Context: an optimization exercise on an open-source flow, tuned for small area, a short achievable clock period and few clock cycles. The choices shown serve that exercise and are no tape-out recipe. RTL that was checked went through simulation tests only; none was proved equivalent to the original. Some runs may be left out. An edit can pass the tests and still lose a function that they never use. Only the layout flow was run in runs 2 to 5, 7 and 8; the RTL was not checked for function there.

==> flow/design.v <==
`timescale 1ns/10ps
module CNT_counter(output reg CNT_valid,
                   output reg [7:0] CNT1_tmp,
                   output reg [7:0] CNT2_tmp,
                   output reg [7:0] CNT3_tmp,
                   output reg [7:0] CNT4_tmp,
                   output reg [7:0] CNT5_tmp,
                   output reg [7:0] CNT6_tmp,
                   input gray_valid,
                   input [7:0] gray_data,
                   input clk,
                   input reset);
    localparam TRUE  = 1'b1;
    localparam FALSE = 1'b0;
    reg [6:0] pixel_num [5:0];  
    reg gray_valid_tmp;
    wire send_CNT_flg = gray_valid_tmp & !gray_valid;
    always @(posedge clk) begin
        if (reset) begin
            gray_valid_tmp <= FALSE;
        end
        else begin
            gray_valid_tmp <= gray_valid;
        end
    end
    always @(posedge clk) begin
        if (reset) begin
            CNT_valid <= FALSE;
        end
        else if (send_CNT_flg) begin
            CNT_valid <= TRUE;
        end
        else begin
            CNT_valid <= FALSE;
        end
    end
    always @(posedge clk) begin
        if (reset || send_CNT_flg) begin
            pixel_num[0] <= 7'd0;
            pixel_num[1] <= 7'd0;
            pixel_num[2] <= 7'd0;
            pixel_num[3] <= 7'd0;
            pixel_num[4] <= 7'd0;
            pixel_num[5] <= 7'd0;
        end
        else if (gray_valid) begin
            case(gray_data)
                8'h01: begin
                    pixel_num[0] <= pixel_num[0] + 7'd1;
                end
                8'h02: begin
                    pixel_num[1] <= pixel_num[1] + 7'd1;
                end
                8'h03: begin
                    pixel_num[2] <= pixel_num[2] + 7'd1;
                end
                8'h04: begin
                    pixel_num[3] <= pixel_num[3] + 7'd1;
                end
                8'h05: begin
                    pixel_num[4] <= pixel_num[4] + 7'd1;
                end
                8'h06: begin
                    pixel_num[5] <= pixel_num[5] + 7'd1;
                end
                default begin
                end
            endcase
        end
        else begin
        end
    end
    always @(posedge clk) begin
        if (reset) begin
            CNT1_tmp <= 8'd0;
            CNT2_tmp <= 8'd0;
            CNT3_tmp <= 8'd0;
            CNT4_tmp <= 8'd0;
            CNT5_tmp <= 8'd0;
            CNT6_tmp <= 8'd0;
        end
        else if (send_CNT_flg) begin
            CNT1_tmp <= {1'b0, pixel_num[0]};
            CNT2_tmp <= {1'b0, pixel_num[1]};
            CNT3_tmp <= {1'b0, pixel_num[2]};
            CNT4_tmp <= {1'b0, pixel_num[3]};
            CNT5_tmp <= {1'b0, pixel_num[4]};
            CNT6_tmp <= {1'b0, pixel_num[5]};
        end
        else begin
            CNT1_tmp <= 8'd0;
            CNT2_tmp <= 8'd0;
            CNT3_tmp <= 8'd0;
            CNT4_tmp <= 8'd0;
            CNT5_tmp <= 8'd0;
            CNT6_tmp <= 8'd0;
        end
    end
endmodule
`timescale 1ns/10ps
module order_gen(output reg [2:0] order1,
                 output reg [2:0] order2,
                 output reg [2:0] order3,
                 output reg [2:0] order4,
                 output reg [2:0] order5,
                 output reg [2:0] order6,
                 output order_cmp_flg,
                 input [7:0] CNT1,
                 input [7:0] CNT2,
                 input [7:0] CNT3,
                 input [7:0] CNT4,
                 input [7:0] CNT5,
                 input [7:0] CNT6,
                 input start_order_flg,
                 input clk,
                 input reset);
localparam TRUE  = 1'b1;
localparam FALSE = 1'b0;
reg [2:0] order_ptr;
reg [7:0] order_sel;
assign order_cmp_flg = (order_ptr == 6);
reg [7:0] CNT_tmp [5:0];
always @(*) begin
    CNT_tmp[0] = CNT1;
    CNT_tmp[1] = CNT2;
    CNT_tmp[2] = CNT3;
    CNT_tmp[3] = CNT4;
    CNT_tmp[4] = CNT5;
    CNT_tmp[5] = CNT6;
end
always @(*) begin
    order_sel = CNT_tmp[order_ptr];
end
reg started_flg;
always @(posedge clk) begin
    if (reset || order_cmp_flg) begin
        started_flg <= FALSE;
    end
    else if (start_order_flg) begin
        started_flg <= TRUE;
    end
    else begin
        started_flg <= started_flg;
    end
end
always @(posedge clk) begin
    if (reset || start_order_flg) begin
        order1    <= 3'd0;
        order2    <= 3'd0;
        order3    <= 3'd0;
        order4    <= 3'd0;
        order5    <= 3'd0;
        order6    <= 3'd0;
        order_ptr <= 0;
    end
    else if (started_flg) begin
        order_ptr <= order_ptr + 1;
        if (CNT_tmp[0] < order_sel) begin
            order1 <= order1 + 1;
        end
        else if (CNT_tmp[0] == order_sel) begin
            if (order_ptr < 0) begin
                order1 <= order1 + 1;
            end
        end
        else begin
        end
        if (CNT_tmp[1] < order_sel) begin
            order2 <= order2 + 1;
        end
        else if (CNT_tmp[1] == order_sel) begin
            if (order_ptr < 1) begin
                order2 <= order2 + 1;
            end
        end
        else begin
        end
        if (CNT_tmp[2] < order_sel) begin
            order3 <= order3 + 1;
        end
        else if (CNT_tmp[2] == order_sel) begin
            if (order_ptr < 2) begin
                order3 <= order3 + 1;
            end
        end
        else begin
        end
        if (CNT_tmp[3] < order_sel) begin
            order4 <= order4 + 1;
        end
        else if (CNT_tmp[3] == order_sel) begin
            if (order_ptr < 3) begin
                order4 <= order4 + 1;
            end
        end
        else begin
        end
        if (CNT_tmp[4] < order_sel) begin
            order5 <= order5 + 1;
        end
        else if (CNT_tmp[4] == order_sel) begin
            if (order_ptr < 4) begin
                order5 <= order5 + 1;
            end
        end
        else begin
        end
        if (CNT_tmp[5] < order_sel) begin
            order6 <= order6 + 1;
        end
        else if (CNT_tmp[5] == order_sel) begin
            if (order_ptr < 5) begin
                order6 <= order6 + 1;
            end
        end
        else begin
        end
    end
    else begin
    end
end
endmodule
`timescale 1ns/10ps
module tree_mem(output reg [3:0] node_l_o,
                output reg [3:0] node_r_o,
                input [3:0] node_l_i,
                input [3:0] node_r_i,
                input [3:0] root_sel,
                input w_r,
                input clear,
                input clk,
                input reset);
localparam WRITE      = 1;
localparam READ       = 0;
localparam LEFT       = 1;
localparam RIGHT      = 0;
localparam NODE_EMPTY = 11;
wire [3:0] root_ptr = root_sel-4'd6;
reg [3:0] root_left[4:0];
reg [3:0] root_right[4:0];
always @(negedge clk) begin
    if (reset || clear) begin
        node_l_o      <= NODE_EMPTY;
        node_r_o      <= NODE_EMPTY;
        root_left[0]  <= NODE_EMPTY;  
        root_left[1]  <= NODE_EMPTY;  
        root_left[2]  <= NODE_EMPTY;  
        root_left[3]  <= NODE_EMPTY;  
        root_left[4]  <= NODE_EMPTY;  
        root_right[0] <= NODE_EMPTY;  
        root_right[1] <= NODE_EMPTY;  
        root_right[2] <= NODE_EMPTY;  
        root_right[3] <= NODE_EMPTY;  
        root_right[4] <= NODE_EMPTY;  
    end
    else begin
        case(w_r)
            WRITE: begin
                root_left[root_ptr]  <= node_l_i;
                root_right[root_ptr] <= node_r_i;
            end
            READ: begin
                node_l_o <= root_left[root_ptr];
                node_r_o <= root_right[root_ptr];
            end
        endcase
    end
end
endmodule
`timescale 1ns/10ps
module Combination(output reg [3:0] node_l,
                   output reg [3:0] node_r,
                   output reg [3:0] root_sel,
                   output reg w_r,
                   output reg cmb_cmp_flg,
                   input [2:0] order1,
                   input [2:0] order2,
                   input [2:0] order3,
                   input [2:0] order4,
                   input [2:0] order5,
                   input [2:0] order6,
                   input [7:0] CNT1,
                   input [7:0] CNT2,
                   input [7:0] CNT3,
                   input [7:0] CNT4,
                   input [7:0] CNT5,
                   input [7:0] CNT6,
                   input start_cmb_flg,
                   input clk,
                   input reset);
localparam TRUE       = 1'b1;
localparam FALSE      = 1'b0;
localparam WRITE      = 1;
localparam READ       = 0;
localparam LEFT       = 1;
localparam RIGHT      = 0;
localparam NODE_EMPTY = 11;
reg started_flg;
reg [2:0] time_counter,order_ptr , root_ptr;
wire [7:0] CNT[5:0];
assign CNT[0] = CNT1;
assign CNT[1] = CNT2;
assign CNT[2] = CNT3;
assign CNT[3] = CNT4;
assign CNT[4] = CNT5;
assign CNT[5] = CNT6;
always @(posedge clk) begin
    if (reset) begin
        cmb_cmp_flg <= FALSE;
    end
    else begin
        cmb_cmp_flg <= (time_counter > 3'd4);
    end
end
always @(posedge clk) begin
    if (reset) begin
        started_flg <= FALSE;
    end
    else if (start_cmb_flg) begin
        started_flg <= TRUE;
    end
    else if (time_counter > 3'd4) begin
        started_flg <= FALSE;
    end
    else begin
        started_flg <= started_flg;
    end
end
reg [7:0] CNT_tmp[5:0];
reg [3:0] node[5:0];
reg order_flg;
always @(posedge clk) begin
    if (reset || start_cmb_flg) begin
        order_flg    <= FALSE;
        node_l       <= NODE_EMPTY;
        node_r       <= NODE_EMPTY;
        root_sel     <= 4'd6;
        w_r          <= READ;
        time_counter <= 3'd4;
        order_ptr    <= 3'd0;
        root_ptr     <= 3'd4;
        CNT_tmp[order1] <= CNT[0];
        CNT_tmp[order2] <= CNT[1];
        CNT_tmp[order3] <= CNT[2];
        CNT_tmp[order4] <= CNT[3];
        CNT_tmp[order5] <= CNT[4];
        CNT_tmp[order6] <= CNT[5];
        node[order1]    <= 4'd0;
        node[order2]    <= 4'd1;
        node[order3]    <= 4'd2;
        node[order4]    <= 4'd3;
        node[order5]    <= 4'd4;
        node[order6]    <= 4'd5;
    end
    else if (started_flg) begin
        if (!order_flg) begin
            order_flg             <= TRUE;
            w_r                   <= WRITE;
            time_counter          <= time_counter - 3'd1;
            order_ptr             <= time_counter;
            root_ptr              <= root_ptr - 3'd1;
            CNT_tmp[time_counter] <= CNT_tmp[time_counter] + CNT_tmp[time_counter + 1'd1];
            node[time_counter]    <= {1'b0, root_ptr} + 4'd6;
            node_l                <= node[time_counter + 3'd1];
            node_r                <= node[time_counter];
            root_sel              <= root_ptr + 3'd6;
        end
        else begin
            w_r <= READ;
            if (order_ptr != 3'd0 && CNT_tmp[order_ptr] > CNT_tmp[order_ptr - 3'd1]) begin
                CNT_tmp[order_ptr - 3'd1] <= CNT_tmp[order_ptr];
                CNT_tmp[order_ptr]        <= CNT_tmp[order_ptr - 3'd1];
                node[order_ptr - 3'd1]    <= node[order_ptr];
                node[order_ptr]           <= node[order_ptr - 3'd1];
                order_ptr                 <= order_ptr - 3'd1;
            end
            else begin
                order_flg <= FALSE;
            end
        end
    end
    else begin
        node_l   <= NODE_EMPTY;
        node_r   <= NODE_EMPTY;
        root_sel <= 4'd6;
        w_r      <= READ;
    end
end
endmodule
`timescale 1ns/10ps
module decorder(output reg code_valid,
                output [47:0] HC,
                output [47:0] M,
                output reg [3:0] root_sel,
                input [3:0] node_l_sel,
                input [3:0] node_r_sel,
                input cmb_cmp_flg,
                input clk,
                input reset);
    localparam TRUE       = 1'b1;
    localparam FALSE      = 1'b0;
    localparam WRITE      = 1;
    localparam READ       = 0;
    localparam LEFT       = 1;
    localparam RIGHT      = 0;
    localparam NODE_EMPTY = 11;
    reg [7:0] HC_tmp[5:0];
    reg [7:0] M_tmp[5:0];
    assign HC = {HC_tmp[0], HC_tmp[1], HC_tmp[2], HC_tmp[3], HC_tmp[4], HC_tmp[5]};
    assign M  = {M_tmp[0], M_tmp[1], M_tmp[2], M_tmp[3], M_tmp[4], M_tmp[5]};
    reg cmb_cmp_flg_tmp;
    wire started_flg = cmb_cmp_flg && !cmb_cmp_flg_tmp;
    always @(posedge clk) begin
        cmb_cmp_flg_tmp <= cmb_cmp_flg;
    end
    reg [6:0] now_code, now_mask;
    reg [3:0] node_stack[3:0];
    reg [2:0] layer;
    reg [2:0] layer_stack[3:0];
    reg [2:0] stack_ptr;
    reg detect_l_w;
    always @(posedge clk) begin
        if (reset || started_flg) begin
            code_valid     <= FALSE;
            detect_l_w     <= RIGHT;
            root_sel       <= 4'd6;
            HC_tmp[0]      <= 8'd0;
            HC_tmp[1]      <= 8'd0;
            HC_tmp[2]      <= 8'd0;
            HC_tmp[3]      <= 8'd0;
            HC_tmp[4]      <= 8'd0;
            HC_tmp[5]      <= 8'd0;
            M_tmp[0]       <= 8'd0;
            M_tmp[1]       <= 8'd0;
            M_tmp[2]       <= 8'd0;
            M_tmp[3]       <= 8'd0;
            M_tmp[4]       <= 8'd0;
            M_tmp[5]       <= 8'd0;
            now_code       <= 7'b000_0000;
            now_mask       <= 7'b000_0000;
            node_stack[0]  <= 4'd0;
            node_stack[1]  <= 4'd0;
            node_stack[2]  <= 4'd0;
            node_stack[3]  <= 4'd0;
            layer          <= 3'd0;
            layer_stack[0] <= 3'd0;
            layer_stack[1] <= 3'd0;
            layer_stack[2] <= 3'd0;
            layer_stack[3] <= 3'd0;
            stack_ptr      <= 3'd0;
        end
        else if (cmb_cmp_flg_tmp && !code_valid) begin
            if (detect_l_w == LEFT) begin
                if (node_l_sel < 6) begin  
                    HC_tmp[node_l_sel] <= {now_code, 1'b1};
                    M_tmp[node_l_sel]  <= {now_mask, 1'b1};
                    if (stack_ptr == 0)begin
                        code_valid <= TRUE;
                    end
                    else begin
                        layer      <= layer_stack[stack_ptr-3'd1];
                        root_sel   <= node_stack[stack_ptr-3'd1];
                        detect_l_w <= LEFT;
                        now_code   <= now_code >> (layer-layer_stack[stack_ptr-3'd1]);
                        now_mask   <= now_mask >> (layer-layer_stack[stack_ptr-3'd1]);
                        stack_ptr  <= stack_ptr - 3'd1;
                    end
                end
                else begin
                    layer      <= layer + 3'd1;
                    root_sel   <= node_l_sel;
                    detect_l_w <= RIGHT;
                    now_code   <= {now_code[5:0], 1'b1};
                    now_mask   <= {now_mask[5:0], 1'b1};
                end
            end
            else begin
                if (node_r_sel < 6) begin  
                    detect_l_w         <= LEFT;
                    HC_tmp[node_r_sel] <= {now_code, 1'b0};
                    M_tmp[node_r_sel]  <= {now_mask, 1'b1};
                end
                else begin
                    layer                  <= layer + 3'd1;
                    root_sel               <= node_r_sel;
                    detect_l_w             <= RIGHT;
                    now_code               <= {now_code[5:0], 1'b0};
                    now_mask               <= {now_mask[5:0], 1'b1};
                    node_stack[stack_ptr]  <= root_sel;
                    layer_stack[stack_ptr] <= layer;
                    stack_ptr              <= stack_ptr+3'd1;
                end
            end
        end
        else begin
        end
    end
endmodule
`timescale 1ns/10ps
module huffman(clk,
               reset,
               gray_valid,
               gray_data,
               CNT_valid,
               CNT1,
               CNT2,
               CNT3,
               CNT4,
               CNT5,
               CNT6,
               code_valid,
               HC1,
               HC2,
               HC3,
               HC4,
               HC5,
               HC6,
               M1,
               M2,
               M3,
               M4,
               M5,
               M6);
    input clk;
    input reset;
    input gray_valid;
    input [7:0] gray_data;
    output CNT_valid;
    output [7:0] CNT1, CNT2, CNT3, CNT4, CNT5, CNT6;
    output code_valid;
    output [7:0] HC1, HC2, HC3, HC4, HC5, HC6;
    output [7:0] M1, M2, M3, M4, M5, M6;
    localparam TRUE  = 1'b1;
    localparam FALSE = 1'b0;
    localparam WRITE = 1;
    localparam READ  = 0;
    reg [7:0] CNT1_tmp, CNT2_tmp, CNT3_tmp, CNT4_tmp, CNT5_tmp, CNT6_tmp;
    always @(posedge clk) begin
        if (reset) begin
            CNT1_tmp <= 8'd0;
            CNT2_tmp <= 8'd0;
            CNT3_tmp <= 8'd0;
            CNT4_tmp <= 8'd0;
            CNT5_tmp <= 8'd0;
            CNT6_tmp <= 8'd0;
        end
        else if (CNT_valid) begin
            CNT1_tmp <= CNT1;
            CNT2_tmp <= CNT2;
            CNT3_tmp <= CNT3;
            CNT4_tmp <= CNT4;
            CNT5_tmp <= CNT5;
            CNT6_tmp <= CNT6;
        end
        else begin
        end
    end
    CNT_counter CNT_counter1(
    .CNT_valid(CNT_valid),
    .CNT1_tmp(CNT1),
    .CNT2_tmp(CNT2),
    .CNT3_tmp(CNT3),
    .CNT4_tmp(CNT4),
    .CNT5_tmp(CNT5),
    .CNT6_tmp(CNT6),
    .gray_valid(gray_valid),
    .gray_data(gray_data),
    .clk(clk),
    .reset(reset)
    );
    wire start_order_flg = CNT_valid;
    wire [2:0] order1;
    wire [2:0] order2;
    wire [2:0] order3;
    wire [2:0] order4;
    wire [2:0] order5;
    wire [2:0] order6;
    wire order_cmp_flg;
    order_gen order_gen1(
    .order1(order1),
    .order2(order2),
    .order3(order3),
    .order4(order4),
    .order5(order5),
    .order6(order6),
    .order_cmp_flg(order_cmp_flg),
    .CNT1(CNT1_tmp),
    .CNT2(CNT2_tmp),
    .CNT3(CNT3_tmp),
    .CNT4(CNT4_tmp),
    .CNT5(CNT5_tmp),
    .CNT6(CNT6_tmp),
    .start_order_flg(start_order_flg),
    .clk(clk),
    .reset(reset)
    );
    reg order_cmp_flg_tmp;
    always @(posedge clk) begin
        order_cmp_flg_tmp <= order_cmp_flg;
    end
    wire node_w_r, cmb_cmp_flg;
    wire start_cmb_flg = order_cmp_flg && !order_cmp_flg_tmp;
    wire [3:0] root_sel_dcd;
    wire [3:0] node_l_o, node_r_o, node_l_i, node_r_i, root_sel_cmb;
    wire [3:0] root_sel_i = cmb_cmp_flg ? root_sel_dcd : root_sel_cmb;
    wire w_r              = cmb_cmp_flg ? READ : node_w_r;
    tree_mem tree_mem1(
    .node_l_o(node_l_o),
    .node_r_o(node_r_o),
    .node_l_i(node_l_i),
    .node_r_i(node_r_i),
    .root_sel(root_sel_i),
    .w_r(w_r),
    .clear(start_cmb_flg),
    .clk(clk),
    .reset(reset)
    );
    Combination Combination1(
    .node_l(node_l_i),
    .node_r(node_r_i),
    .root_sel(root_sel_cmb),
    .w_r(node_w_r),
    .cmb_cmp_flg(cmb_cmp_flg),
    .order1(order1),
    .order2(order2),
    .order3(order3),
    .order4(order4),
    .order5(order5),
    .order6(order6),
    .CNT1(CNT1_tmp),
    .CNT2(CNT2_tmp),
    .CNT3(CNT3_tmp),
    .CNT4(CNT4_tmp),
    .CNT5(CNT5_tmp),
    .CNT6(CNT6_tmp),
    .start_cmb_flg(start_cmb_flg),
    .clk(clk),
    .reset(reset));
    decorder decorder1(
    .code_valid(code_valid),
    .HC({HC1, HC2, HC3, HC4, HC5, HC6}),
    .M({M1, M2, M3, M4, M5, M6}),
    .root_sel(root_sel_dcd),
    .node_l_sel(node_l_o),
    .node_r_sel(node_r_o),
    .cmb_cmp_flg(cmb_cmp_flg),
    .clk(clk),
    .reset(reset));
endmodule
==> flow/run.sh <==
#!/bin/bash
# synth_recipe.tcl (not shown) runs the flow's synth.tcl, then flattens the netlist and writes it again
# the make line also repeats each setting of config.mk as NAME=value (left out here)
make -C /OpenROAD-flow-scripts/flow DESIGN_CONFIG=/design/flow/config.mk WORK_HOME=/design/flow/orfs CLKGATE_MAP_FILE= SYNTH_SCRIPT=/design/flow/synth_recipe.tcl finish
==> flow/config.mk <==
export PLATFORM = sky130hd
export DESIGN_NAME = huffman
export DESIGN_NICKNAME = huffman
export VERILOG_FILES = /design/flow/design.v
export SDC_FILE = /design/flow/constraint.sdc
export NUM_CORES = 4
export LEC_CHECK = 0
export CAP_MARGIN = 20
export CORE_MARGIN = 2
export CORE_UTILIZATION = 40
export SLEW_MARGIN = 20
==> flow/constraint.sdc <==
create_clock -name core_clock -period 6.0 [get_ports {clk}]
set_input_delay 1.2000 -clock core_clock [delete_from_list [all_inputs] [get_ports {clk}]]
set_output_delay 1.2000 -clock core_clock [all_outputs]
set_load 0.01 [all_outputs]
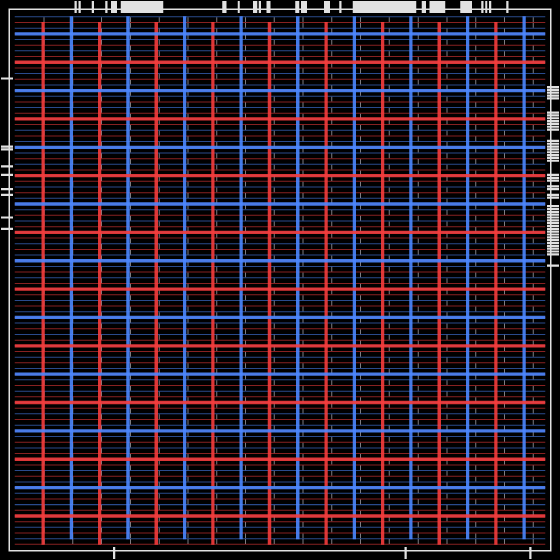
(run_1/pdn.png)
Pins as bars on the die edge. Tap cells in gray.
[blue] VDD
[red] VSS
tap cells: 855
met1 rails: 94
met4 straps: 18
die height: 259 µm

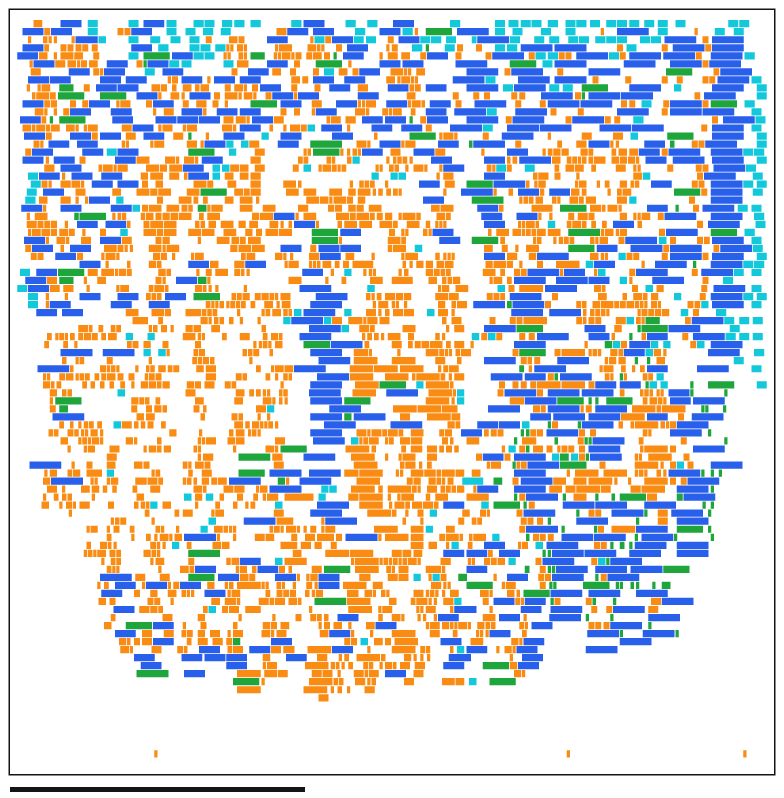
(run_1/cell_classes.png)
Bar = 100 µm.
[blue] flip-flops | cells: 471 | share of their area: 40%
[cyan] other buffers and delay cells | cells: 246 | share of their area: 7.6%
[orange] all other logic | cells: 1,939 | share of their area: 46%
[green] clock drivers and dummy loads | cells: 166 | share of their area: 6.9%
design area: 30,600 µm²
Final Core Density: 47.5%
core area: 64,300 µm²
Row Count: 93

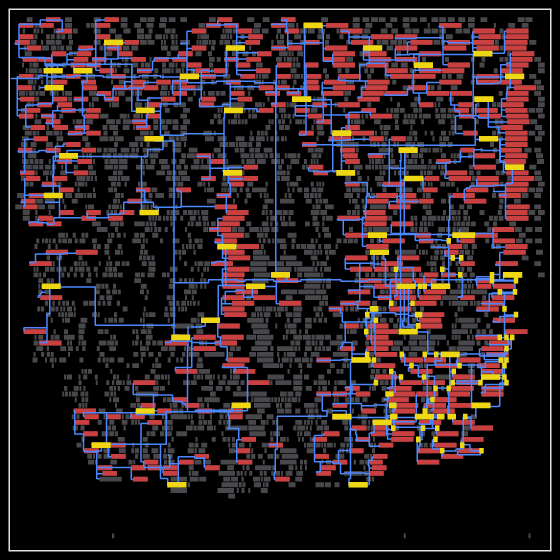
(run_1/clock_map.png)
[red] flip-flops | count: 471
[yellow] cells driving clock nets | count: 123
[blue] clock wires | length: 6,690 µm
routed clock nets: 124
flops lie: spread over the die
Skew-Pair Late Insertion Delay: 0.65 ns
Worst Skew: 0.0525 ns

==> key figures, run 1 <==
Outcome
  – Status: finished clean

Final layout
  – Commonest non-fill, non-tap cell in the layout: nor2_1
  – Biggest regs: Combination1.CNT_tmp x48, decorder1.HC_tmp x48, decorder1.M_tmp x48
  – Layout cell share with drive strength beyond 1: 10.9%
  – Diode count: 0
  – # nets final: 2,888
  – Commonest cells after routing, fill and taps aside: 296 x nor2_1, 242 x dfxtp_1, 226 x edfxtp_1
  – Area grow syn2layout: 17.6%

Routing
  – Met2 WL post-DR: 40.6 mm
  – Post-route ant nets: 0
  – Vias per inst: 5.87
  – Routed wire length: 86.5 mm
  – Vias: 21,600
  – Top Metal Used: met4
  – WL/cell: 23.5 µm
  – DR iter-0 viols: 2,095
  – DRC viols: 0
  – WL met3: 7.02 mm
  – Pre-antenna DRT Iters: 8
  – WL met1: 36.2 mm

Die
  – Initial Utilization: 40.4%
  – Die W: 259 µm
  – I/O pin total: 157
  – Die Area: 67,100 µm²

Timing
  – Final setup fails: 0
  – Final Hold Viols: 0
  – Final Slew Violations: 0
  – Fin Hold WS: 0.486 ns
  – Max_slew headroom: 25.3%
  – Worst-Margin Slew: 1.11 ns
  – Unrepaired setup endpoints after global routing: no
  – Setup TNS: 0 ns

CTS
  – CTS buffer count: 51
  – Clock transition at the registers of the reported paths: 0.06 ns
  – TritonCTS clock tree: built
  – Max Root-Sink Buffers: 3
  – CTS-repair resized insts: 0
  – Max H-tree Level: 2
  – Post-CTS setup buffers: 0
  – Hold-fix buffer count after cts: 0
  – Root Buffer: clkbuf_16
  – Clk sink count: 471

Worst hold path
  – Hold Crit Endpoint: CNT_counter1.CNT5_tmp[6]
  – Min-delay src: CNT_counter1.pixel_num[4][6]
  – Min-Delay Path Class: flop to flop
  – Hold path cells: 1

GRT
  – Global Route met1 Usage: 33.4%
  – Largest net degree at the start of global routing: 44
  – GRT Overall Usage: 25.2%
  – Met2 track demand over resource: 41.2%
  – GRT overflow: 0
  – Initial antenna violation count: 0
  – First-pass GRT wire length: 129 mm
  – Gr busiest metal: met2
  – Met3 GRT Util: 4.87%
  – Vias in the first global route: 20,600

Critical path
  – Crit path kind: flop to flop
  – CP startpoint: order_gen1.order_ptr[0]
  – Nature of the critical path startpoint: flop
  – R2R cell count: 7
  – Worst EP arrival: 2.88 ns
  – Worst EP required: 3.29 ns
  – Reg2reg end: tree_mem1.root_right[1][3]
  – Worst Setup End Kind: flop
  – Reg-to-reg startpoint: order_gen1.order_ptr[0]
  – Crit Path Max Fanout: 9
  – Reg2Reg Setup Slack: 0.41 ns
  – Crit path to: tree_mem1.root_right[1][3]

Logic synthesis
  – Ys Warns: 8
  – Count leader, synth: nor2_1
  – Sequential fraction of the synthesis area: 45.0%
  – Post-synthesis cell count: 2,584
  – Post-synthesis register bit count: 471
  – Post-synth EDFFs: 226
  – Most instantiated cells after synthesis: 297 x nor2_1, 245 x dfxtp_1, 226 x edfxtp_1
  – FFs w/ async S/R, synth: 0%
  – Distinct cells, synth: 100
  – Syn Std Cell Area: 26,000 µm²
  – Mean post-synth cell area: 10.1 µm²
  – Ys flop type: dfxtp_1
  – Synth area leader: edfxtp_1
  – Area contributors post-synth: edfxtp_1 26%, dfxtp_1 19%, mux2i_1 6.4%, mux4_2 5.7%, ha_1 4.5%
  – Top cell type's share of synthesized area: 26.1%

Placement
  – Routability congestion estimate: 0.976
  – Buffers on Ports: 150
  – Final HPWL DP: 63.7 mm
  – Placed Area: 28,500 µm²

Flow run
  – # Max-Cap Violations: 0
Testbench counts for the RTL of run 1, summed over its fixed seeds: cycles 26,185.
[run 1: metrics by stage]
stage,instances,setup slack [ns]
2_1_floorplan,2589,0.173
3_3_place_gp,3511,0.214
3_5_place_dp,3511,0.113
4_1_cts,3676,0.455
5_1_grt,3677,0.246
6_report,3677,0.409
[run 1: critical path, cell delays in order, from the launching register on]
cell and delay (ns):
dfxtp_1 0.54, inv_1 0.12, ha_1 0.29, nand3b_4 0.18, nand2_1 0.10, nor2_1 0.29, and3_1 0.37, nand2b_1 0.37
[run 1: logic make-up (layout without fill, tap and decap cells)]
group	Yosys count	in the layout	share of synthesized area (%)
other	1	6	0.0144
buffers and inverters	231	464	3.80
AND/OR/NAND/NOR	976	976	18.7
multiplexers	246	246	12.8
flip-flops	471	471	45.0
adder cells (fa/ha/maj)	96	96	4.68
AO/OA/AOI/OAI	512	512	13.4
XOR/XNOR	51	51	1.72
[run 1: area by class of cell]
cell class	count	area [µm²]
Clock buffer	64	1410
Tap cell	855	1070
Sequential cell	471	11700
Inverter	52	195
Multi-Input combinational cell	1887	13400
Fill cell	5917	33800
Clock inverter	102	627
Timing Repair Buffer	246	2230
==> run_1/final_routing.png <==
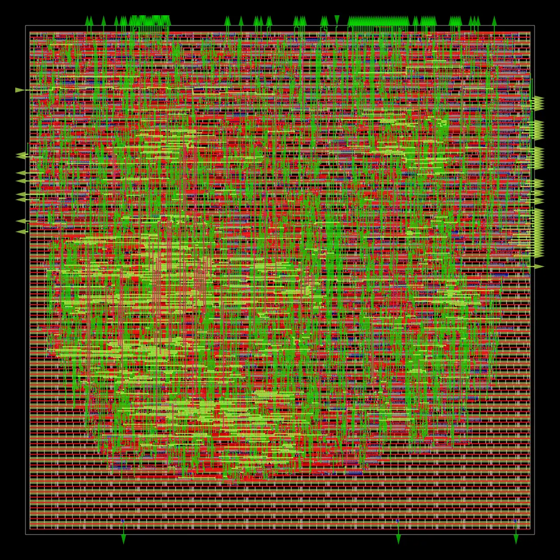

==> run 2: a larger rewrite; changed files in full <==
==> flow/design.v <==
`timescale 1ns/10ps
module huffman(clk,
               reset,
               gray_valid,
               gray_data,
               CNT_valid,
               CNT1,
               CNT2,
               CNT3,
               CNT4,
               CNT5,
               CNT6,
               code_valid,
               HC1,
               HC2,
               HC3,
               HC4,
               HC5,
               HC6,
               M1,
               M2,
               M3,
               M4,
               M5,
               M6);
    input clk;
    input reset;
    input gray_valid;
    input [7:0] gray_data;
    output reg CNT_valid;
    output [7:0] CNT1, CNT2, CNT3, CNT4, CNT5, CNT6;
    output reg code_valid;
    output [7:0] HC1, HC2, HC3, HC4, HC5, HC6;
    output [7:0] M1, M2, M3, M4, M5, M6;
    reg gv_d;
    reg run;
    reg [6:0] cnt [0:5];
    reg [2:0] pos [0:5];
    reg [4:0] hc  [0:5];
    reg [4:0] mk  [0:5];
    wire active = CNT_valid | run;
    wire [4:0] gt;
    wire [4:0] sw;
    genvar g;
    generate
        for (g = 0; g < 5; g = g + 1) begin : cmp
            assign gt[g] = cnt[g] > cnt[g+1];
            if (g == 0) begin : f
                assign sw[g] = gt[g];
            end else begin : n
                assign sw[g] = gt[g] & ~gt[g-1];
            end
        end
    endgenerate
    wire merge = active & ~|gt;
    wire two_left = ~|{pos[0][2:1], pos[1][2:1], pos[2][2:1],
                       pos[3][2:1], pos[4][2:1], pos[5][2:1]};
    wire last = merge & two_left;
    wire [6:0] sum = cnt[0] + cnt[1];
    always @(posedge clk) begin
        if (reset) begin
            gv_d       <= 1'b0;
            CNT_valid  <= 1'b0;
            run        <= 1'b0;
            code_valid <= 1'b0;
        end else begin
            gv_d       <= gray_valid;
            CNT_valid  <= gv_d & ~gray_valid;
            run        <= active & ~last;
            code_valid <= last;
        end
    end
    integer i;
    always @(posedge clk) begin
        for (i = 0; i < 6; i = i + 1) begin
            if (reset || last)
                cnt[i] <= 7'd0;
            else if (active) begin
                if (merge) begin
                    if (i == 0)
                        cnt[i] <= sum;
                    else if (i == 5)
                        cnt[i] <= 7'h7f;
                    else
                        cnt[i] <= cnt[(i+1)%6];
                end else if (i < 5 && sw[i%5])
                    cnt[i] <= cnt[(i+1)%6];
                else if (i > 0 && sw[(i+4)%5])
                    cnt[i] <= cnt[(i+5)%6];
            end else if (gray_valid && gray_data == 6 - i)
                cnt[i] <= cnt[i] + 7'd1;
        end
    end
    function [5:0] jdec(input [2:0] p);
        jdec = {p[2] & ~p[1], p[1] & ~p[0], p[2] & p[0],
                ~p[2] & p[1], ~p[1] & p[0], ~p[2] & ~p[0]};
    endfunction
    always @(posedge clk) begin
        for (i = 0; i < 6; i = i + 1) begin
            if (gray_valid) begin
                pos[i] <= (i == 0) ? 3'b100 : (i == 1) ? 3'b110 :
                          (i == 2) ? 3'b111 : (i == 3) ? 3'b011 :
                          (i == 4) ? 3'b001 : 3'b000;
                hc[i]  <= 5'd0;
                mk[i]  <= 5'd0;
            end else if (active) begin
                if (merge) begin
                    if (~pos[i][2] & ~pos[i][1]) begin
                        pos[i] <= 3'b000;
                        mk[i] <= {mk[i][3:0], 1'b1};
                        if (~pos[i][0])
                            hc[i] <= hc[i] | (~mk[i] & {mk[i][3:0], 1'b1});
                    end else
                        pos[i] <= {~pos[i][0], pos[i][2], pos[i][1]};
                end else begin
                    if (|(jdec(pos[i]) & {1'b0, sw}))
                        pos[i] <= {pos[i][1], pos[i][0], ~pos[i][2]};
                    else if (|(jdec(pos[i]) & {sw, 1'b0}))
                        pos[i] <= {~pos[i][0], pos[i][2], pos[i][1]};
                end
            end
        end
    end
    assign CNT1 = {1'b0, cnt[5]};
    assign CNT2 = {1'b0, cnt[4]};
    assign CNT3 = {1'b0, cnt[3]};
    assign CNT4 = {1'b0, cnt[2]};
    assign CNT5 = {1'b0, cnt[1]};
    assign CNT6 = {1'b0, cnt[0]};
    assign HC1 = {3'b0, hc[0]};
    assign HC2 = {3'b0, hc[1]};
    assign HC3 = {3'b0, hc[2]};
    assign HC4 = {3'b0, hc[3]};
    assign HC5 = {3'b0, hc[4]};
    assign HC6 = {3'b0, hc[5]};
    assign M1 = {3'b0, mk[0]};
    assign M2 = {3'b0, mk[1]};
    assign M3 = {3'b0, mk[2]};
    assign M4 = {3'b0, mk[3]};
    assign M5 = {3'b0, mk[4]};
    assign M6 = {3'b0, mk[5]};
endmodule
==> flow/config.mk <==
export PLATFORM = sky130hd
export DESIGN_NAME = huffman
export DESIGN_NICKNAME = huffman
export VERILOG_FILES = /design/flow/design.v
export SDC_FILE = /design/flow/constraint.sdc
export NUM_CORES = 4
export LEC_CHECK = 0
export ABC_CLOCK_PERIOD_IN_PS = 3500
export CAP_MARGIN = 20
export CORE_MARGIN = 2
export CORE_UTILIZATION = 50
export SETUP_SLACK_MARGIN = 2.5
export SLEW_MARGIN = 20
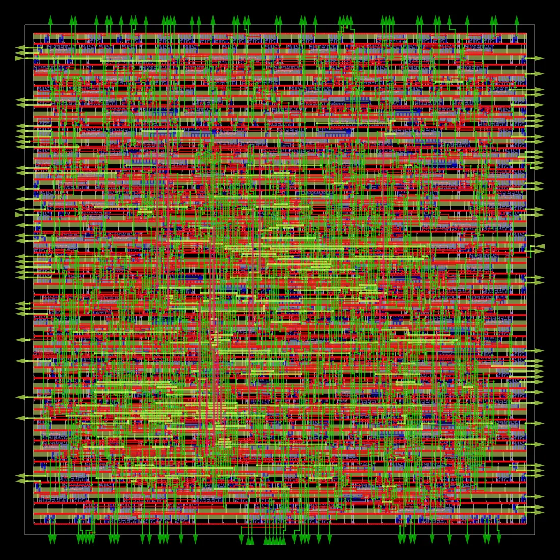
(run_2/final_routing.png)
Vias: 8,454
WL/cell: 16.8 µm
GRT Overall Usage: 26.7%
WL met3: 1.83 mm

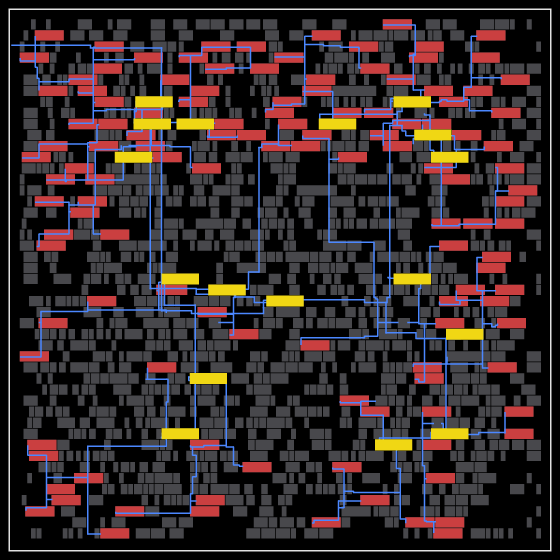
(run_2/clock_map.png)
[yellow] cells driving clock nets | count: 17
[red] flip-flops | count: 124
[blue] clock wires | length: 1,840 µm
flops lie: spread over the die
Worst Skew: 0.0143 ns

==> key figures, run 2 <==
Timing
  – Unrepaired setup endpoints after global routing: yes
  – Fin Hold WS: 0.459 ns (-0.0264 ns)
  – Fmax: 295 MHz
  – Max_slew headroom: 45.9% (+21 points)
  – Final setup fails: 0 (unchanged)
  – Setup TNS: 0 ns (unchanged)
  – Final Hold Viols: 0 (unchanged)
  – Final Slew Violations: 0 (unchanged)
  – Post-route minimum period: 3.39 ns
  – Worst-Margin Slew: 0.805 ns (-0.310 ns)
  – Fin crit share: 56.5%

Placement
  – Buffers on Ports: 114 (-24%)
  – Final HPWL DP: 16.8 mm (-74%)
  – Dpl cells: 1,397 (-60%)
  – Routability congestion estimate: 0.874 (-10%)

GRT
  – Largest net degree at the start of global routing: 76 (+73%)
  – Initial antenna violation count: 0 (unchanged)
  – Met3 GRT Util: 5.36% (+0.49 points)
  – Met2 track demand over resource: 41.9% (+0.68 points)
  – Vias in the first global route: 7,540 (-63%)
  – Global Route met1 Usage: 37.0% (+3.6 points)
  – Gr busiest metal: met2
  – GRT overflow: 0 (unchanged)
  – First-pass GRT wire length: 38.9 mm (-70%)

Logic synthesis
  – Synth Area in Compound Gates: 27.9% (+15 points)
  – Ys flop type: dfxtp_1
  – Syn Std Cell Area: 8290 µm² (-68%)
  – Most instantiated cells after synthesis: 138 x nor2_1, 124 x dfxtp_1, 119 x a21oi_1
  – Mean post-synth cell area: 7.46 µm² (-26%)
  – Largest family of logic cells by synthesized area: compound AO/OA/AOI/OAI gates
  – Top cell type's share of synthesized area: 30.0% (+3.9 points)
  – Ys Warns: 5 (-3)
  – Adder-cell area share of the yosys netlist: 7.34% (+2.7 points)
  – Post-Synth Simple-Gate Area: 20.9% (+2.2 points)
  – Post-synth EDFFs: 0 (-100%)
  – Xor/xnor share of the synthesized area: 0.845% (-0.87 points)
  – Mux contribution to synthesized area: 2.66% (-10 points)
  – Post-synthesis register bit count: 124 (-74%)
  – Distinct cells, synth: 78 (-22%)
  – Count leader, synth: nor2_1
  – Area contributors post-synth: dfxtp_1 30%, a21oi_1 7.2%, ha_1 7.1%, nor2_1 6.3%, buf_4 3.8%
  – Sequential fraction of the synthesis area: 30.0% (-15 points)
  – Synth area leader: dfxtp_1
  – FFs w/ async S/R, synth: 0% (unchanged)
  – Post-synthesis cell count: 1,111 (-57%)

Final layout
  – Multi-input logic area: 5260 µm² (-61%)
  – Sequential cell area: 2480 µm² (-79%)
  – Area grow syn2layout: 23.2%
  – Diode count: 0 (unchanged)
  – Biggest regs: cnt x42, hc x30, mk x30
  – Commonest non-fill, non-tap cell in the layout: nor2_1
  – Final non-filler cell total: 1,438 (-61%)
  – Layout cell share with drive strength beyond 1: 8.87% (-2.1 points)
  – Max reg flops: 42
  – # nets final: 1,264 (-56%)
  – Final Core Density: 62.2% (+15 points)
  – Commonest cells after routing, fill and taps aside: 132 x nor2_1, 123 x dfxtp_1, 116 x a21oi_1
  – Largest register by flop count: cnt
  – # fillers: 1,547 (-74%)

CTS
  – CTS-repair resized insts: 6 (+6)
  – Max Root-Sink Buffers: 2 (-1)
  – TritonCTS clock tree: built
  – CTS buffer count: 17 (-67%)
  – Post-CTS setup buffers: 3 (+3)
  – Skew-Pair Late Insertion Delay: 0.43 ns (-0.22 ns)
  – Clock transition at the registers of the reported paths: 0.06 ns (about the same)
  – Hold-fix buffer count after cts: 0 (unchanged)
  – Max H-tree Level: 4 (+2)
  – Clk sink count: 124 (-74%)
  – Root Buffer: clkbuf_16

Critical path
  – Worst path cell trace: inv_1 > ha_1 > a21oi_1 > o21ai_0 > o21a_1 > nor2_1 > a21oi_2 > mux2i_1 > nand2_1 > a31oi_1
  – Nature of the critical path startpoint: flop
  – Crit Path Max Fanout: 9 (unchanged)
  – CP max stage cell: dfxtp_1
  – Crit path kind: flop to flop
  – Worst Setup End Kind: flop
  – CP delay by family, top: compound AO/OA/AOI/OAI gates
  – Max incr delay on CP: 0.54 ns (about the same)
  – Worst EP required: 6.34 ns (+3.05 ns)
  – Worst EP arrival: 3.73 ns (+0.85 ns)
  – Buf/Inv on CP: 1 (unchanged)

Die
  – Die Area: 17,600 µm² (-74%)
  – I/O pin total: 157 (unchanged)
  – Die height: 133 µm (-49%)
  – Die W: 133 µm (-49%)
  – Row Count: 47 (-49%)
  – Core area: 16,400 µm² (-75%)
  – Initial Utilization: 50.5% (+10 points)

Routing
  – Pre-antenna DRT Iters: 7 (-1)
  – Post-route ant nets: 0 (unchanged)
  – Vias per inst: 5.88 (+0.11%)
  – DR iter-0 viols: 848 (-60%)
  – Met2 WL post-DR: 11.0 mm (-73%)
  – Routed wire length: 24.2 mm (-72%)
  – DRC viols: 0 (unchanged)
  – Top Metal Used: met4
  – WL met1: 11.0 mm (-70%)

Worst hold path
  – Min-Delay Path Class: flop to flop

Flow run
  – # Max-Cap Violations: 0 (unchanged)

Outcome
  – Status: finished clean
==> run 2: cell types whose count changed in the layout (fill, tap and decap cells not counted), sizes merged, moves of 52 or more <==
cell,before,now
buf,97,17
and2,143,7
nand2b,58,6
mux2i,169,22
nand2,200,81
dfxtp,245,124
edfxtp,226,0
nor2,300,142
mux4,66,0
==> run 2: area by class of cell <==
cell class / instances / share of cell area, %
clock inverter: 14 / 1.79
timing repair buffer: 130 / 12.3
clock buffer: 18 / 4.20
tap: 220 / 2.70
sequential: 124 / 24.3
multi-input combinational: 847 / 51.5
inverter: 85 / 3.12
==> run 2: stage by stage <==
stage / cell area, µm² / setup slack, ns
finish: 10200 / 2.61
global route: 10200 / 2.47
CTS: 10100 / 2.46
detailed placement: 9390 / 1.60
global placement: 9390 / 1.72
floorplan: 8440 / 2.87
==> run 2: worst paths after layout <==
kind / startpoint / to / cells after the start / slack (ns)
max: cnt[2][4] / cnt[2][4] / 10 / 2.61
min: gv_d / CNT_valid / 1 / 0.46
max reg2reg: cnt[2][4] / cnt[2][4] / 10 / 2.61
min reg2reg: gv_d / CNT_valid / 1 / 0.46
==> run_2/metal_stack.png <==
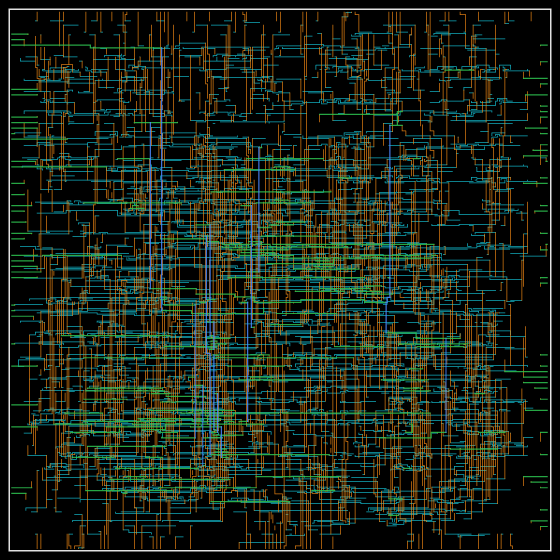

## Run 3: what changed since run 2
==> flow/config.mk (replaced) <==
export PLATFORM = sky130hd
export DESIGN_NAME = huffman
export DESIGN_NICKNAME = huffman
export VERILOG_FILES = /design/flow/design.v
export SDC_FILE = /design/flow/constraint.sdc
export NUM_CORES = 4
export LEC_CHECK = 0
export ABC_CLOCK_PERIOD_IN_PS = 2500
export CAP_MARGIN = 20
export CORE_MARGIN = 2
export CORE_UTILIZATION = 50
export SETUP_SLACK_MARGIN = 3.5
export SLEW_MARGIN = 20
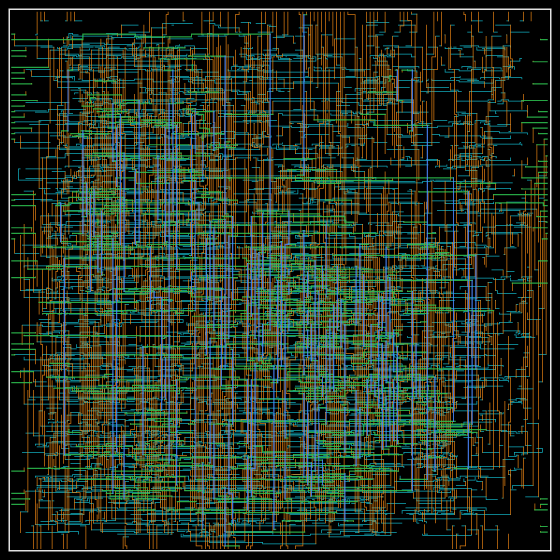
(run_3/metal_stack.png)
[green] met3 | wire length: 4,030 µm
[cyan] met1 | wire length: 13,400 µm
[orange] met2 | wire length: 16,900 µm
[blue] met4 | wire length: 2,760 µm
WL/cell: 22.8 µm
Vias: 10,500
GRT Overall Usage: 35.1%
routed wire length: 37.1 mm

==> key figures, run 3 <==
Critical path
  – Worst EP arrival: 3.34 ns (-0.39 ns)
  – Nature of the critical path startpoint: flop
  – CP max stage cell: dfxtp_4
  – Buf/Inv on CP: 3 (+2)
  – Crit path kind: flop to flop
  – Worst EP required: 6.36 ns (+0.02 ns)
  – Reg2reg end: cnt[1][4]
  – Crit Path Max Fanout: 8 (-1)
  – CP startpoint: cnt[1][5]
  – R2R cell count: 12 (+2)
  – Crit path to: cnt[1][4]
  – Max incr delay on CP: 0.37 ns (-0.17 ns)
  – Worst path most repeated cell: buf_12
  – Worst path depth: 12 (+2)
  – Worst Setup End Kind: flop
  – Reg-to-reg startpoint: cnt[1][5]
  – CP delay by family, top: compound AO/OA/AOI/OAI gates
  – Reg2Reg Setup Slack: 3.01 ns (+0.40 ns)
  – Worst path cell trace: buf_6 > ha_4 > nand4_1 > or2_1 > o21a_4 > a211oi_4 > buf_12 > and2_4 > buf_12 > o21ai_1 > a21o_1 > a31oi_1

GRT
  – Largest net degree at the start of global routing: 76 (unchanged)
  – GRT overflow: 0 (unchanged)
  – Met2 track demand over resource: 56.9% (+15 points)
  – Vias in the first global route: 9,188 (+22%)
  – Gr busiest metal: met2
  – Met3 GRT Util: 7.20% (+1.8 points)
  – Initial antenna violation count: 0 (unchanged)
  – First-pass GRT wire length: 49.5 mm (+27%)
  – Global Route met1 Usage: 44.8% (+7.8 points)

Logic synthesis
  – Top cell type's share of synthesized area: 30.0% (unchanged)
  – Mean post-synth cell area: 7.46 µm² (unchanged)
  – Post-synth EDFFs: 0 (unchanged)
  – Post-synthesis cell count: 1,111 (unchanged)
  – Synth area leader: dfxtp_1
  – Area contributors post-synth: dfxtp_1 30%, a21oi_1 7.2%, ha_1 7.1%, nor2_1 6.3%, buf_4 3.8%
  – Most instantiated cells after synthesis: 138 x nor2_1, 124 x dfxtp_1, 119 x a21oi_1
  – Ys Warns: 5 (unchanged)
  – Syn Std Cell Area: 8290 µm² (unchanged)
  – Ys flop type: dfxtp_1
  – Sequential fraction of the synthesis area: 30.0% (unchanged)
  – Distinct cells, synth: 78 (unchanged)
  – Post-synthesis register bit count: 124 (unchanged)
  – Count leader, synth: nor2_1
  – FFs w/ async S/R, synth: 0% (unchanged)

Final layout
  – Clock-cell share: 4.38% (-1.6 points)
  – Final non-filler cell total: 1,625 (+13%)
  – Biggest regs: cnt x42, hc x30, mk x30
  – Diode count: 0 (unchanged)
  – Fraction of area in multi-input gates: 49.8% (-1.8 points)
  – Design area: 13,600 µm² (+33%)
  – Fraction of area in registers: 19.3% (-5.0 points)
  – Multi-input logic area: 6780 µm² (+29%)
  – Area grow syn2layout: 64.3%
  – Final Core Density: 83.0% (+21 points)
  – Commonest cells after routing, fill and taps aside: 132 x buf_4, 106 x nor2_1, 106 x dlygate4sd2_1
  – # nets final: 1,451 (+15%)
  – Signal buffers: 313 (+140%)
  – Leading cell kind: multi-input combinational cells
  – Multi-input gates: 851 (+0.47%)
  – # clk buffers: 17 (-1)
  – Sequential cell area: 2640 µm² (+6.1%)
  – Number of non-clock inverters: 85 (unchanged)
  – # fillers: 985 (-36%)
  – Max reg flops: 42 (unchanged)
  – Sequential cells: 124 (unchanged)
  – Layout cell share with drive strength beyond 1: 39.0% (+30 points)
  – Commonest non-fill, non-tap cell in the layout: buf_4
  – Non-Clock Buffer Area Fraction: 22.0% (+9.7 points)
  – Largest register by flop count: cnt

Routing
  – Met2 WL post-DR: 16.9 mm (+54%)
  – WL met3: 4.03 mm (+120%)
  – Post-route ant nets: 0 (unchanged)
  – WL met1: 13.4 mm (+22%)
  – Pre-antenna DRT Iters: 7 (unchanged)
  – Top Metal Used: met4
  – DR iter-0 viols: 1,217 (+44%)
  – Vias per inst: 6.43 (+9.4%)
  – DRC viols: 0 (unchanged)

Timing
  – Post-route minimum period: 2.99 ns (-0.404 ns)
  – Unrepaired setup endpoints after global routing: yes
  – Fin crit share: 49.8% (-6.7 points)
  – Final Hold Viols: 0 (unchanged)
  – Final setup fails: 0 (unchanged)
  – Final Slew Violations: 0 (unchanged)
  – Fin Hold WS: 0.462 ns (+0.00304 ns)
  – Worst-Margin Slew: 0.823 ns (+0.0184 ns)
  – Max_slew headroom: 45.1% (-0.78 points)
  – Post-route worst setup slack: 3.01 ns (+0.404 ns)
  – Setup TNS: 0 ns (unchanged)
  – Fmax: 335 MHz (+14%)

CTS
  – Clk sink count: 124 (unchanged)
  – CTS buffer count: 17 (unchanged)
  – Hold-fix buffer count after cts: 0 (unchanged)
  – Root Buffer: clkbuf_16
  – TritonCTS clock tree: built
  – Clock transition at the registers of the reported paths: 0.07 ns (about the same)
  – Max Root-Sink Buffers: 2 (unchanged)
  – Max H-tree Level: 4 (unchanged)

Placement
  – Placed Area: 9950 µm² (+6.0%)
  – Dpl cells: 1,395 (-0.14%)
  – Routability congestion estimate: 0.873 (about the same)
  – Pre-CTS WS: 2.40 ns (+0.808 ns)
  – Buffers on Ports: 114 (unchanged)
  – Final HPWL DP: 18.1 mm (+7.6%)

Die
  – Tap Count: 220 (unchanged)
  – Row Count: 47 (unchanged)
  – Initial Utilization: 50.5% (unchanged)
  – Die Area: 17,600 µm² (unchanged)
  – Die height: 133 µm (unchanged)
  – Die W: 133 µm (unchanged)
  – Core area: 16,400 µm² (unchanged)
  – I/O pin total: 157 (unchanged)

Worst hold path
  – Min-delay src: hc[3][1]
  – Hold Crit Endpoint: hc[3][1]
  – Min-Delay Path Class: flop to flop
  – Hold path cells: 2 (+1)

Outcome
  – Status: finished clean

Flow run
  – # Max-Cap Violations: 0 (unchanged)
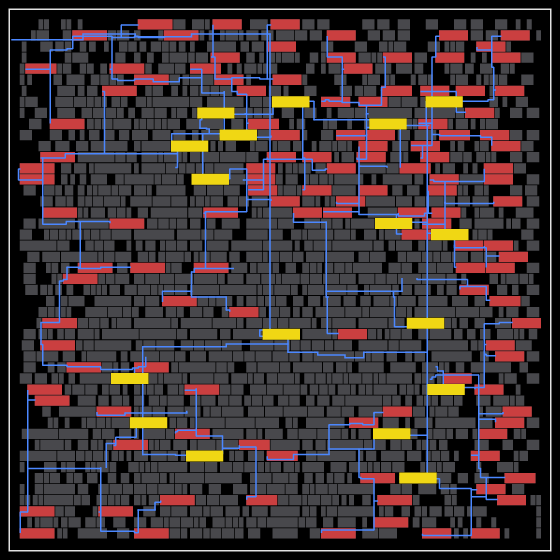
(run_3/clock_map.png)
[blue] clock wires | length: 1,940 µm
[yellow] cells driving clock nets | count: 17
[red] flip-flops | count: 124
flops lie: spread over the die
Skew-Pair Late Insertion Delay: 0.44 ns
Worst Skew: 0.0158 ns

==> run 3: changes by cell type in the layout (fill, tap and decap cells not counted), sizes merged <==
cell	delta
buf	+185
clkdlybuf4s50	-112
dlygate4sd2	+106
inv	+4
dlymetal6s2s	+3
bufinv	-2
o21ai	+2
clkinvlp	-1
o21ba	+1
o22ai	+1
==> run 3: repair_timing <==
item	4_1_cts	5_1_grt
pin swaps	75	88
hold endpoints to repair	0	0
endpoints found under the setup margin	221	125
cloned	9	1
setup buffers	123	65
gates resized for setup	292	138
==> run 3: cell families (layout without fill, tap and decap cells) <==
kind of cell             after synthesis  in the layout  synth area share [%]
AND/OR/NAND/NOR                      370            371                  20.9
AO/OA/AOI/OAI                        355            360                  27.9
buffers and inverters                183            430                  10.4
flip-flops                           124            124                  30.0
adder cells (fa/ha/maj)               48             48                  7.34
multiplexers                          22             22                  2.66
XOR/XNOR                               8              8                 0.845
other                                  1             42                0.0452
==> run_3/final_routing.png <==
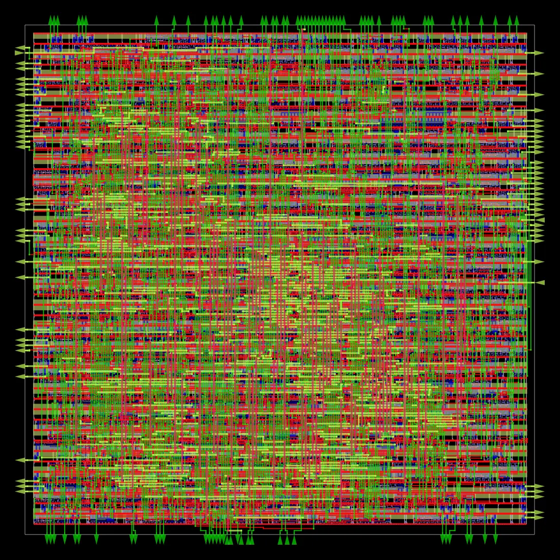

## Run 4: what changed since run 3
--- a/flow/design.v
+++ b/flow/design.v
@@ -38,7 +38,9 @@
     reg [2:0] pos [0:5];
     reg [4:0] hc  [0:5];
     reg [4:0] mk  [0:5];
-    wire active = CNT_valid | run;
+    reg ph;
+    reg [4:0] gtr;
+    wire active = run & ph;
     wire [4:0] gt;
     wire [4:0] sw;
     genvar g;
@@ -46,13 +48,13 @@
         for (g = 0; g < 5; g = g + 1) begin : cmp
             assign gt[g] = cnt[g] > cnt[g+1];
             if (g == 0) begin : f
-                assign sw[g] = gt[g];
+                assign sw[g] = gtr[g];
             end else begin : n
-                assign sw[g] = gt[g] & ~gt[g-1];
+                assign sw[g] = gtr[g] & ~gtr[g-1];
             end
         end
     endgenerate
-    wire merge = active & ~|gt;
+    wire merge = active & ~|gtr;
     wire two_left = ~|{pos[0][2:1], pos[1][2:1], pos[2][2:1],
                        pos[3][2:1], pos[4][2:1], pos[5][2:1]};
     wire last = merge & two_left;
@@ -62,15 +64,18 @@
             gv_d       <= 1'b0;
             CNT_valid  <= 1'b0;
             run        <= 1'b0;
+            ph         <= 1'b0;
             code_valid <= 1'b0;
         end else begin
             gv_d       <= gray_valid;
             CNT_valid  <= gv_d & ~gray_valid;
-            run        <= active & ~last;
+            run        <= (CNT_valid | run) & ~last;
+            ph         <= CNT_valid | (run & ~ph);
             code_valid <= last;
         end
     end
     integer i;
+    always @(posedge clk) gtr <= gt;
     always @(posedge clk) begin
         for (i = 0; i < 6; i = i + 1) begin
             if (reset || last)
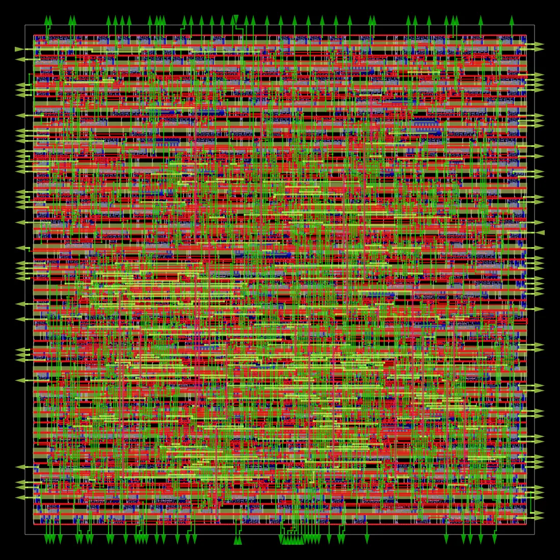
(run_4/final_routing.png)
WL met3: 2.55 mm
WL met1: 12.0 mm
GRT Overall Usage: 29.7%
routed wire length: 27.3 mm

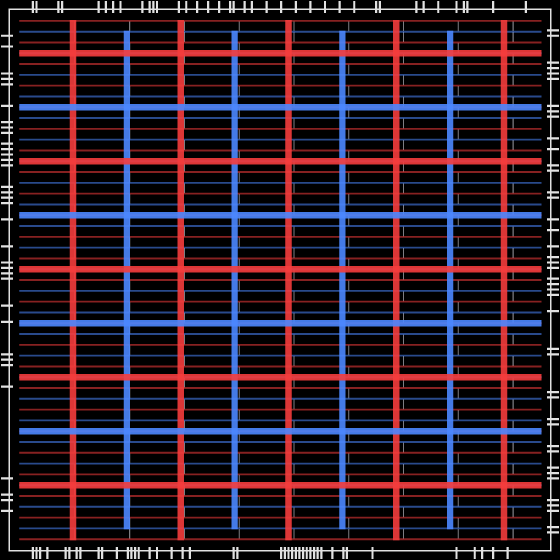
(run_4/pdn.png)
Pins as bars on the die edge. Tap cells in gray.
[blue] VDD
[red] VSS
met4 straps: 9
met5 straps: 9
core area: 17,200 µm²
Die W: 136 µm
die height: 136 µm

==> key figures, run 4 <==
Logic synthesis
  – Post-synth EDFFs: 0 (unchanged)
  – Mux contribution to synthesized area: 2.35% (-0.30 points)
  – Ys Warns: 5 (unchanged)
  – Area contributors post-synth: dfxtp_1 30%, ha_1 6.7%, a21oi_1 6.5%, nor2_1 5.6%, buf_4 3.7%
  – Xor/xnor share of the synthesized area: 0.503% (-0.34 points)
  – FFs w/ async S/R, synth: 0% (unchanged)
  – Synth Area in Compound Gates: 27.6% (-0.30 points)
  – Syn Std Cell Area: 8710 µm² (+5.1%)
  – Post-Synth Simple-Gate Area: 21.6% (+0.73 points)
  – Distinct cells, synth: 82 (+5.1%)
  – Post-synthesis cell count: 1,146 (+3.2%)
  – Synth area leader: dfxtp_1
  – Top cell type's share of synthesized area: 29.9% (-0.088 points)
  – Mean post-synth cell area: 7.60 µm² (+1.9%)

Routing
  – Post-route ant nets: 0 (unchanged)
  – DR iter-0 viols: 768 (-37%)
  – DRC viols: 0 (unchanged)
  – Pre-antenna DRT Iters: 5 (-2)
  – WL/cell: 18.6 µm (-19%)
  – Met2 WL post-DR: 12.1 mm (-28%)
  – Top Metal Used: met4

GRT
  – Vias in the first global route: 7,983 (-13%)
  – Initial antenna violation count: 0 (unchanged)
  – Global Route met1 Usage: 40.9% (-3.9 points)
  – Met2 track demand over resource: 45.1% (-12 points)
  – First-pass GRT wire length: 43.2 mm (-13%)
  – Met3 GRT Util: 6.52% (-0.68 points)
  – Largest net degree at the start of global routing: 80 (+5.3%)

Final layout
  – Diode count: 0 (unchanged)
  – Area grow syn2layout: 21.8%
  – Largest register by flop count: cnt
  – Commonest cells after routing, fill and taps aside: 127 x nor2_1, 112 x a21oi_1, 103 x dlygate4sd2_1
  – # nets final: 1,290 (-11%)
  – # fillers: 1,683 (+71%)
  – Design area: 10,600 µm² (-22%)
  – Biggest regs: cnt x42, hc x30, mk x30
  – Final non-filler cell total: 1,469 (-9.6%)

Timing
  – Fmax: 410 MHz (+22%)
  – Max_slew headroom: 45.7% (+0.59 points)
  – Unrepaired setup endpoints after global routing: yes
  – Post-route worst setup slack: 3.56 ns (+0.544 ns)
  – Final Hold Viols: 0 (unchanged)
  – Setup TNS: 0 ns (unchanged)
  – Final setup fails: 0 (unchanged)
  – Fin crit share: 40.7% (-9.1 points)

CTS
  – TritonCTS clock tree: built
  – Max H-tree Level: 4 (unchanged)
  – CTS-repair resized insts: 189 (-35%)
  – Skew-Pair Late Insertion Delay: 0.43 ns (about the same)
  – Clock transition at the registers of the reported paths: 0.06 ns (about the same)
  – Max Root-Sink Buffers: 2 (unchanged)
  – Hold-fix buffer count after cts: 0 (unchanged)
  – Clk sink count: 130 (+4.8%)

Placement
  – Dpl cells: 1,421 (+1.9%)
  – Placed Area: 9780 µm² (-1.7%)
  – Routability congestion estimate: 0.907 (+3.8%)
  – Final HPWL DP: 18.2 mm (+0.60%)
  – Pre-CTS WS: 2.57 ns (+0.168 ns)

Worst hold path
  – Min-Delay Path Class: flop to flop

Critical path
  – CP startpoint: run
  – Reg-to-reg startpoint: run
  – Worst path cell trace: and2_4 > buf_4 > o21ai_1 > o32a_1 > a21oi_1 > nor3_1
  – Reg2Reg Setup Slack: 3.56 ns (+0.54 ns)
  – Worst EP arrival: 2.76 ns (-0.58 ns)
  – Nature of the critical path startpoint: flop
  – Worst EP required: 6.32 ns (-0.04 ns)
  – Buf/Inv on CP: 1 (-2)
  – Reg2reg end: cnt[1][3]
  – Crit path kind: flop to flop
  – Worst path depth: 6 (-6)
  – Crit Path Max Fanout: 28 (+20)

Die
  – Row Count: 48 (+2.1%)
  – Initial Utilization: 50.7% (+0.22 points)
  – I/O pin total: 157 (unchanged)

Flow run
  – # Max-Cap Violations: 0 (unchanged)

Outcome
  – Status: finished clean
run 4: cell types whose count changed after synthesis, sizes merged, moves of 7 or more:
cell	previous run	this run
clkbuf	39	52
o31ai	5	12
nor2b	3	17
o21ai	48	61
a21oi	123	114
nor3b	4	12
nand3	51	43
a31oi	47	32
nor2	142	131
nand2	81	56
run 4: layout make-up:
class / instances / area [µm²] / share of cell area (%)
Sequential cell: 130 / 2710 / 25.6
Clock inverter: 14 / 139 / 1.31
Inverter: 88 / 332 / 3.12
Multi-Input combinational cell: 855 / 5470 / 51.5
Timing Repair Buffer: 139 / 1240 / 11.7
Tap cell: 225 / 282 / 2.65
Clock buffer: 18 / 439 / 4.14
run 4: cell families (layout without fill, tap and decap cells):
group | count (synthesis) | in the layout
flops | 130 | 130
buf+inv | 203 | 259
compound gates | 366 | 367
xor+xnor | 5 | 5
simple gates | 373 | 373
mux | 20 | 20
fa+ha+maj | 48 | 48
other cells | 1 | 42
run 4: per-stage QoR:
stage | util, % | hold slack, ns
final | 61.8 | 0.459
after global routing | 61.8 | 0.484
after CTS | 61.3 | 0.463
after detailed placement | 57.0 | 0.455
after global placement | 57.0 | 0.447
after floorplan | - | 0.438
==> run_4/clock_map.png <==
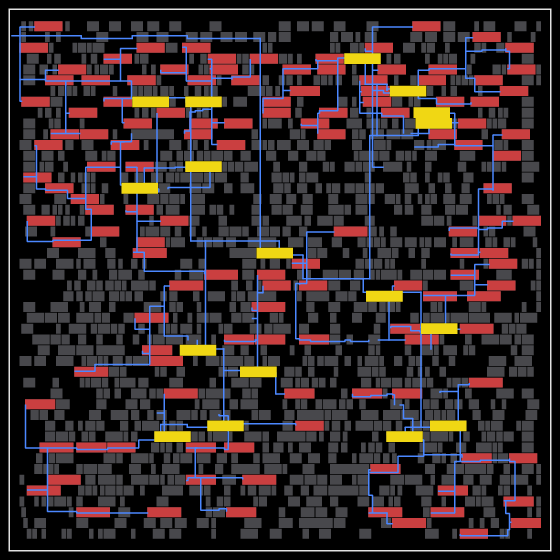

## Run 5: what changed since run 4
--- a/flow/design.v
+++ b/flow/design.v
@@ -36,8 +36,14 @@
     reg run;
     reg [6:0] cnt [0:5];
     reg [2:0] pos [0:5];
-    reg [4:0] hc  [0:5];
-    reg [4:0] mk  [0:5];
+    reg [5:0] cw  [0:5];
+    wire [5:0] ab [0:5];
+    genvar q;
+    generate
+        for (q = 0; q < 6; q = q + 1) begin : msk
+            assign ab[q] = {1'b0, ab[q][5:1] | cw[q][5:1]};
+        end
+    endgenerate
     reg ph;
     reg [4:0] gtr;
     wire active = run & ph;
@@ -106,15 +112,14 @@
                 pos[i] <= (i == 0) ? 3'b100 : (i == 1) ? 3'b110 :
                           (i == 2) ? 3'b111 : (i == 3) ? 3'b011 :
                           (i == 4) ? 3'b001 : 3'b000;
-                hc[i]  <= 5'd0;
-                mk[i]  <= 5'd0;
+                cw[i]  <= 6'd1;
             end else if (active) begin
                 if (merge) begin
                     if (~pos[i][2] & ~pos[i][1]) begin
                         pos[i] <= 3'b000;
-                        mk[i] <= {mk[i][3:0], 1'b1};
-                        if (~pos[i][0])
-                            hc[i] <= hc[i] | (~mk[i] & {mk[i][3:0], 1'b1});
+                        cw[i] <= (ab[i] & cw[i]) |
+                                 (~ab[i] & cw[i] & {6{~pos[i][0]}}) |
+                                 (~ab[i] & ~cw[i] & {cw[i][4:0], 1'b0});
                     end else
                         pos[i] <= {~pos[i][0], pos[i][2], pos[i][1]};
                 end else begin
@@ -132,16 +137,16 @@
     assign CNT4 = {1'b0, cnt[2]};
     assign CNT5 = {1'b0, cnt[1]};
     assign CNT6 = {1'b0, cnt[0]};
-    assign HC1 = {3'b0, hc[0]};
-    assign HC2 = {3'b0, hc[1]};
-    assign HC3 = {3'b0, hc[2]};
-    assign HC4 = {3'b0, hc[3]};
-    assign HC5 = {3'b0, hc[4]};
-    assign HC6 = {3'b0, hc[5]};
-    assign M1 = {3'b0, mk[0]};
-    assign M2 = {3'b0, mk[1]};
-    assign M3 = {3'b0, mk[2]};
-    assign M4 = {3'b0, mk[3]};
-    assign M5 = {3'b0, mk[4]};
-    assign M6 = {3'b0, mk[5]};
+    assign HC1 = {3'b0, cw[0][4:0] & ab[0][4:0]};
+    assign HC2 = {3'b0, cw[1][4:0] & ab[1][4:0]};
+    assign HC3 = {3'b0, cw[2][4:0] & ab[2][4:0]};
+    assign HC4 = {3'b0, cw[3][4:0] & ab[3][4:0]};
+    assign HC5 = {3'b0, cw[4][4:0] & ab[4][4:0]};
+    assign HC6 = {3'b0, cw[5][4:0] & ab[5][4:0]};
+    assign M1 = {3'b0, ab[0][4:0]};
+    assign M2 = {3'b0, ab[1][4:0]};
+    assign M3 = {3'b0, ab[2][4:0]};
+    assign M4 = {3'b0, ab[3][4:0]};
+    assign M5 = {3'b0, ab[4][4:0]};
+    assign M6 = {3'b0, ab[5][4:0]};
 endmodule
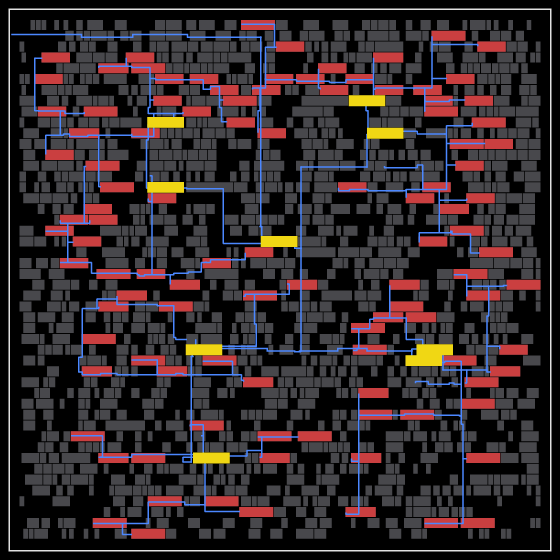
(run_5/clock_map.png)
[yellow] cells driving clock nets | count: 9
[red] flip-flops | count: 106
[blue] clock wires | length: 1,500 µm
routed clock nets: 10
flops lie: spread over the die
Worst Skew: 0.0145 ns
Skew-Pair Late Insertion Delay: 0.37 ns

==> key figures, run 5 <==
Outcome
  – Status: finished clean

GRT
  – Initial antenna violation count: 0 (unchanged)
  – Vias in the first global route: 8,076 (+1.2%)
  – Global Route met1 Usage: 39.7% (-1.2 points)
  – First-pass GRT wire length: 43.0 mm (-0.45%)
  – Met2 track demand over resource: 47.4% (+2.4 points)
  – Met3 GRT Util: 4.79% (-1.7 points)
  – Largest net degree at the start of global routing: 50 (-38%)
  – GRT Overall Usage: 29.2% (-0.41 points)

Routing
  – WL/cell: 18.8 µm (+0.97%)
  – WL met1: 12.3 mm (+2.3%)
  – DR iter-0 viols: 819 (+6.6%)
  – WL met3: 2.13 mm (-16%)
  – Routed wire length: 28.3 mm (+3.8%)
  – Top Metal Used: met4
  – DRC viols: 0 (unchanged)
  – Pre-antenna DRT Iters: 5 (unchanged)
  – Post-route ant nets: 0 (unchanged)
  – Met2 WL post-DR: 13.2 mm (+9.4%)

Logic synthesis
  – Post-Synth Simple-Gate Area: 27.6% (+6.0 points)
  – Syn Std Cell Area: 8670 µm² (-0.50%)
  – Top cell type's share of synthesized area: 24.5% (-5.4 points)
  – Area contributors post-synth: dfxtp_1 24%, ha_1 6.8%, a21oi_1 5.4%, o21ai_0 5.4%, buf_4 4.5%
  – Synth area leader: dfxtp_1
  – Synth Area in Compound Gates: 26.9% (-0.65 points)
  – Post-synthesis cell count: 1,142 (-0.35%)
  – Mean post-synth cell area: 7.59 µm² (-0.15%)
  – Xor/xnor share of the synthesized area: 0.202% (-0.30 points)
  – Ys Warns: 4 (-1)
  – Post-synth EDFFs: 0 (unchanged)
  – Post-synthesis register bit count: 106
  – Ys flop type: dfxtp_1
  – Distinct cells, synth: 91 (+11%)
  – FFs w/ async S/R, synth: 0% (unchanged)
  – Mux contribution to synthesized area: 2.44% (+0.084 points)

Flow run
  – # Max-Cap Violations: 0 (unchanged)

Final layout
  – Commonest cells after routing, fill and taps aside: 94 x a21oi_1, 91 x o21ai_0, 70 x buf_4
  – Area grow syn2layout: 28.1%
  – # nets final: 1,340 (+3.9%)
  – Biggest regs: cnt x42, cw x36, pos x18
  – Final non-filler cell total: 1,510 (+2.8%)
  – Final Core Density: 64.9% (+3.1 points)
  – Design area: 11,100 µm² (+4.7%)
  – Largest register by flop count: cnt
  – Diode count: 0 (unchanged)

CTS
  – Clock transition at the registers of the reported paths: 0.07 ns (about the same)
  – Clk sink count: 106 (-18%)
  – TritonCTS clock tree: built
  – Max Root-Sink Buffers: 2 (unchanged)
  – Max H-tree Level: 3 (-1)

Critical path
  – Worst EP arrival: 1.68 ns (-1.08 ns)
  – Crit path kind: flop to output pin
  – Reg2reg end: cnt[5][6]
  – Reg2Reg Setup Slack: 3.55 ns (about the same)
  – CP startpoint: cw[1][3]
  – Nature of the critical path startpoint: flop
  – Worst EP required: 4.80 ns (-1.52 ns)
  – R2R cell count: 6
  – Reg-to-reg startpoint: gtr[0]
  – Crit Path Max Fanout: 5 (-82%)
  – Crit path to: HC2[0]

Timing
  – Final setup fails: 0 (unchanged)
  – Max_slew headroom: 58.4% (+13 points)
  – Post-route worst setup slack: 3.12 ns (-0.441 ns)
  – Unrepaired setup endpoints after global routing: yes
  – Final Slew Violations: 0
  – Fin Hold WS: 0.458 ns (-0.00132 ns)
  – Fmax: 347 MHz (-15%)
  – Final Hold Viols: 0 (unchanged)
  – Post-route minimum period: 2.88 ns
  – Fin crit share: 48.0% (+7.4 points)
  – Setup TNS: 0 ns (unchanged)

Die
  – Initial Utilization: 50.7% (-0.078 points)
  – I/O pin total: 157 (unchanged)
  – Row Count: 48 (unchanged)

Placement
  – Dpl cells: 1,406 (-1.1%)
  – Final HPWL DP: 17.7 mm (-3.0%)
  – Pre-CTS WS: 2.46 ns (-0.116 ns)
  – Placed Area: 9620 µm² (-1.7%)
  – Routability congestion estimate: 0.854 (-5.8%)
  – Buffers on Ports: 114

Worst hold path
  – Min-Delay Path Class: flop to flop
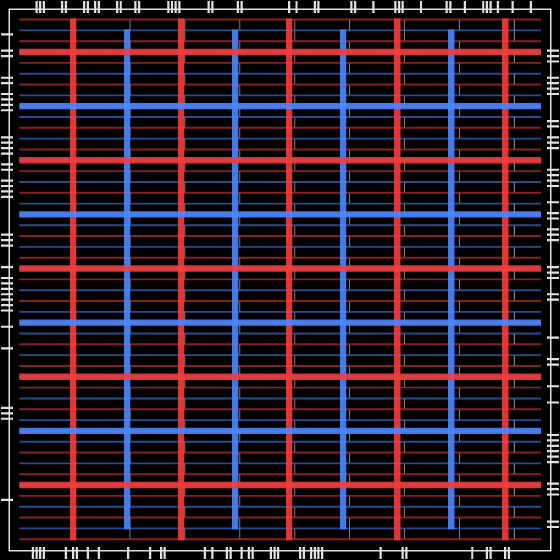
(run_5/pdn.png)
Pins as bars on the die edge. Tap cells in gray.
[blue] VDD
[red] VSS
rows: 48
met1 rails: 49
tap cells: 225
die height: 136 µm
Die W: 136 µm
core area: 17,100 µm²

## run 5: cell count changes in the layout (fill, tap and decap cells not counted), moves of 18 or more
cell	before	now
buf_6	3	50
a21oi_1	112	94
and3_1	7	26
nor2_1	127	65
o21ai_0	55	91
dfxtp_4	23	42
buf_4	18	70
dlygate4sd2_1	103	55
and2_1	2	21
inv_1	86	55
dfxtp_1	87	44
## run 5: critical path, stage by stage (launching register included)
cell and delay (ns):
dfxtp_2 0.34, or3_4 0.41, nor2_4 0.10, inv_2 0.06, nor2_4 0.09, inv_2 0.04
and2_1 0.14, buf_2 0.13
## run 5: timing repair
action,CTS,global route
hold buffers,0,0
setup endpoints to repair,178,87
pin swaps,32,27
cloned,3,1
buffers inserted,55,30
resized for setup,406,115
## run 5: area by class of cell
| cell class | count | area (µm²) |
|---|---|---|
| flip-flops and latches | 106 | 2300 |
| clock inverters | 6 | 52.6 |
| multi-input cells | 883 | 6090 |
| clock buffers | 9 | 225 |
| repair buffers | 209 | 1890 |
| well taps | 225 | 282 |
| inverters | 72 | 270 |
| fillers | 1531 | 6010 |
==> run_5/final_routing.png <==
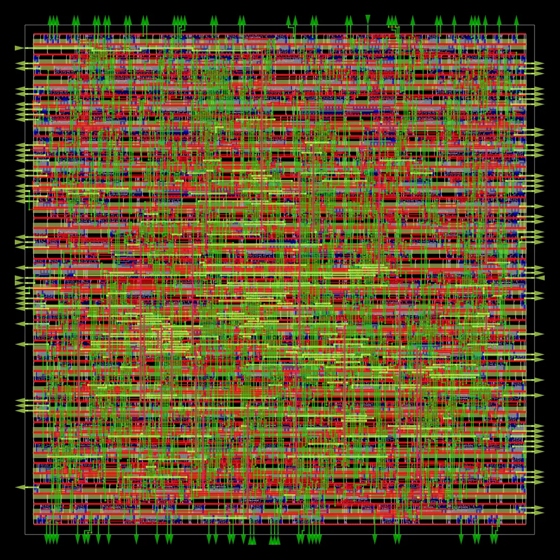

## Run 6: what changed since run 5
==> flow/design.v (replaced) <==
`timescale 1ns/10ps
module huffman(clk,
               reset,
               gray_valid,
               gray_data,
               CNT_valid,
               CNT1,
               CNT2,
               CNT3,
               CNT4,
               CNT5,
               CNT6,
               code_valid,
               HC1,
               HC2,
               HC3,
               HC4,
               HC5,
               HC6,
               M1,
               M2,
               M3,
               M4,
               M5,
               M6);
    input clk;
    input reset;
    input gray_valid;
    input [7:0] gray_data;
    output reg CNT_valid;
    output [7:0] CNT1, CNT2, CNT3, CNT4, CNT5, CNT6;
    output reg code_valid;
    output [7:0] HC1, HC2, HC3, HC4, HC5, HC6;
    output [7:0] M1, M2, M3, M4, M5, M6;
    reg gv_d;
    reg run;
    reg [6:0] cnt [0:5];
    reg [2:0] pos [0:5];
    reg [4:0] hc  [0:5];
    reg [4:0] mk  [0:5];
    wire active = CNT_valid | run;
    wire [4:0] gt;
    wire [4:0] sw;
    genvar g;
    generate
        for (g = 0; g < 5; g = g + 1) begin : cmp
            assign gt[g] = cnt[g] > cnt[g+1];
            if (g == 0) begin : f
                assign sw[g] = gt[g];
            end else begin : n
                assign sw[g] = gt[g] & ~gt[g-1];
            end
        end
    endgenerate
    wire merge = active & ~|gt;
    wire two_left = (pos[0][2:1] == 2'b00) & (pos[1][2:1] == 2'b00) &
                    (pos[2][2:1] == 2'b00) & (pos[3][2:1] == 2'b00) &
                    (pos[4][2:1] == 2'b00) & (pos[5][2:1] == 2'b00);
    wire last = merge & two_left;
    wire [6:0] sum = cnt[0] + cnt[1];
    always @(posedge clk) begin
        if (reset) begin
            gv_d       <= 1'b0;
            CNT_valid  <= 1'b0;
            run        <= 1'b0;
            code_valid <= 1'b0;
        end else begin
            gv_d       <= gray_valid;
            CNT_valid  <= gv_d & ~gray_valid;
            run        <= active & ~last;
            code_valid <= last;
        end
    end
    integer i;
    always @(posedge clk) begin
        for (i = 0; i < 6; i = i + 1) begin
            if (reset || last)
                cnt[i] <= 7'd0;
            else if (active) begin
                if (merge) begin
                    if (i == 0)
                        cnt[i] <= sum;
                    else if (i == 5)
                        cnt[i] <= 7'h7f;
                    else
                        cnt[i] <= cnt[(i+1)%6];
                end else if (i < 5 && sw[i%5])
                    cnt[i] <= cnt[(i+1)%6];
                else if (i > 0 && sw[(i+4)%5])
                    cnt[i] <= cnt[(i+5)%6];
            end else if (gray_valid && gray_data == 6 - i)
                cnt[i] <= cnt[i] + 7'd1;
        end
    end
    always @(posedge clk) begin
        for (i = 0; i < 6; i = i + 1) begin
            if (gray_valid) begin
                pos[i] <= 3'd5 - i;
                hc[i]  <= 5'd0;
                mk[i]  <= 5'd0;
            end else if (active) begin
                if (merge) begin
                    if (pos[i] != 3'd0)
                        pos[i] <= pos[i] - 3'd1;
                    if (pos[i][2:1] == 2'b00) begin
                        mk[i] <= {mk[i][3:0], 1'b1};
                        if (pos[i][0] == 1'b0)
                            hc[i] <= hc[i] | (~mk[i] & {mk[i][3:0], 1'b1});
                    end
                end else begin
                    if (pos[i] != 3'd5 && sw[pos[i]])
                        pos[i] <= pos[i] + 3'd1;
                    else if (pos[i] != 3'd0 && sw[pos[i] - 3'd1])
                        pos[i] <= pos[i] - 3'd1;
                end
            end
        end
    end
    assign CNT1 = {1'b0, cnt[5]};
    assign CNT2 = {1'b0, cnt[4]};
    assign CNT3 = {1'b0, cnt[3]};
    assign CNT4 = {1'b0, cnt[2]};
    assign CNT5 = {1'b0, cnt[1]};
    assign CNT6 = {1'b0, cnt[0]};
    assign HC1 = {3'b0, hc[0]};
    assign HC2 = {3'b0, hc[1]};
    assign HC3 = {3'b0, hc[2]};
    assign HC4 = {3'b0, hc[3]};
    assign HC5 = {3'b0, hc[4]};
    assign HC6 = {3'b0, hc[5]};
    assign M1 = {3'b0, mk[0]};
    assign M2 = {3'b0, mk[1]};
    assign M3 = {3'b0, mk[2]};
    assign M4 = {3'b0, mk[3]};
    assign M5 = {3'b0, mk[4]};
    assign M6 = {3'b0, mk[5]};
endmodule
==> flow/config.mk (replaced) <==
export PLATFORM = sky130hd
export DESIGN_NAME = huffman
export DESIGN_NICKNAME = huffman
export VERILOG_FILES = /design/flow/design.v
export SDC_FILE = /design/flow/constraint.sdc
export NUM_CORES = 4
export LEC_CHECK = 0
export CAP_MARGIN = 20
export CORE_MARGIN = 2
export CORE_UTILIZATION = 40
export SLEW_MARGIN = 20
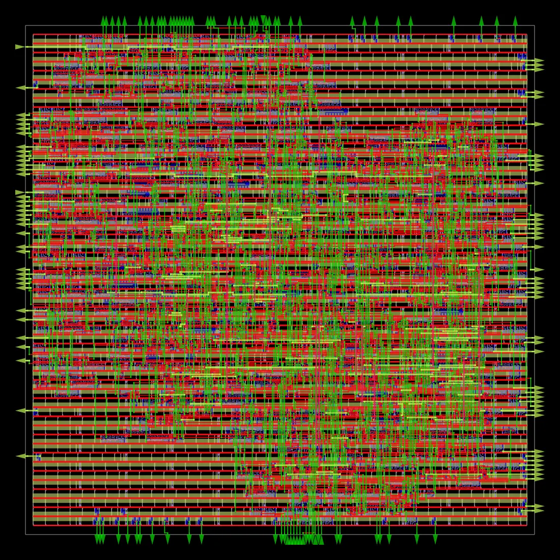
(run_6/final_routing.png)
WL met1: 12.2 mm
WL met3: 1.44 mm
Top Metal Used: met4
GRT Overall Usage: 22.4%
Vias: 8,406

==> key figures, run 6 <==
Timing
  – Worst Skew: 0.0120 ns (-0.00255 ns)
  – Setup TNS: 0 ns (unchanged)
  – Final setup fails: 0 (unchanged)
  – Final Slew Violations: 0 (unchanged)
  – Max_slew headroom: 30.8% (-28 points)
  – Fmax: 250 MHz (-28%)
  – Unrepaired setup endpoints after global routing: no
  – Post-route minimum period: 3.99 ns (+1.11 ns)
  – Final Hold Viols: 0 (unchanged)
  – Fin crit share: 66.5% (+19 points)
  – Post-route worst setup slack: 2.01 ns (-1.11 ns)
  – Worst-Margin Slew: 1.04 ns
  – Fin Hold WS: 0.472 ns (+0.0138 ns)

CTS
  – Clk sink count: 124 (+17%)
  – TritonCTS clock tree: built
  – Root Buffer: clkbuf_16
  – Clock transition at the registers of the reported paths: 0.07 ns (about the same)
  – Skew-Pair Late Insertion Delay: 0.43 ns (+0.06 ns)
  – Max Root-Sink Buffers: 2 (unchanged)
  – Max H-tree Level: 4 (+1)
  – Post-CTS setup buffers: 0 (-100%)
  – CTS buffer count: 17
  – CTS-repair resized insts: 0 (-100%)
  – Hold-fix buffer count after cts: 0 (unchanged)

Placement
  – Routability congestion estimate: 0.911 (+6.7%)
  – Buffers on Ports: 114 (unchanged)
  – Placed Area: 9950 µm² (+3.4%)
  – Final HPWL DP: 18.3 mm (+3.7%)
  – Dpl cells: 1,474 (+4.8%)
  – Pre-CTS WS: 2.02 ns (-0.439 ns)

Routing
  – Routed wire length: 26.1 mm (-8.0%)
  – DR iter-0 viols: 473 (-42%)
  – DRC viols: 0 (unchanged)
  – Pre-antenna DRT Iters: 6 (+1)
  – Post-route ant nets: 0 (unchanged)
  – Vias per inst: 5.58
  – WL/cell: 17.3 µm (-7.7%)

Logic synthesis
  – Count leader, synth: dfxtp_1
  – FFs w/ async S/R, synth: 0% (unchanged)
  – Mux contribution to synthesized area: 6.94% (+4.5 points)
  – Xor/xnor share of the synthesized area: 1.39% (+1.2 points)
  – Adder-cell area share of the yosys netlist: 10.3%
  – Most instantiated cells after synthesis: 124 x dfxtp_1, 119 x nor2_1, 88 x inv_1
  – Largest family of logic cells by synthesized area: simple AND/OR/NAND/NOR gates
  – Distinct cells, synth: 77 (-15%)
  – Sequential fraction of the synthesis area: 28.2%
  – Ys flop type: dfxtp_1
  – Post-Synth Simple-Gate Area: 21.5% (-6.1 points)
  – Top cell type's share of synthesized area: 28.2% (+3.8 points)
  – Syn Std Cell Area: 8790 µm² (+1.4%)
  – Post-synth EDFFs: 0 (unchanged)
  – Post-synthesis register bit count: 124 (+17%)
  – Area contributors post-synth: dfxtp_1 28%, ha_1 10%, mux2i_1 5.9%, nor2_1 5.1%, a21oi_1 4.7%
  – Synth Area in Compound Gates: 21.3% (-5.6 points)
  – Ys Warns: 5 (+1)
  – Synth area leader: dfxtp_1
  – Mean post-synth cell area: 7.80 µm² (+2.7%)
  – Post-synthesis cell count: 1,127 (-1.3%)

Final layout
  – # fillers: 2,119 (+38%)
  – Multi-input logic area: 5570 µm² (-8.6%)
  – # nets final: 1,296 (-3.3%)
  – Area grow syn2layout: 19.9%
  – Final non-filler cell total: 1,506 (-0.26%)
  – Design area: 10,500 µm² (-5.1%)
  – Commonest non-fill, non-tap cell in the layout: dfxtp_1
  – Layout cell share with drive strength beyond 1: 6.12%
  – Sequential cell area: 2480 µm² (+7.7%)
  – Biggest regs: cnt x42, hc x30, mk x30
  – Commonest cells after routing, fill and taps aside: 124 x dfxtp_1, 119 x nor2_1, 113 x clkdlybuf4s50_1
  – Diode count: 0 (unchanged)
  – Final Core Density: 48.6% (-16 points)
  – Largest register by flop count: cnt
  – Max reg flops: 42

Critical path
  – Crit Path Max Fanout: 21 (+16)
  – Worst Setup End Kind: flop
  – Nature of the critical path startpoint: flop
  – Worst EP arrival: 4.28 ns (+2.60 ns)
  – Crit path kind: flop to flop
  – Worst EP required: 6.29 ns (+1.49 ns)

GRT
  – Largest net degree at the start of global routing: 63 (+26%)
  – GRT overflow: 0
  – Initial antenna violation count: 0 (unchanged)
  – First-pass GRT wire length: 42.9 mm (-0.16%)
  – Vias in the first global route: 8,032 (-0.54%)

Outcome
  – Status: finished clean

Worst hold path
  – Min-Delay Path Class: flop to flop

Die
  – Row Count: 54 (+13%)
  – Die Area: 23,200 µm²
  – I/O pin total: 157 (unchanged)
  – Initial Utilization: 40.5% (-10 points)

Flow run
  – # Max-Cap Violations: 0 (unchanged)
Testbench counts for the RTL of run 6, summed over its fixed seeds: cycles 22,423.
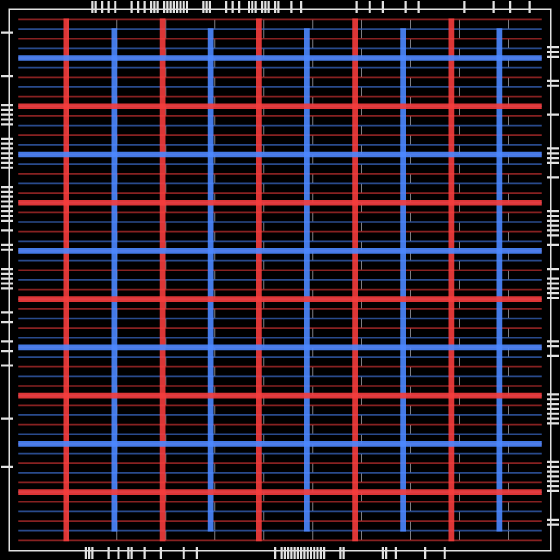
(run_6/pdn.png)
Pins as bars on the die edge. Tap cells in gray.
[red] VSS
[blue] VDD
signal pins: 157
met4 straps: 10
met1 rails: 55
tap cells: 280
die height: 152 µm
Die W: 152 µm
core area: 21,700 µm²

-- run 6: critical path, stage by stage, from the launching register on --
cell and delay [ns]:
dfxtp_1 0.47, inv_1 0.13, ha_1 0.32, a21oi_1 0.14, o21ai_0 0.14, o22ai_2 0.65, and3_1 0.45, and3_1 0.38
a21o_1 0.77, buf_4 0.31, nor2_1 0.05
-- run 6: worst paths after layout --
path | from | end | slack [ns] | cells after the start
min reg2reg | hc[2][1] | hc[2][1] | 0.47 | 2
max reg2reg | cnt[4][4] | run | 2.01 | 10
min | hc[2][1] | hc[2][1] | 0.47 | 2
max | cnt[4][4] | run | 2.01 | 10
-- run 6: final cells by class --
class                           count  share of cell area [%]
Clock inverter                     15                    1.61
Inverter                           88                    3.13
Multi-Input combinational cell    857                    52.8
Clock buffer                       17                    4.04
Tap cell                          280                    3.32
Timing Repair Buffer              125                    11.6
Sequential cell                   124                    23.5
-- run 6: per-layer routing --
layer  GRT usage, %  wire length [µm]
met4           6.94               478
met2           36.7             12000
met3           3.90              1440
met1           30.2             12200
met5              0                 0
==> run_6/clock_map.png <==
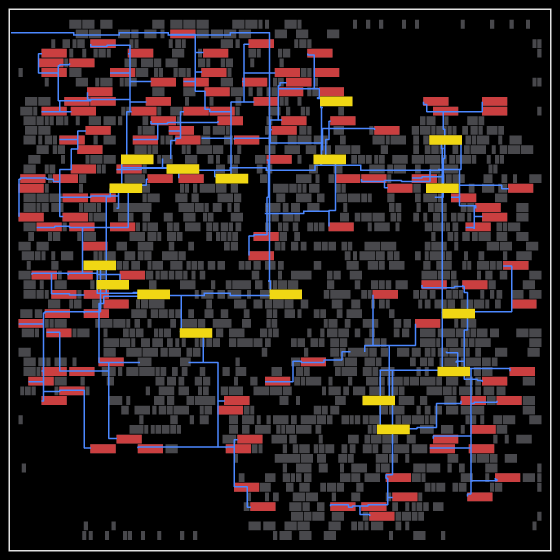

==> run 7: a larger rewrite; changed files in full <==
==> flow/design.v <==
`timescale 1ns/10ps
module huffman(clk,
               reset,
               gray_valid,
               gray_data,
               CNT_valid,
               CNT1,
               CNT2,
               CNT3,
               CNT4,
               CNT5,
               CNT6,
               code_valid,
               HC1,
               HC2,
               HC3,
               HC4,
               HC5,
               HC6,
               M1,
               M2,
               M3,
               M4,
               M5,
               M6);
    input clk;
    input reset;
    input gray_valid;
    input [7:0] gray_data;
    output reg CNT_valid;
    output [7:0] CNT1, CNT2, CNT3, CNT4, CNT5, CNT6;
    output reg code_valid;
    output [7:0] HC1, HC2, HC3, HC4, HC5, HC6;
    output [7:0] M1, M2, M3, M4, M5, M6;
    reg gv_d;
    reg run;                 
    reg ph;                  
    reg [4:0] swr;           
    reg mg;                  
    reg lst;                 
    reg [6:0] cnt [0:5];
    reg [2:0] pos [0:5];
    reg [4:0] hc  [0:5];
    reg [4:0] mk  [0:5];
    wire [4:0] gt;
    wire [4:0] sw;
    genvar g;
    generate
        for (g = 0; g < 5; g = g + 1) begin : cmp
            assign gt[g] = cnt[g] > cnt[g+1];
            if (g == 0) begin : f
                assign sw[g] = gt[g];
            end else begin : n
                assign sw[g] = gt[g] & ~gt[g-1];
            end
        end
    endgenerate
    wire decide = CNT_valid | (run & ~ph);
    wire two_left = ~|{pos[0][2:1], pos[1][2:1], pos[2][2:1],
                       pos[3][2:1], pos[4][2:1], pos[5][2:1]};
    wire [6:0] sum = cnt[0] + cnt[1];
    always @(posedge clk) begin
        if (reset) begin
            gv_d       <= 1'b0;
            CNT_valid  <= 1'b0;
            run        <= 1'b0;
            ph         <= 1'b0;
            swr        <= 5'd0;
            mg         <= 1'b0;
            lst        <= 1'b0;
            code_valid <= 1'b0;
        end else begin
            gv_d       <= gray_valid;
            CNT_valid  <= gv_d & ~gray_valid;
            run        <= (CNT_valid | run) & ~lst;
            ph         <= decide;
            swr        <= decide ? sw : 5'd0;
            mg         <= decide & ~|gt;
            lst        <= decide & ~|gt & two_left;
            code_valid <= lst;
        end
    end
    integer i;
    always @(posedge clk) begin
        for (i = 0; i < 6; i = i + 1) begin
            if (reset || lst)
                cnt[i] <= 7'd0;
            else if (mg) begin
                if (i == 0)
                    cnt[i] <= sum;
                else if (i == 5)
                    cnt[i] <= 7'h7f;
                else
                    cnt[i] <= cnt[(i+1)%6];
            end else if (i < 5 && swr[i%5])
                cnt[i] <= cnt[(i+1)%6];
            else if (i > 0 && swr[(i+4)%5])
                cnt[i] <= cnt[(i+5)%6];
            else if (gray_valid && gray_data == 6 - i)
                cnt[i] <= cnt[i] + 7'd1;
        end
    end
    function [5:0] jdec(input [2:0] p);
        jdec = {p[2] & ~p[1], p[1] & ~p[0], p[2] & p[0],
                ~p[2] & p[1], ~p[1] & p[0], ~p[2] & ~p[0]};
    endfunction
    always @(posedge clk) begin
        for (i = 0; i < 6; i = i + 1) begin
            if (gray_valid) begin
                pos[i] <= (i == 0) ? 3'b100 : (i == 1) ? 3'b110 :
                          (i == 2) ? 3'b111 : (i == 3) ? 3'b011 :
                          (i == 4) ? 3'b001 : 3'b000;
                hc[i]  <= 5'd0;
                mk[i]  <= 5'd0;
            end else if (mg) begin
                if (~pos[i][2] & ~pos[i][1]) begin
                    pos[i] <= 3'b000;
                    mk[i] <= {mk[i][3:0], 1'b1};
                    if (~pos[i][0])
                        hc[i] <= hc[i] | (~mk[i] & {mk[i][3:0], 1'b1});
                end else
                    pos[i] <= {~pos[i][0], pos[i][2], pos[i][1]};
            end else if (|(jdec(pos[i]) & {1'b0, swr}))
                pos[i] <= {pos[i][1], pos[i][0], ~pos[i][2]};
            else if (|(jdec(pos[i]) & {swr, 1'b0}))
                pos[i] <= {~pos[i][0], pos[i][2], pos[i][1]};
        end
    end
    assign CNT1 = {1'b0, cnt[5]};
    assign CNT2 = {1'b0, cnt[4]};
    assign CNT3 = {1'b0, cnt[3]};
    assign CNT4 = {1'b0, cnt[2]};
    assign CNT5 = {1'b0, cnt[1]};
    assign CNT6 = {1'b0, cnt[0]};
    assign HC1 = {3'b0, hc[0]};
    assign HC2 = {3'b0, hc[1]};
    assign HC3 = {3'b0, hc[2]};
    assign HC4 = {3'b0, hc[3]};
    assign HC5 = {3'b0, hc[4]};
    assign HC6 = {3'b0, hc[5]};
    assign M1 = {3'b0, mk[0]};
    assign M2 = {3'b0, mk[1]};
    assign M3 = {3'b0, mk[2]};
    assign M4 = {3'b0, mk[3]};
    assign M5 = {3'b0, mk[4]};
    assign M6 = {3'b0, mk[5]};
endmodule
==> flow/config.mk <==
export PLATFORM = sky130hd
export DESIGN_NAME = huffman
export DESIGN_NICKNAME = huffman
export VERILOG_FILES = /design/flow/design.v
export SDC_FILE = /design/flow/constraint.sdc
export NUM_CORES = 4
export LEC_CHECK = 0
export ABC_CLOCK_PERIOD_IN_PS = 2500
export CAP_MARGIN = 20
export CORE_MARGIN = 2
export CORE_UTILIZATION = 50
export SETUP_SLACK_MARGIN = 3.5
export SLEW_MARGIN = 20
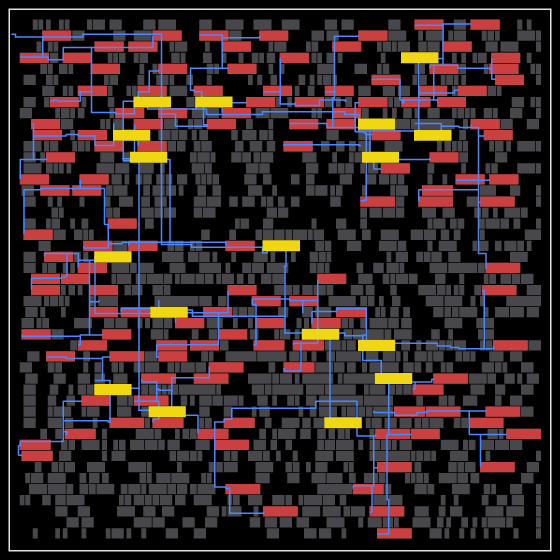
(run_7/clock_map.png)
[yellow] cells driving clock nets | count: 17
[red] flip-flops | count: 132
[blue] clock wires | length: 1,830 µm
routed clock nets: 18
Skew-Pair Late Insertion Delay: 0.42 ns
Worst Skew: 0.0125 ns

==> key figures, run 7 <==
Critical path
  – Nature of the critical path startpoint: flop
  – Worst EP required: 4.80 ns (-1.49 ns)
  – Max incr delay on CP: 0.55 ns (-0.22 ns)
  – Crit Path Max Fanout: 6 (-71%)
  – Crit path kind: flop to output pin
  – Reg-to-reg startpoint: mg
  – Buf/Inv on CP: 1 (-1)
  – Worst Setup End Kind: output pin
  – Worst EP arrival: 1.36 ns (-2.92 ns)
  – Worst path cell trace: clkdlybuf4s50_1
  – Worst path depth: 1 (-9)
  – CP startpoint: cnt[0][6]
  – Reg2reg end: hc[1][3]

Die
  – Core area: 16,400 µm² (-24%)
  – Die height: 133 µm (-13%)
  – I/O pin total: 157 (unchanged)
  – Die Area: 17,600 µm² (-24%)
  – Row Count: 47 (-13%)

CTS
  – Hold-fix buffer count after cts: 0 (unchanged)
  – Root Buffer: clkbuf_16
  – Max Root-Sink Buffers: 2 (unchanged)
  – CTS buffer count: 17 (unchanged)
  – TritonCTS clock tree: built

Routing
  – Vias: 7,676 (-8.7%)
  – DR iter-0 viols: 556 (+18%)
  – Vias per inst: 5.56 (-0.35%)

Timing
  – Final Slew Violations: 0 (unchanged)
  – Worst-Margin Slew: 1.06 ns (+0.0215 ns)
  – Setup TNS: 0 ns (unchanged)
  – Fmax: 391 MHz (+56%)
  – Post-route minimum period: 2.56 ns (-1.44 ns)
  – Final setup fails: 0 (unchanged)
  – Unrepaired setup endpoints after global routing: yes
  – Fin Hold WS: 0.455 ns (-0.0164 ns)

Logic synthesis
  – Mean post-synth cell area: 7.79 µm² (about the same)
  – FFs w/ async S/R, synth: 0% (unchanged)
  – Adder-cell area share of the yosys netlist: 7.33% (-3.0 points)
  – Ys Warns: 5 (unchanged)
  – Area contributors post-synth: dfxtp_1 32%, ha_1 7.1%, nor2_1 6.0%, a21oi_1 5.6%, mux2i_1 4.0%
  – Ys flop type: dfxtp_1
  – Post-synth EDFFs: 0 (unchanged)
  – Post-Synth Simple-Gate Area: 20.2% (-1.2 points)
  – Syn Std Cell Area: 8290 µm² (-5.7%)
  – Post-synthesis register bit count: 132 (+6.5%)

GRT
  – Met2 track demand over resource: 39.0% (+2.3 points)
  – Vias in the first global route: 6,872 (-14%)
  – GRT overflow: 0 (unchanged)
  – First-pass GRT wire length: 35.9 mm (-16%)
  – Met3 GRT Util: 4.71% (+0.82 points)
  – Gr busiest metal: met2
  – Global Route met1 Usage: 35.2% (+4.9 points)
  – GRT Overall Usage: 24.8% (+2.4 points)

Placement
  – Routability congestion estimate: 0.838 (-7.9%)
  – Final HPWL DP: 14.5 mm (-21%)
  – Dpl cells: 1,337 (-9.3%)

Final layout
  – Max reg flops: 42 (unchanged)
  – # nets final: 1,207 (-6.9%)
  – Biggest regs: cnt x42, hc x30, mk x30
  – Diode count: 0 (unchanged)
  – Sequential cell area: 2760 µm² (+11%)
  – Commonest non-fill, non-tap cell in the layout: nor2_1
  – Final Core Density: 62.8% (+14 points)
  – Multi-input logic area: 5090 µm² (-8.5%)
  – Layout cell share with drive strength beyond 1: 11.6% (+5.5 points)

Outcome
  – Status: finished clean

Worst hold path
  – Min-delay src: gv_d
  – Hold path cells: 1 (-1)
  – Min-Delay Path Class: flop to flop
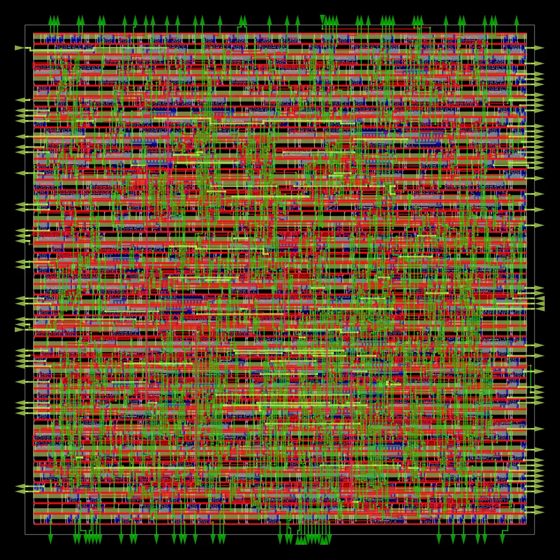
(run_7/final_routing.png)
routed wire length: 22.3 mm
WL met1: 10.8 mm
WL/cell: 16.1 µm

## run 7: routing by layer
layer  vias to the layer above  routed length, µm  share of wire (%)
li1                       3868                  -                  -
met1                      3600              10800                 49
met2                       191              10200                 46
met3                        17               1020                4.6
met4                         0                240                1.1
met5                         -                  0                  0
## run 7: per-stage QoR
step / setup slack, ns / area (µm²)
after detailed placement: 2.53 / 9300
after global routing: 3.41 / 10300
after floorplan: 3.51 / 8450
after CTS: 3.35 / 10200
after global placement: 2.57 / 9300
final: 3.44 / 10300
## run 7: timing repair
| item | CTS | global route |
|---|---|---|
| pin swaps | 4 | 9 |
| setup buffers | 6 | 3 |
| gates cloned | 1 | 2 |
| setup endpoints to repair | 163 | 49 |
| resized for setup | 180 | 31 |
## run 7: cell type report
| cell class | instances | area share, % |
|---|---|---|
| multi-input cells | 788 | 49.4 |
| clock inverters | 12 | 1.49 |
| inverters | 80 | 2.91 |
| repair buffers | 129 | 12.4 |
| well taps | 220 | 2.67 |
| clock buffers | 19 | 4.39 |
| flip-flops and latches | 132 | 26.7 |
==> run_7/pdn.png <==
Pins as bars on the die edge. Tap cells in gray.
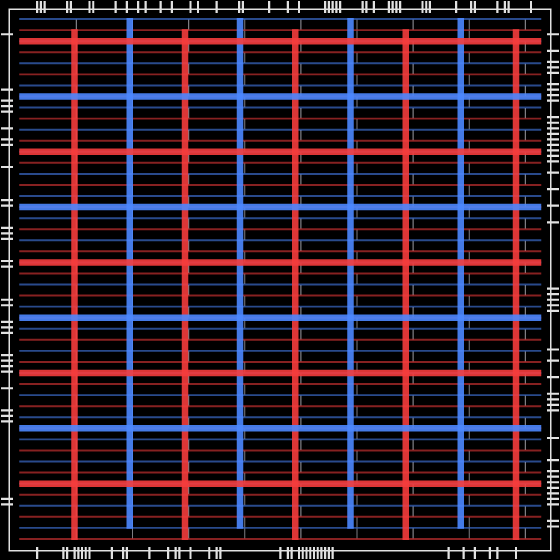

## Run 8: what changed since run 7
==> flow/config.mk (replaced) <==
export PLATFORM = sky130hd
export DESIGN_NAME = huffman
export DESIGN_NICKNAME = huffman
export VERILOG_FILES = /design/flow/design.v
export SDC_FILE = /design/flow/constraint.sdc
export NUM_CORES = 4
export LEC_CHECK = 0
export ABC_CLOCK_PERIOD_IN_PS = 2000
export CAP_MARGIN = 20
export CORE_MARGIN = 2
export CORE_UTILIZATION = 50
export SETUP_SLACK_MARGIN = 4.0
export SLEW_MARGIN = 20
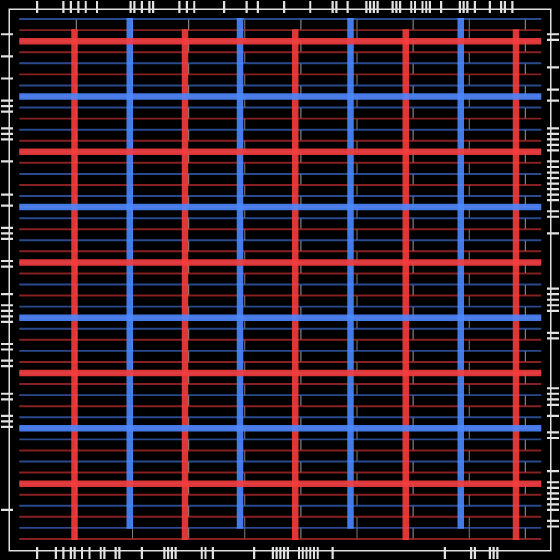
(run_8/pdn.png)
Pins as bars on the die edge. Tap cells in gray.
[red] VSS
[blue] VDD
tap cells: 220
signal pins: 157
met4 straps: 9
rows: 47
Die W: 133 µm
die height: 133 µm
core area: 16,400 µm²

==> key figures, run 8 <==
Routing
  – Pre-antenna DRT Iters: 5
  – Vias per inst: 5.67 (+1.9%)
  – DRC viols: 0
  – DR iter-0 viols: 651 (+17%)
  – Post-route ant nets: 0

Final layout
  – Final non-filler cell total: 1,480
  – Design area: 11,700 µm² (+14%)
  – Diode count: 0 (unchanged)
  – Final Core Density: 71.4% (+8.6 points)
  – Area grow syn2layout: 41.3%
  – # nets final: 1,307 (+8.3%)
  – Biggest regs: cnt x42, hc x30, mk x30
  – Layout cell share with drive strength beyond 1: 37.1% (+26 points)
  – Max reg flops: 42 (unchanged)
  – # fillers: 1,314
  – Largest register by flop count: cnt
  – Commonest cells after routing, fill and taps aside: 128 x nor2_1, 120 x buf_6, 89 x buf_4
  – Commonest non-fill, non-tap cell in the layout: nor2_1

CTS
  – Skew-Pair Late Insertion Delay: 0.42 ns (about the same)
  – Post-CTS setup buffers: 86 (+80)
  – CTS-repair resized insts: 751 (+320%)
  – Max Root-Sink Buffers: 2 (unchanged)
  – Clk sink count: 132
  – Max H-tree Level: 4
  – Clock transition at the registers of the reported paths: 0.06 ns
  – Hold-fix buffer count after cts: 0 (unchanged)
  – Root Buffer: clkbuf_16
  – TritonCTS clock tree: built
  – CTS buffer count: 17 (unchanged)

Placement
  – Dpl cells: 1,339 (+0.15%)
  – Pre-CTS WS: 2.65 ns (+0.117 ns)
  – Placed Area: 9370 µm² (+0.74%)
  – Buffers on Ports: 114
  – Final HPWL DP: 14.5 mm (-0.18%)
  – Routability congestion estimate: 0.821 (-2.0%)

Logic synthesis
  – Top cell type's share of synthesized area: 31.9%
  – Post-synth EDFFs: 0 (unchanged)
  – Count leader, synth: nor2_1
  – Syn Std Cell Area: 8290 µm² (unchanged)
  – Synth area leader: dfxtp_1
  – Distinct cells, synth: 75
  – Ys Warns: 5 (unchanged)
  – Ys flop type: dfxtp_1
  – Post-synthesis cell count: 1,064
  – Area contributors post-synth: dfxtp_1 32%, ha_1 7.1%, nor2_1 6.0%, a21oi_1 5.6%, mux2i_1 4.0%
  – Post-synthesis register bit count: 132 (unchanged)
  – Mean post-synth cell area: 7.79 µm² (unchanged)
  – FFs w/ async S/R, synth: 0% (unchanged)
  – Sequential fraction of the synthesis area: 31.9%
  – Most instantiated cells after synthesis: 133 x nor2_1, 132 x dfxtp_1, 93 x a21oi_1

Worst hold path
  – Hold path cells: 1 (unchanged)
  – Hold Crit Endpoint: CNT_valid
  – Min-delay src: gv_d
  – Min-Delay Path Class: flop to flop

Critical path
  – R2R cell count: 7
  – Worst EP required: 6.34 ns (+1.54 ns)
  – Crit path kind: primary input to flop
  – Reg2reg end: cnt[1][0]
  – Buf/Inv on CP: 5 (+4)
  – Crit Path Max Fanout: 6 (unchanged)
  – Worst Setup End Kind: flop
  – Worst path most repeated cell: buf_6
  – Nature of the critical path startpoint: primary input
  – Reg2Reg Setup Slack: 3.91 ns
  – Worst EP arrival: 2.64 ns (+1.28 ns)
  – Reg-to-reg startpoint: mg
  – CP delay by family, top: buffers and inverters
  – CP max stage cell: nor4b_4
  – Worst path cell trace: buf_6 > nor4b_4 > buf_4 > nand3b_1 > buf_6 > o211ai_4 > buf_6 > buf_16 > nor2_2 > nor3_2
  – CP startpoint: gray_data[5]
  – Max incr delay on CP: 0.26 ns (-0.29 ns)

Timing
  – Final setup fails: 0 (unchanged)
  – Unrepaired setup endpoints after global routing: yes
  – Setup TNS: 0 ns (unchanged)
  – Final Slew Violations: 0 (unchanged)
  – Post-route minimum period: 2.30 ns (-0.253 ns)
  – Final Hold Viols: 0
  – Fmax: 434 MHz (+11%)
  – Worst-Margin Slew: 0.910 ns (-0.149 ns)
  – Post-route worst setup slack: 3.70 ns (+0.253 ns)
  – Fin crit share: 38.4%
  – Fin Hold WS: 0.451 ns (-0.00407 ns)
  – Worst Skew: 0.00738 ns (-0.00511 ns)
  – Max_slew headroom: 39.3%

Die
  – Die Area: 17,600 µm² (unchanged)
  – Row Count: 47 (unchanged)
  – I/O pin total: 157 (unchanged)
  – Initial Utilization: 50.5%

GRT
  – First-pass GRT wire length: 38.8 mm (+8.0%)
  – Initial antenna violation count: 0
  – Largest net degree at the start of global routing: 77
  – GRT overflow: 0 (unchanged)
  – Vias in the first global route: 7,494 (+9.1%)

Flow run
  – # Max-Cap Violations: 0

Outcome
  – Status: finished clean
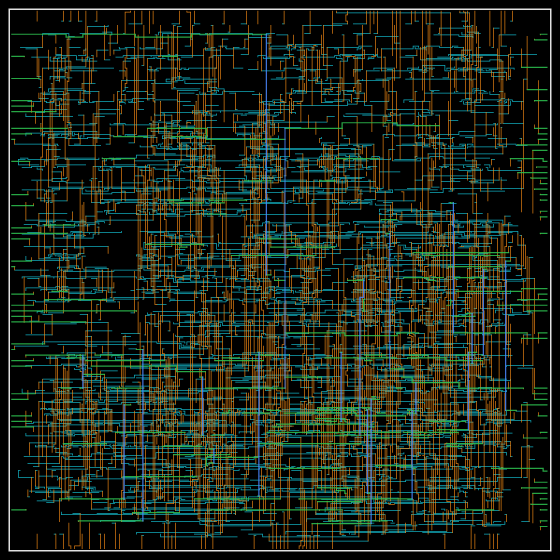
(run_8/metal_stack.png)
[green] met3 | wire length: 1,630 µm
[cyan] met1 | wire length: 11,200 µm
[orange] met2 | wire length: 11,800 µm
[blue] met4 | wire length: 540 µm
Vias: 8,388
WL/cell: 17.0 µm
GRT Overall Usage: 27.3%
routed wire length: 25.2 mm

-- run 8: cell counts after synthesis --
No cell type changed its count.
-- run 8: layout make-up --
cell class / count / area (µm²) / share of cell area, %
clock inverter: 12 / 106 / 0.908
inverter: 80 / 308 / 2.63
multi-input combinational: 791 / 5390 / 46.0
sequential: 132 / 2880 / 24.6
timing repair buffer: 226 / 2300 / 19.6
tap: 220 / 275 / 2.35
clock buffer: 19 / 453 / 3.87
-- run 8: metal layers --
layer / track usage, % / part of all wire [%]
met5: 0 / 0
met4: 9.68 / 2.1
met3: 6.44 / 6.5
met2: 43.0 / 47
met1: 36.6 / 45
-- run 8: cells by family after synthesis --
family	synth area share [%]
adders and majority gates	7.33
muxes	4.12
other	0.0452
DFF	31.9
xor gates and xnor gates	3.06
buffers and inverters	10.8
and+or+nand+nor	20.2
AOI/OAI and AO/OA	22.6
-- run 8: worst max path at each step --
stage / endpoint / cells past startpoint
2_1_floorplan: cnt[1][0] / 6
3_3_place_gp: cnt[4][1] / 6
3_5_place_dp: cnt[4][1] / 6
4_1_cts: cnt[4][1] / 9
5_1_grt: cnt[4][5] / 10
6_report: cnt[4][5] / 10
==> run_8/cell_classes.png <==
Bar = 50 µm.
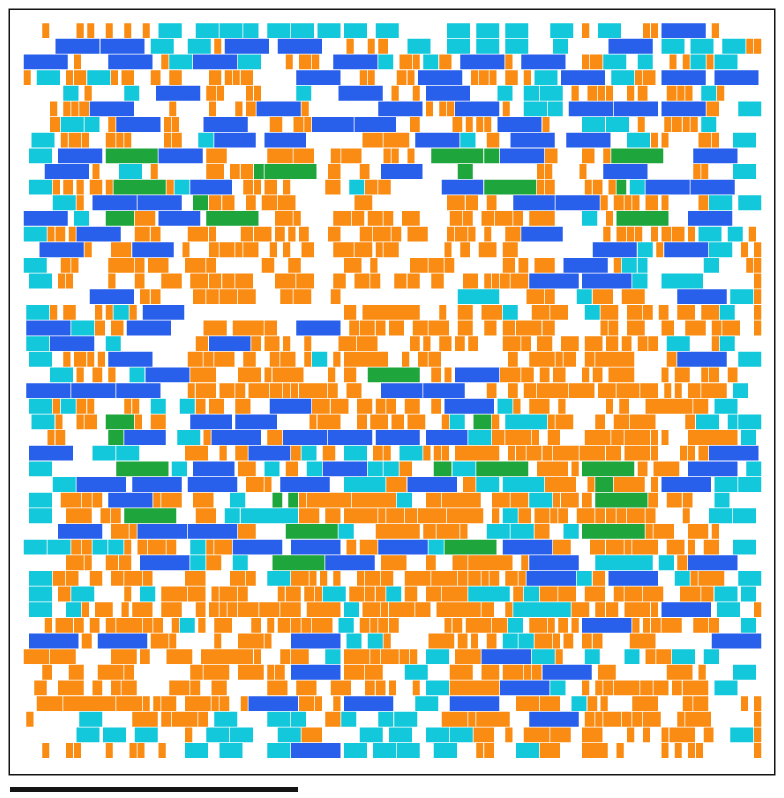

## Run 9: what changed since run 8
--- a/flow/design.v
+++ b/flow/design.v
@@ -38,6 +38,7 @@
     reg [4:0] swr;           
     reg mg;                  
     reg lst;                 
+    reg lsw;                 
     reg [6:0] cnt [0:5];
     reg [2:0] pos [0:5];
     reg [4:0] hc  [0:5];
@@ -55,7 +56,8 @@
             end
         end
     endgenerate
-    wire decide = CNT_valid | (run & ~ph);
+    wire start = gv_d & ~gray_valid;
+    wire decide = start | (run & ~ph);
     wire two_left = ~|{pos[0][2:1], pos[1][2:1], pos[2][2:1],
                        pos[3][2:1], pos[4][2:1], pos[5][2:1]};
     wire [6:0] sum = cnt[0] + cnt[1];
@@ -68,15 +70,17 @@
             swr        <= 5'd0;
             mg         <= 1'b0;
             lst        <= 1'b0;
+            lsw        <= 1'b0;
             code_valid <= 1'b0;
         end else begin
             gv_d       <= gray_valid;
-            CNT_valid  <= gv_d & ~gray_valid;
-            run        <= (CNT_valid | run) & ~lst;
+            CNT_valid  <= start;
+            run        <= (start | run) & ~lst;
             ph         <= decide;
-            swr        <= decide ? sw : 5'd0;
-            mg         <= decide & ~|gt;
-            lst        <= decide & ~|gt & two_left;
+            swr        <= (decide & ~two_left) ? sw : 5'd0;
+            mg         <= decide & (~|gt | two_left);
+            lst        <= decide & two_left;
+            lsw        <= gt[0];
             code_valid <= lst;
         end
     end
@@ -116,7 +120,7 @@
                 if (~pos[i][2] & ~pos[i][1]) begin
                     pos[i] <= 3'b000;
                     mk[i] <= {mk[i][3:0], 1'b1};
-                    if (~pos[i][0])
+                    if (pos[i][0] == (lst & lsw))
                         hc[i] <= hc[i] | (~mk[i] & {mk[i][3:0], 1'b1});
                 end else
                     pos[i] <= {~pos[i][0], pos[i][2], pos[i][1]};
==> flow/config.mk (replaced) <==
export PLATFORM = sky130hd
export DESIGN_NAME = huffman
export DESIGN_NICKNAME = huffman
export VERILOG_FILES = /design/flow/design.v
export SDC_FILE = /design/flow/constraint.sdc
export NUM_CORES = 4
export LEC_CHECK = 0
export ABC_CLOCK_PERIOD_IN_PS = 2500
export CAP_MARGIN = 20
export CORE_MARGIN = 2
export CORE_UTILIZATION = 50
export SETUP_SLACK_MARGIN = 3.5
export SLEW_MARGIN = 20
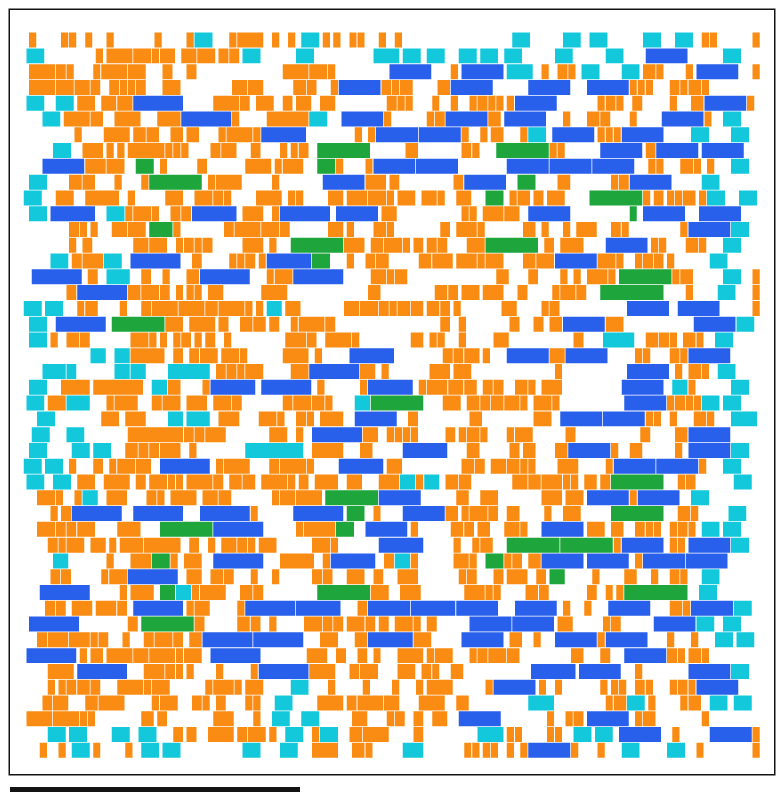
(run_9/cell_classes.png)
Bar = 50 µm.
[blue] flip-flops | cells: 133 | share of their area: 28%
[orange] all other logic | cells: 875 | share of their area: 53%
[green] clock drivers and dummy loads | cells: 32 | share of their area: 6.0%
[cyan] other buffers and delay cells | cells: 133 | share of their area: 12%
design area: 10,100 µm²
fraction of area in registers: 27.6%
Row Count: 46

==> key figures, run 9 <==
Placement
  – Pre-CTS WS: 2.51 ns (-0.144 ns)
  – Final HPWL DP: 14.3 mm (-1.2%)
  – Placed Area: 9210 µm² (-1.7%)
  – Buffers on Ports: 114 (unchanged)
  – Routability congestion estimate: 0.864 (+5.2%)
  – Dpl cells: 1,342 (+0.22%)

Routing
  – Pre-antenna DRT Iters: 5 (unchanged)
  – Post-route ant nets: 0 (unchanged)
  – WL met1: 9.76 mm (-13%)
  – DRC viols: 0 (unchanged)
  – DR iter-0 viols: 421 (-35%)
  – Top Metal Used: met4

Critical path
  – Max incr delay on CP: 0.53 ns (+0.27 ns)
  – Worst Setup End Kind: flop
  – CP delay by family, top: simple AND/OR/NAND/NOR gates
  – Nature of the critical path startpoint: primary input
  – Buf/Inv on CP: 1 (-4)
  – Worst path cell trace: buf_6 > or4b_4 > or2_4 > or3_4 > a21oi_4 > a21oi_1
  – Worst EP arrival: 2.91 ns (+0.27 ns)

Logic synthesis
  – Mean post-synth cell area: 7.62 µm² (-2.2%)
  – Sequential fraction of the synthesis area: 32.7% (+0.81 points)
  – Top cell type's share of synthesized area: 32.7% (+0.81 points)
  – Synth area leader: dfxtp_1
  – Post-synth EDFFs: 0 (unchanged)
  – Ys flop type: dfxtp_1
  – Most instantiated cells after synthesis: 147 x nor2_1, 133 x dfxtp_1, 87 x inv_1
  – Area contributors post-synth: dfxtp_1 33%, ha_1 7.2%, nor2_1 6.8%, a21oi_1 4.6%, mux2i_1 4.1%

Final layout
  – Layout cell share with drive strength beyond 1: 11.8% (-25 points)
  – Diode count: 0 (unchanged)
  – Final Core Density: 63.7% (-7.7 points)
  – Biggest regs: cnt x42, hc x30, mk x30
  – # nets final: 1,219 (-6.7%)
  – # fillers: 1,457 (+11%)
  – Final non-filler cell total: 1,389 (-6.1%)

Die
  – Die W: 132 µm (-0.84%)
  – Die Area: 17,300 µm² (-1.7%)

CTS
  – CTS-repair resized insts: 205 (-73%)
  – Hold-fix buffer count after cts: 0 (unchanged)
  – Root Buffer: clkbuf_16
  – CTS buffer count: 17 (unchanged)
  – Clock transition at the registers of the reported paths: 0.06 ns (about the same)
  – Max H-tree Level: 4 (unchanged)
  – Clk sink count: 133 (+0.76%)
  – Max Root-Sink Buffers: 2 (unchanged)
  – TritonCTS clock tree: built

Timing
  – Fin crit share: 43.6% (+5.2 points)
  – Final setup fails: 0 (unchanged)
  – Worst-Margin Slew: 1.02 ns (+0.111 ns)
  – Post-route worst setup slack: 3.39 ns (-0.309 ns)
  – Setup TNS: 0 ns (unchanged)

GRT
  – Initial antenna violation count: 0 (unchanged)
  – GRT Overall Usage: 24.3% (-3.0 points)
  – Met3 GRT Util: 5.09% (-1.3 points)
  – Gr busiest metal: met2
  – Global Route met1 Usage: 32.7% (-3.9 points)
  – First-pass GRT wire length: 34.6 mm (-11%)

Worst hold path
  – Min-Delay Path Class: flop to flop

Outcome
  – Status: finished clean
Testbench counts for the RTL of run 9, summed over its fixed seeds: cycles 24,688.
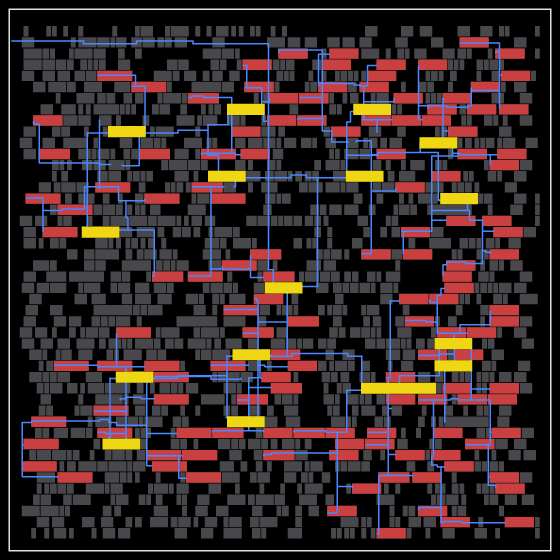
(run_9/clock_map.png)
[blue] clock wires | length: 1,790 µm
[yellow] cells driving clock nets | count: 17
[red] flip-flops | count: 133
flops lie: spread over the die
Skew-Pair Late Insertion Delay: 0.43 ns
Worst Skew: 0.00794 ns

run 9: layout make-up:
type | count | area, µm² | area share (%)
clock buffers | 18 | 429 | 4.24
clock inverters | 14 | 165 | 1.63
inverters | 89 | 338 | 3.34
multi-input cells | 786 | 4910 | 48.6
flip-flops and latches | 133 | 2790 | 27.6
well taps | 216 | 270 | 2.67
repair buffers | 133 | 1210 | 11.9
run 9: path summary, 6_finish.rpt:
| path | start | endpoint | slack (ns) | cells after the start |
|---|---|---|---|---|
| worst min register to register | run | run | 0.45 | 2 |
| worst max register to register | swr[2] | cnt[2][1] | 3.76 | 7 |
| worst max-delay path | gray_data[3] | cnt[5][4] | 3.39 | 6 |
| worst min-delay path | run | run | 0.45 | 2 |
run 9: cells by family (layout without fill, tap and decap cells):
family | Yosys count | in the layout | synth area share, %
compound gates | 274 | 275 | 21.1
xor+xnor | 43 | 43 | 4.62
fa+ha+maj | 48 | 48 | 7.46
buf+inv | 192 | 254 | 10.9
flops | 133 | 133 | 32.7
mux | 33 | 33 | 4.05
other cells | 1 | 42 | 0.0460
simple gates | 345 | 345 | 19.1

==> notes/layouts.md <==
Pictures saved along the way, in no particular order.

Signal wires by layer.
image #1
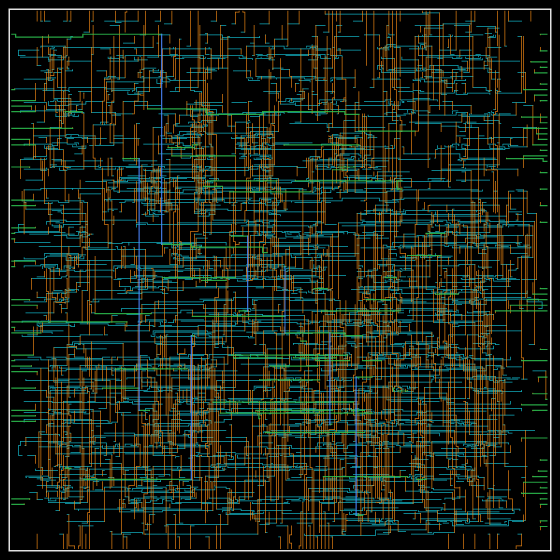
image #2
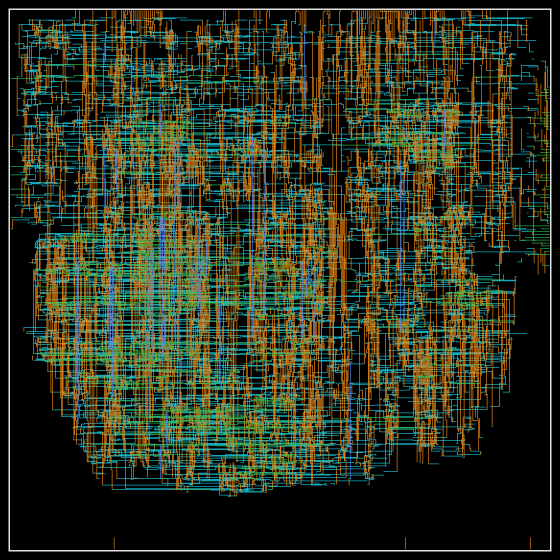
image #3
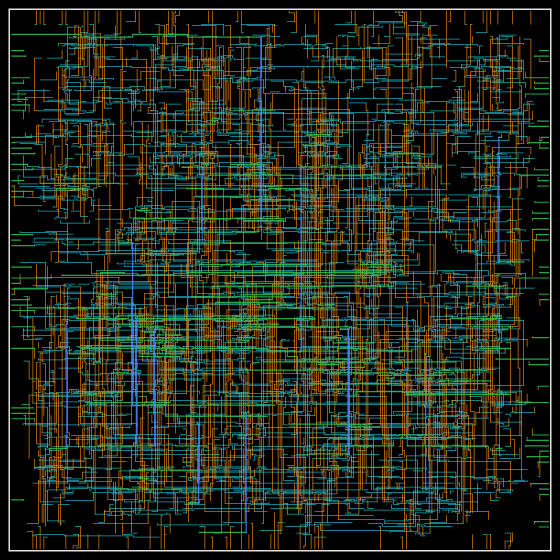
image #4
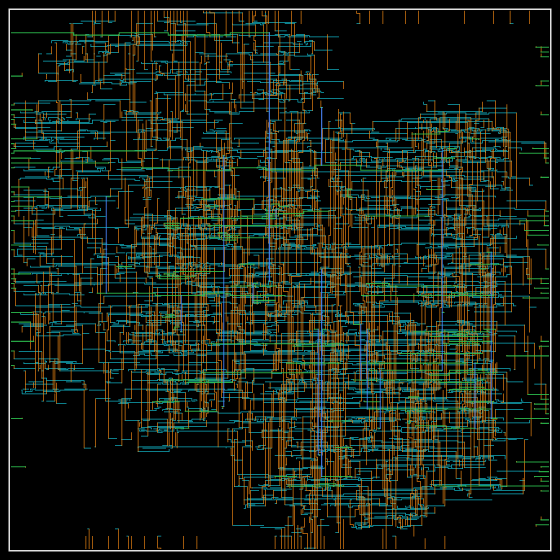
image #5
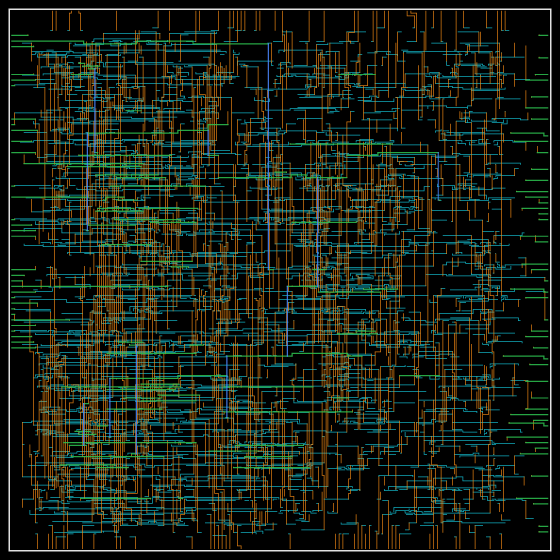
image #6
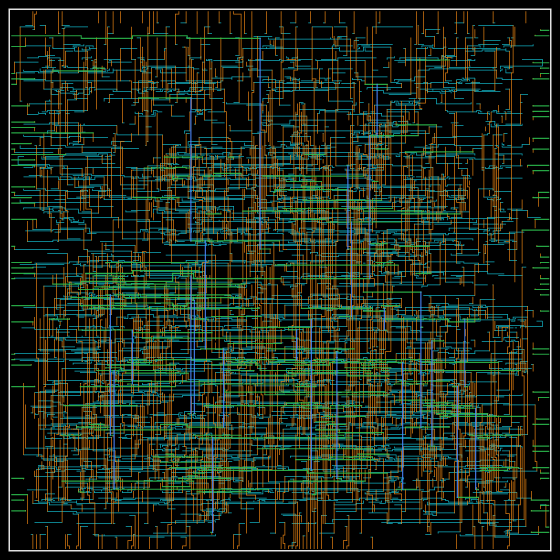
| picture | from |
|---|---|
| image #5 | run 9 |
| image #2 | run 1 |
| image #1 | run 7 |
| image #6 | run 4 |
| image #4 | run 6 |
| image #3 | run 5 |
- most wire: image #2


==> gallery <==
Placed cells, one color a class.
Bar = 50 µm.
Plate I
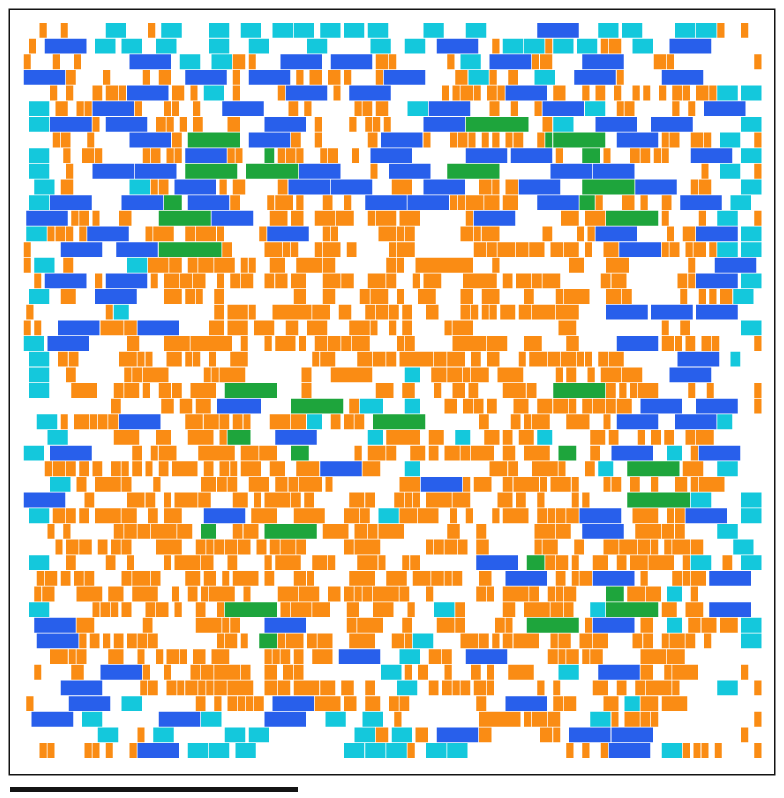
Plate II
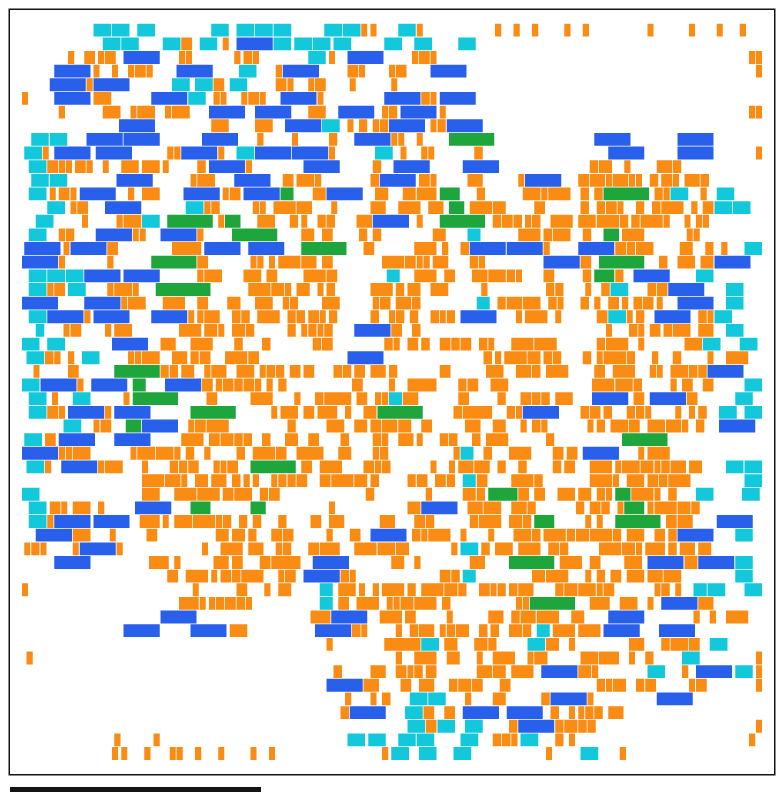
Plate I is run 2.
Plate II is run 6.
Of these, largest die: Plate II
Of these, highest utilization: Plate I

[separate check: timing with driven ports]
The flow's constraints put no driver on any port. The routed layouts listed below were extracted and timed again, unchanged, in two steps. Step 1 sets driving cells, clkbuf_16 on the clock port and buf_2 on the other inputs (assumed; they add their load-dependent delay and slew). Step 2 also shifts input and output timing later by t, the mid clock arrival at the registers, as if the neighbouring blocks saw the same clock. a / b / c = ideal / step 1 / step 2; a / b = the first two.
run | t (ns) | slack for setup (ns) | worst slew at a driven data input, ns
run 2 | 0.471 | 2.611 / 2.611 / 2.202 | 0.03
run 3 | 0.484 | 3.015 / 3.015 / 2.739 | 0.04
run 4 | 0.472 | 3.559 / 3.559 / 3.109 | 0.04
run 5 | 0.404 | 3.118 / 3.074 / 3.166 | 0.05
run 6 | 0.475 | 2.007 / 2.007 / 1.941 | 0.05
run 7 | 0.461 | 3.443 / 3.401 / 3.049 | 0.06
run 8 | 0.460 | 3.695 / 3.693 / 3.233 | 0.06
run 9 | 0.470 | 3.386 / 3.397 / 2.928 | 0.04
After both steps setup and hold are still met in every run listed. For run 8, which loses most, drivers alone change the setup slack by -0.002 ns; drivers and shift together by -0.462 ns.
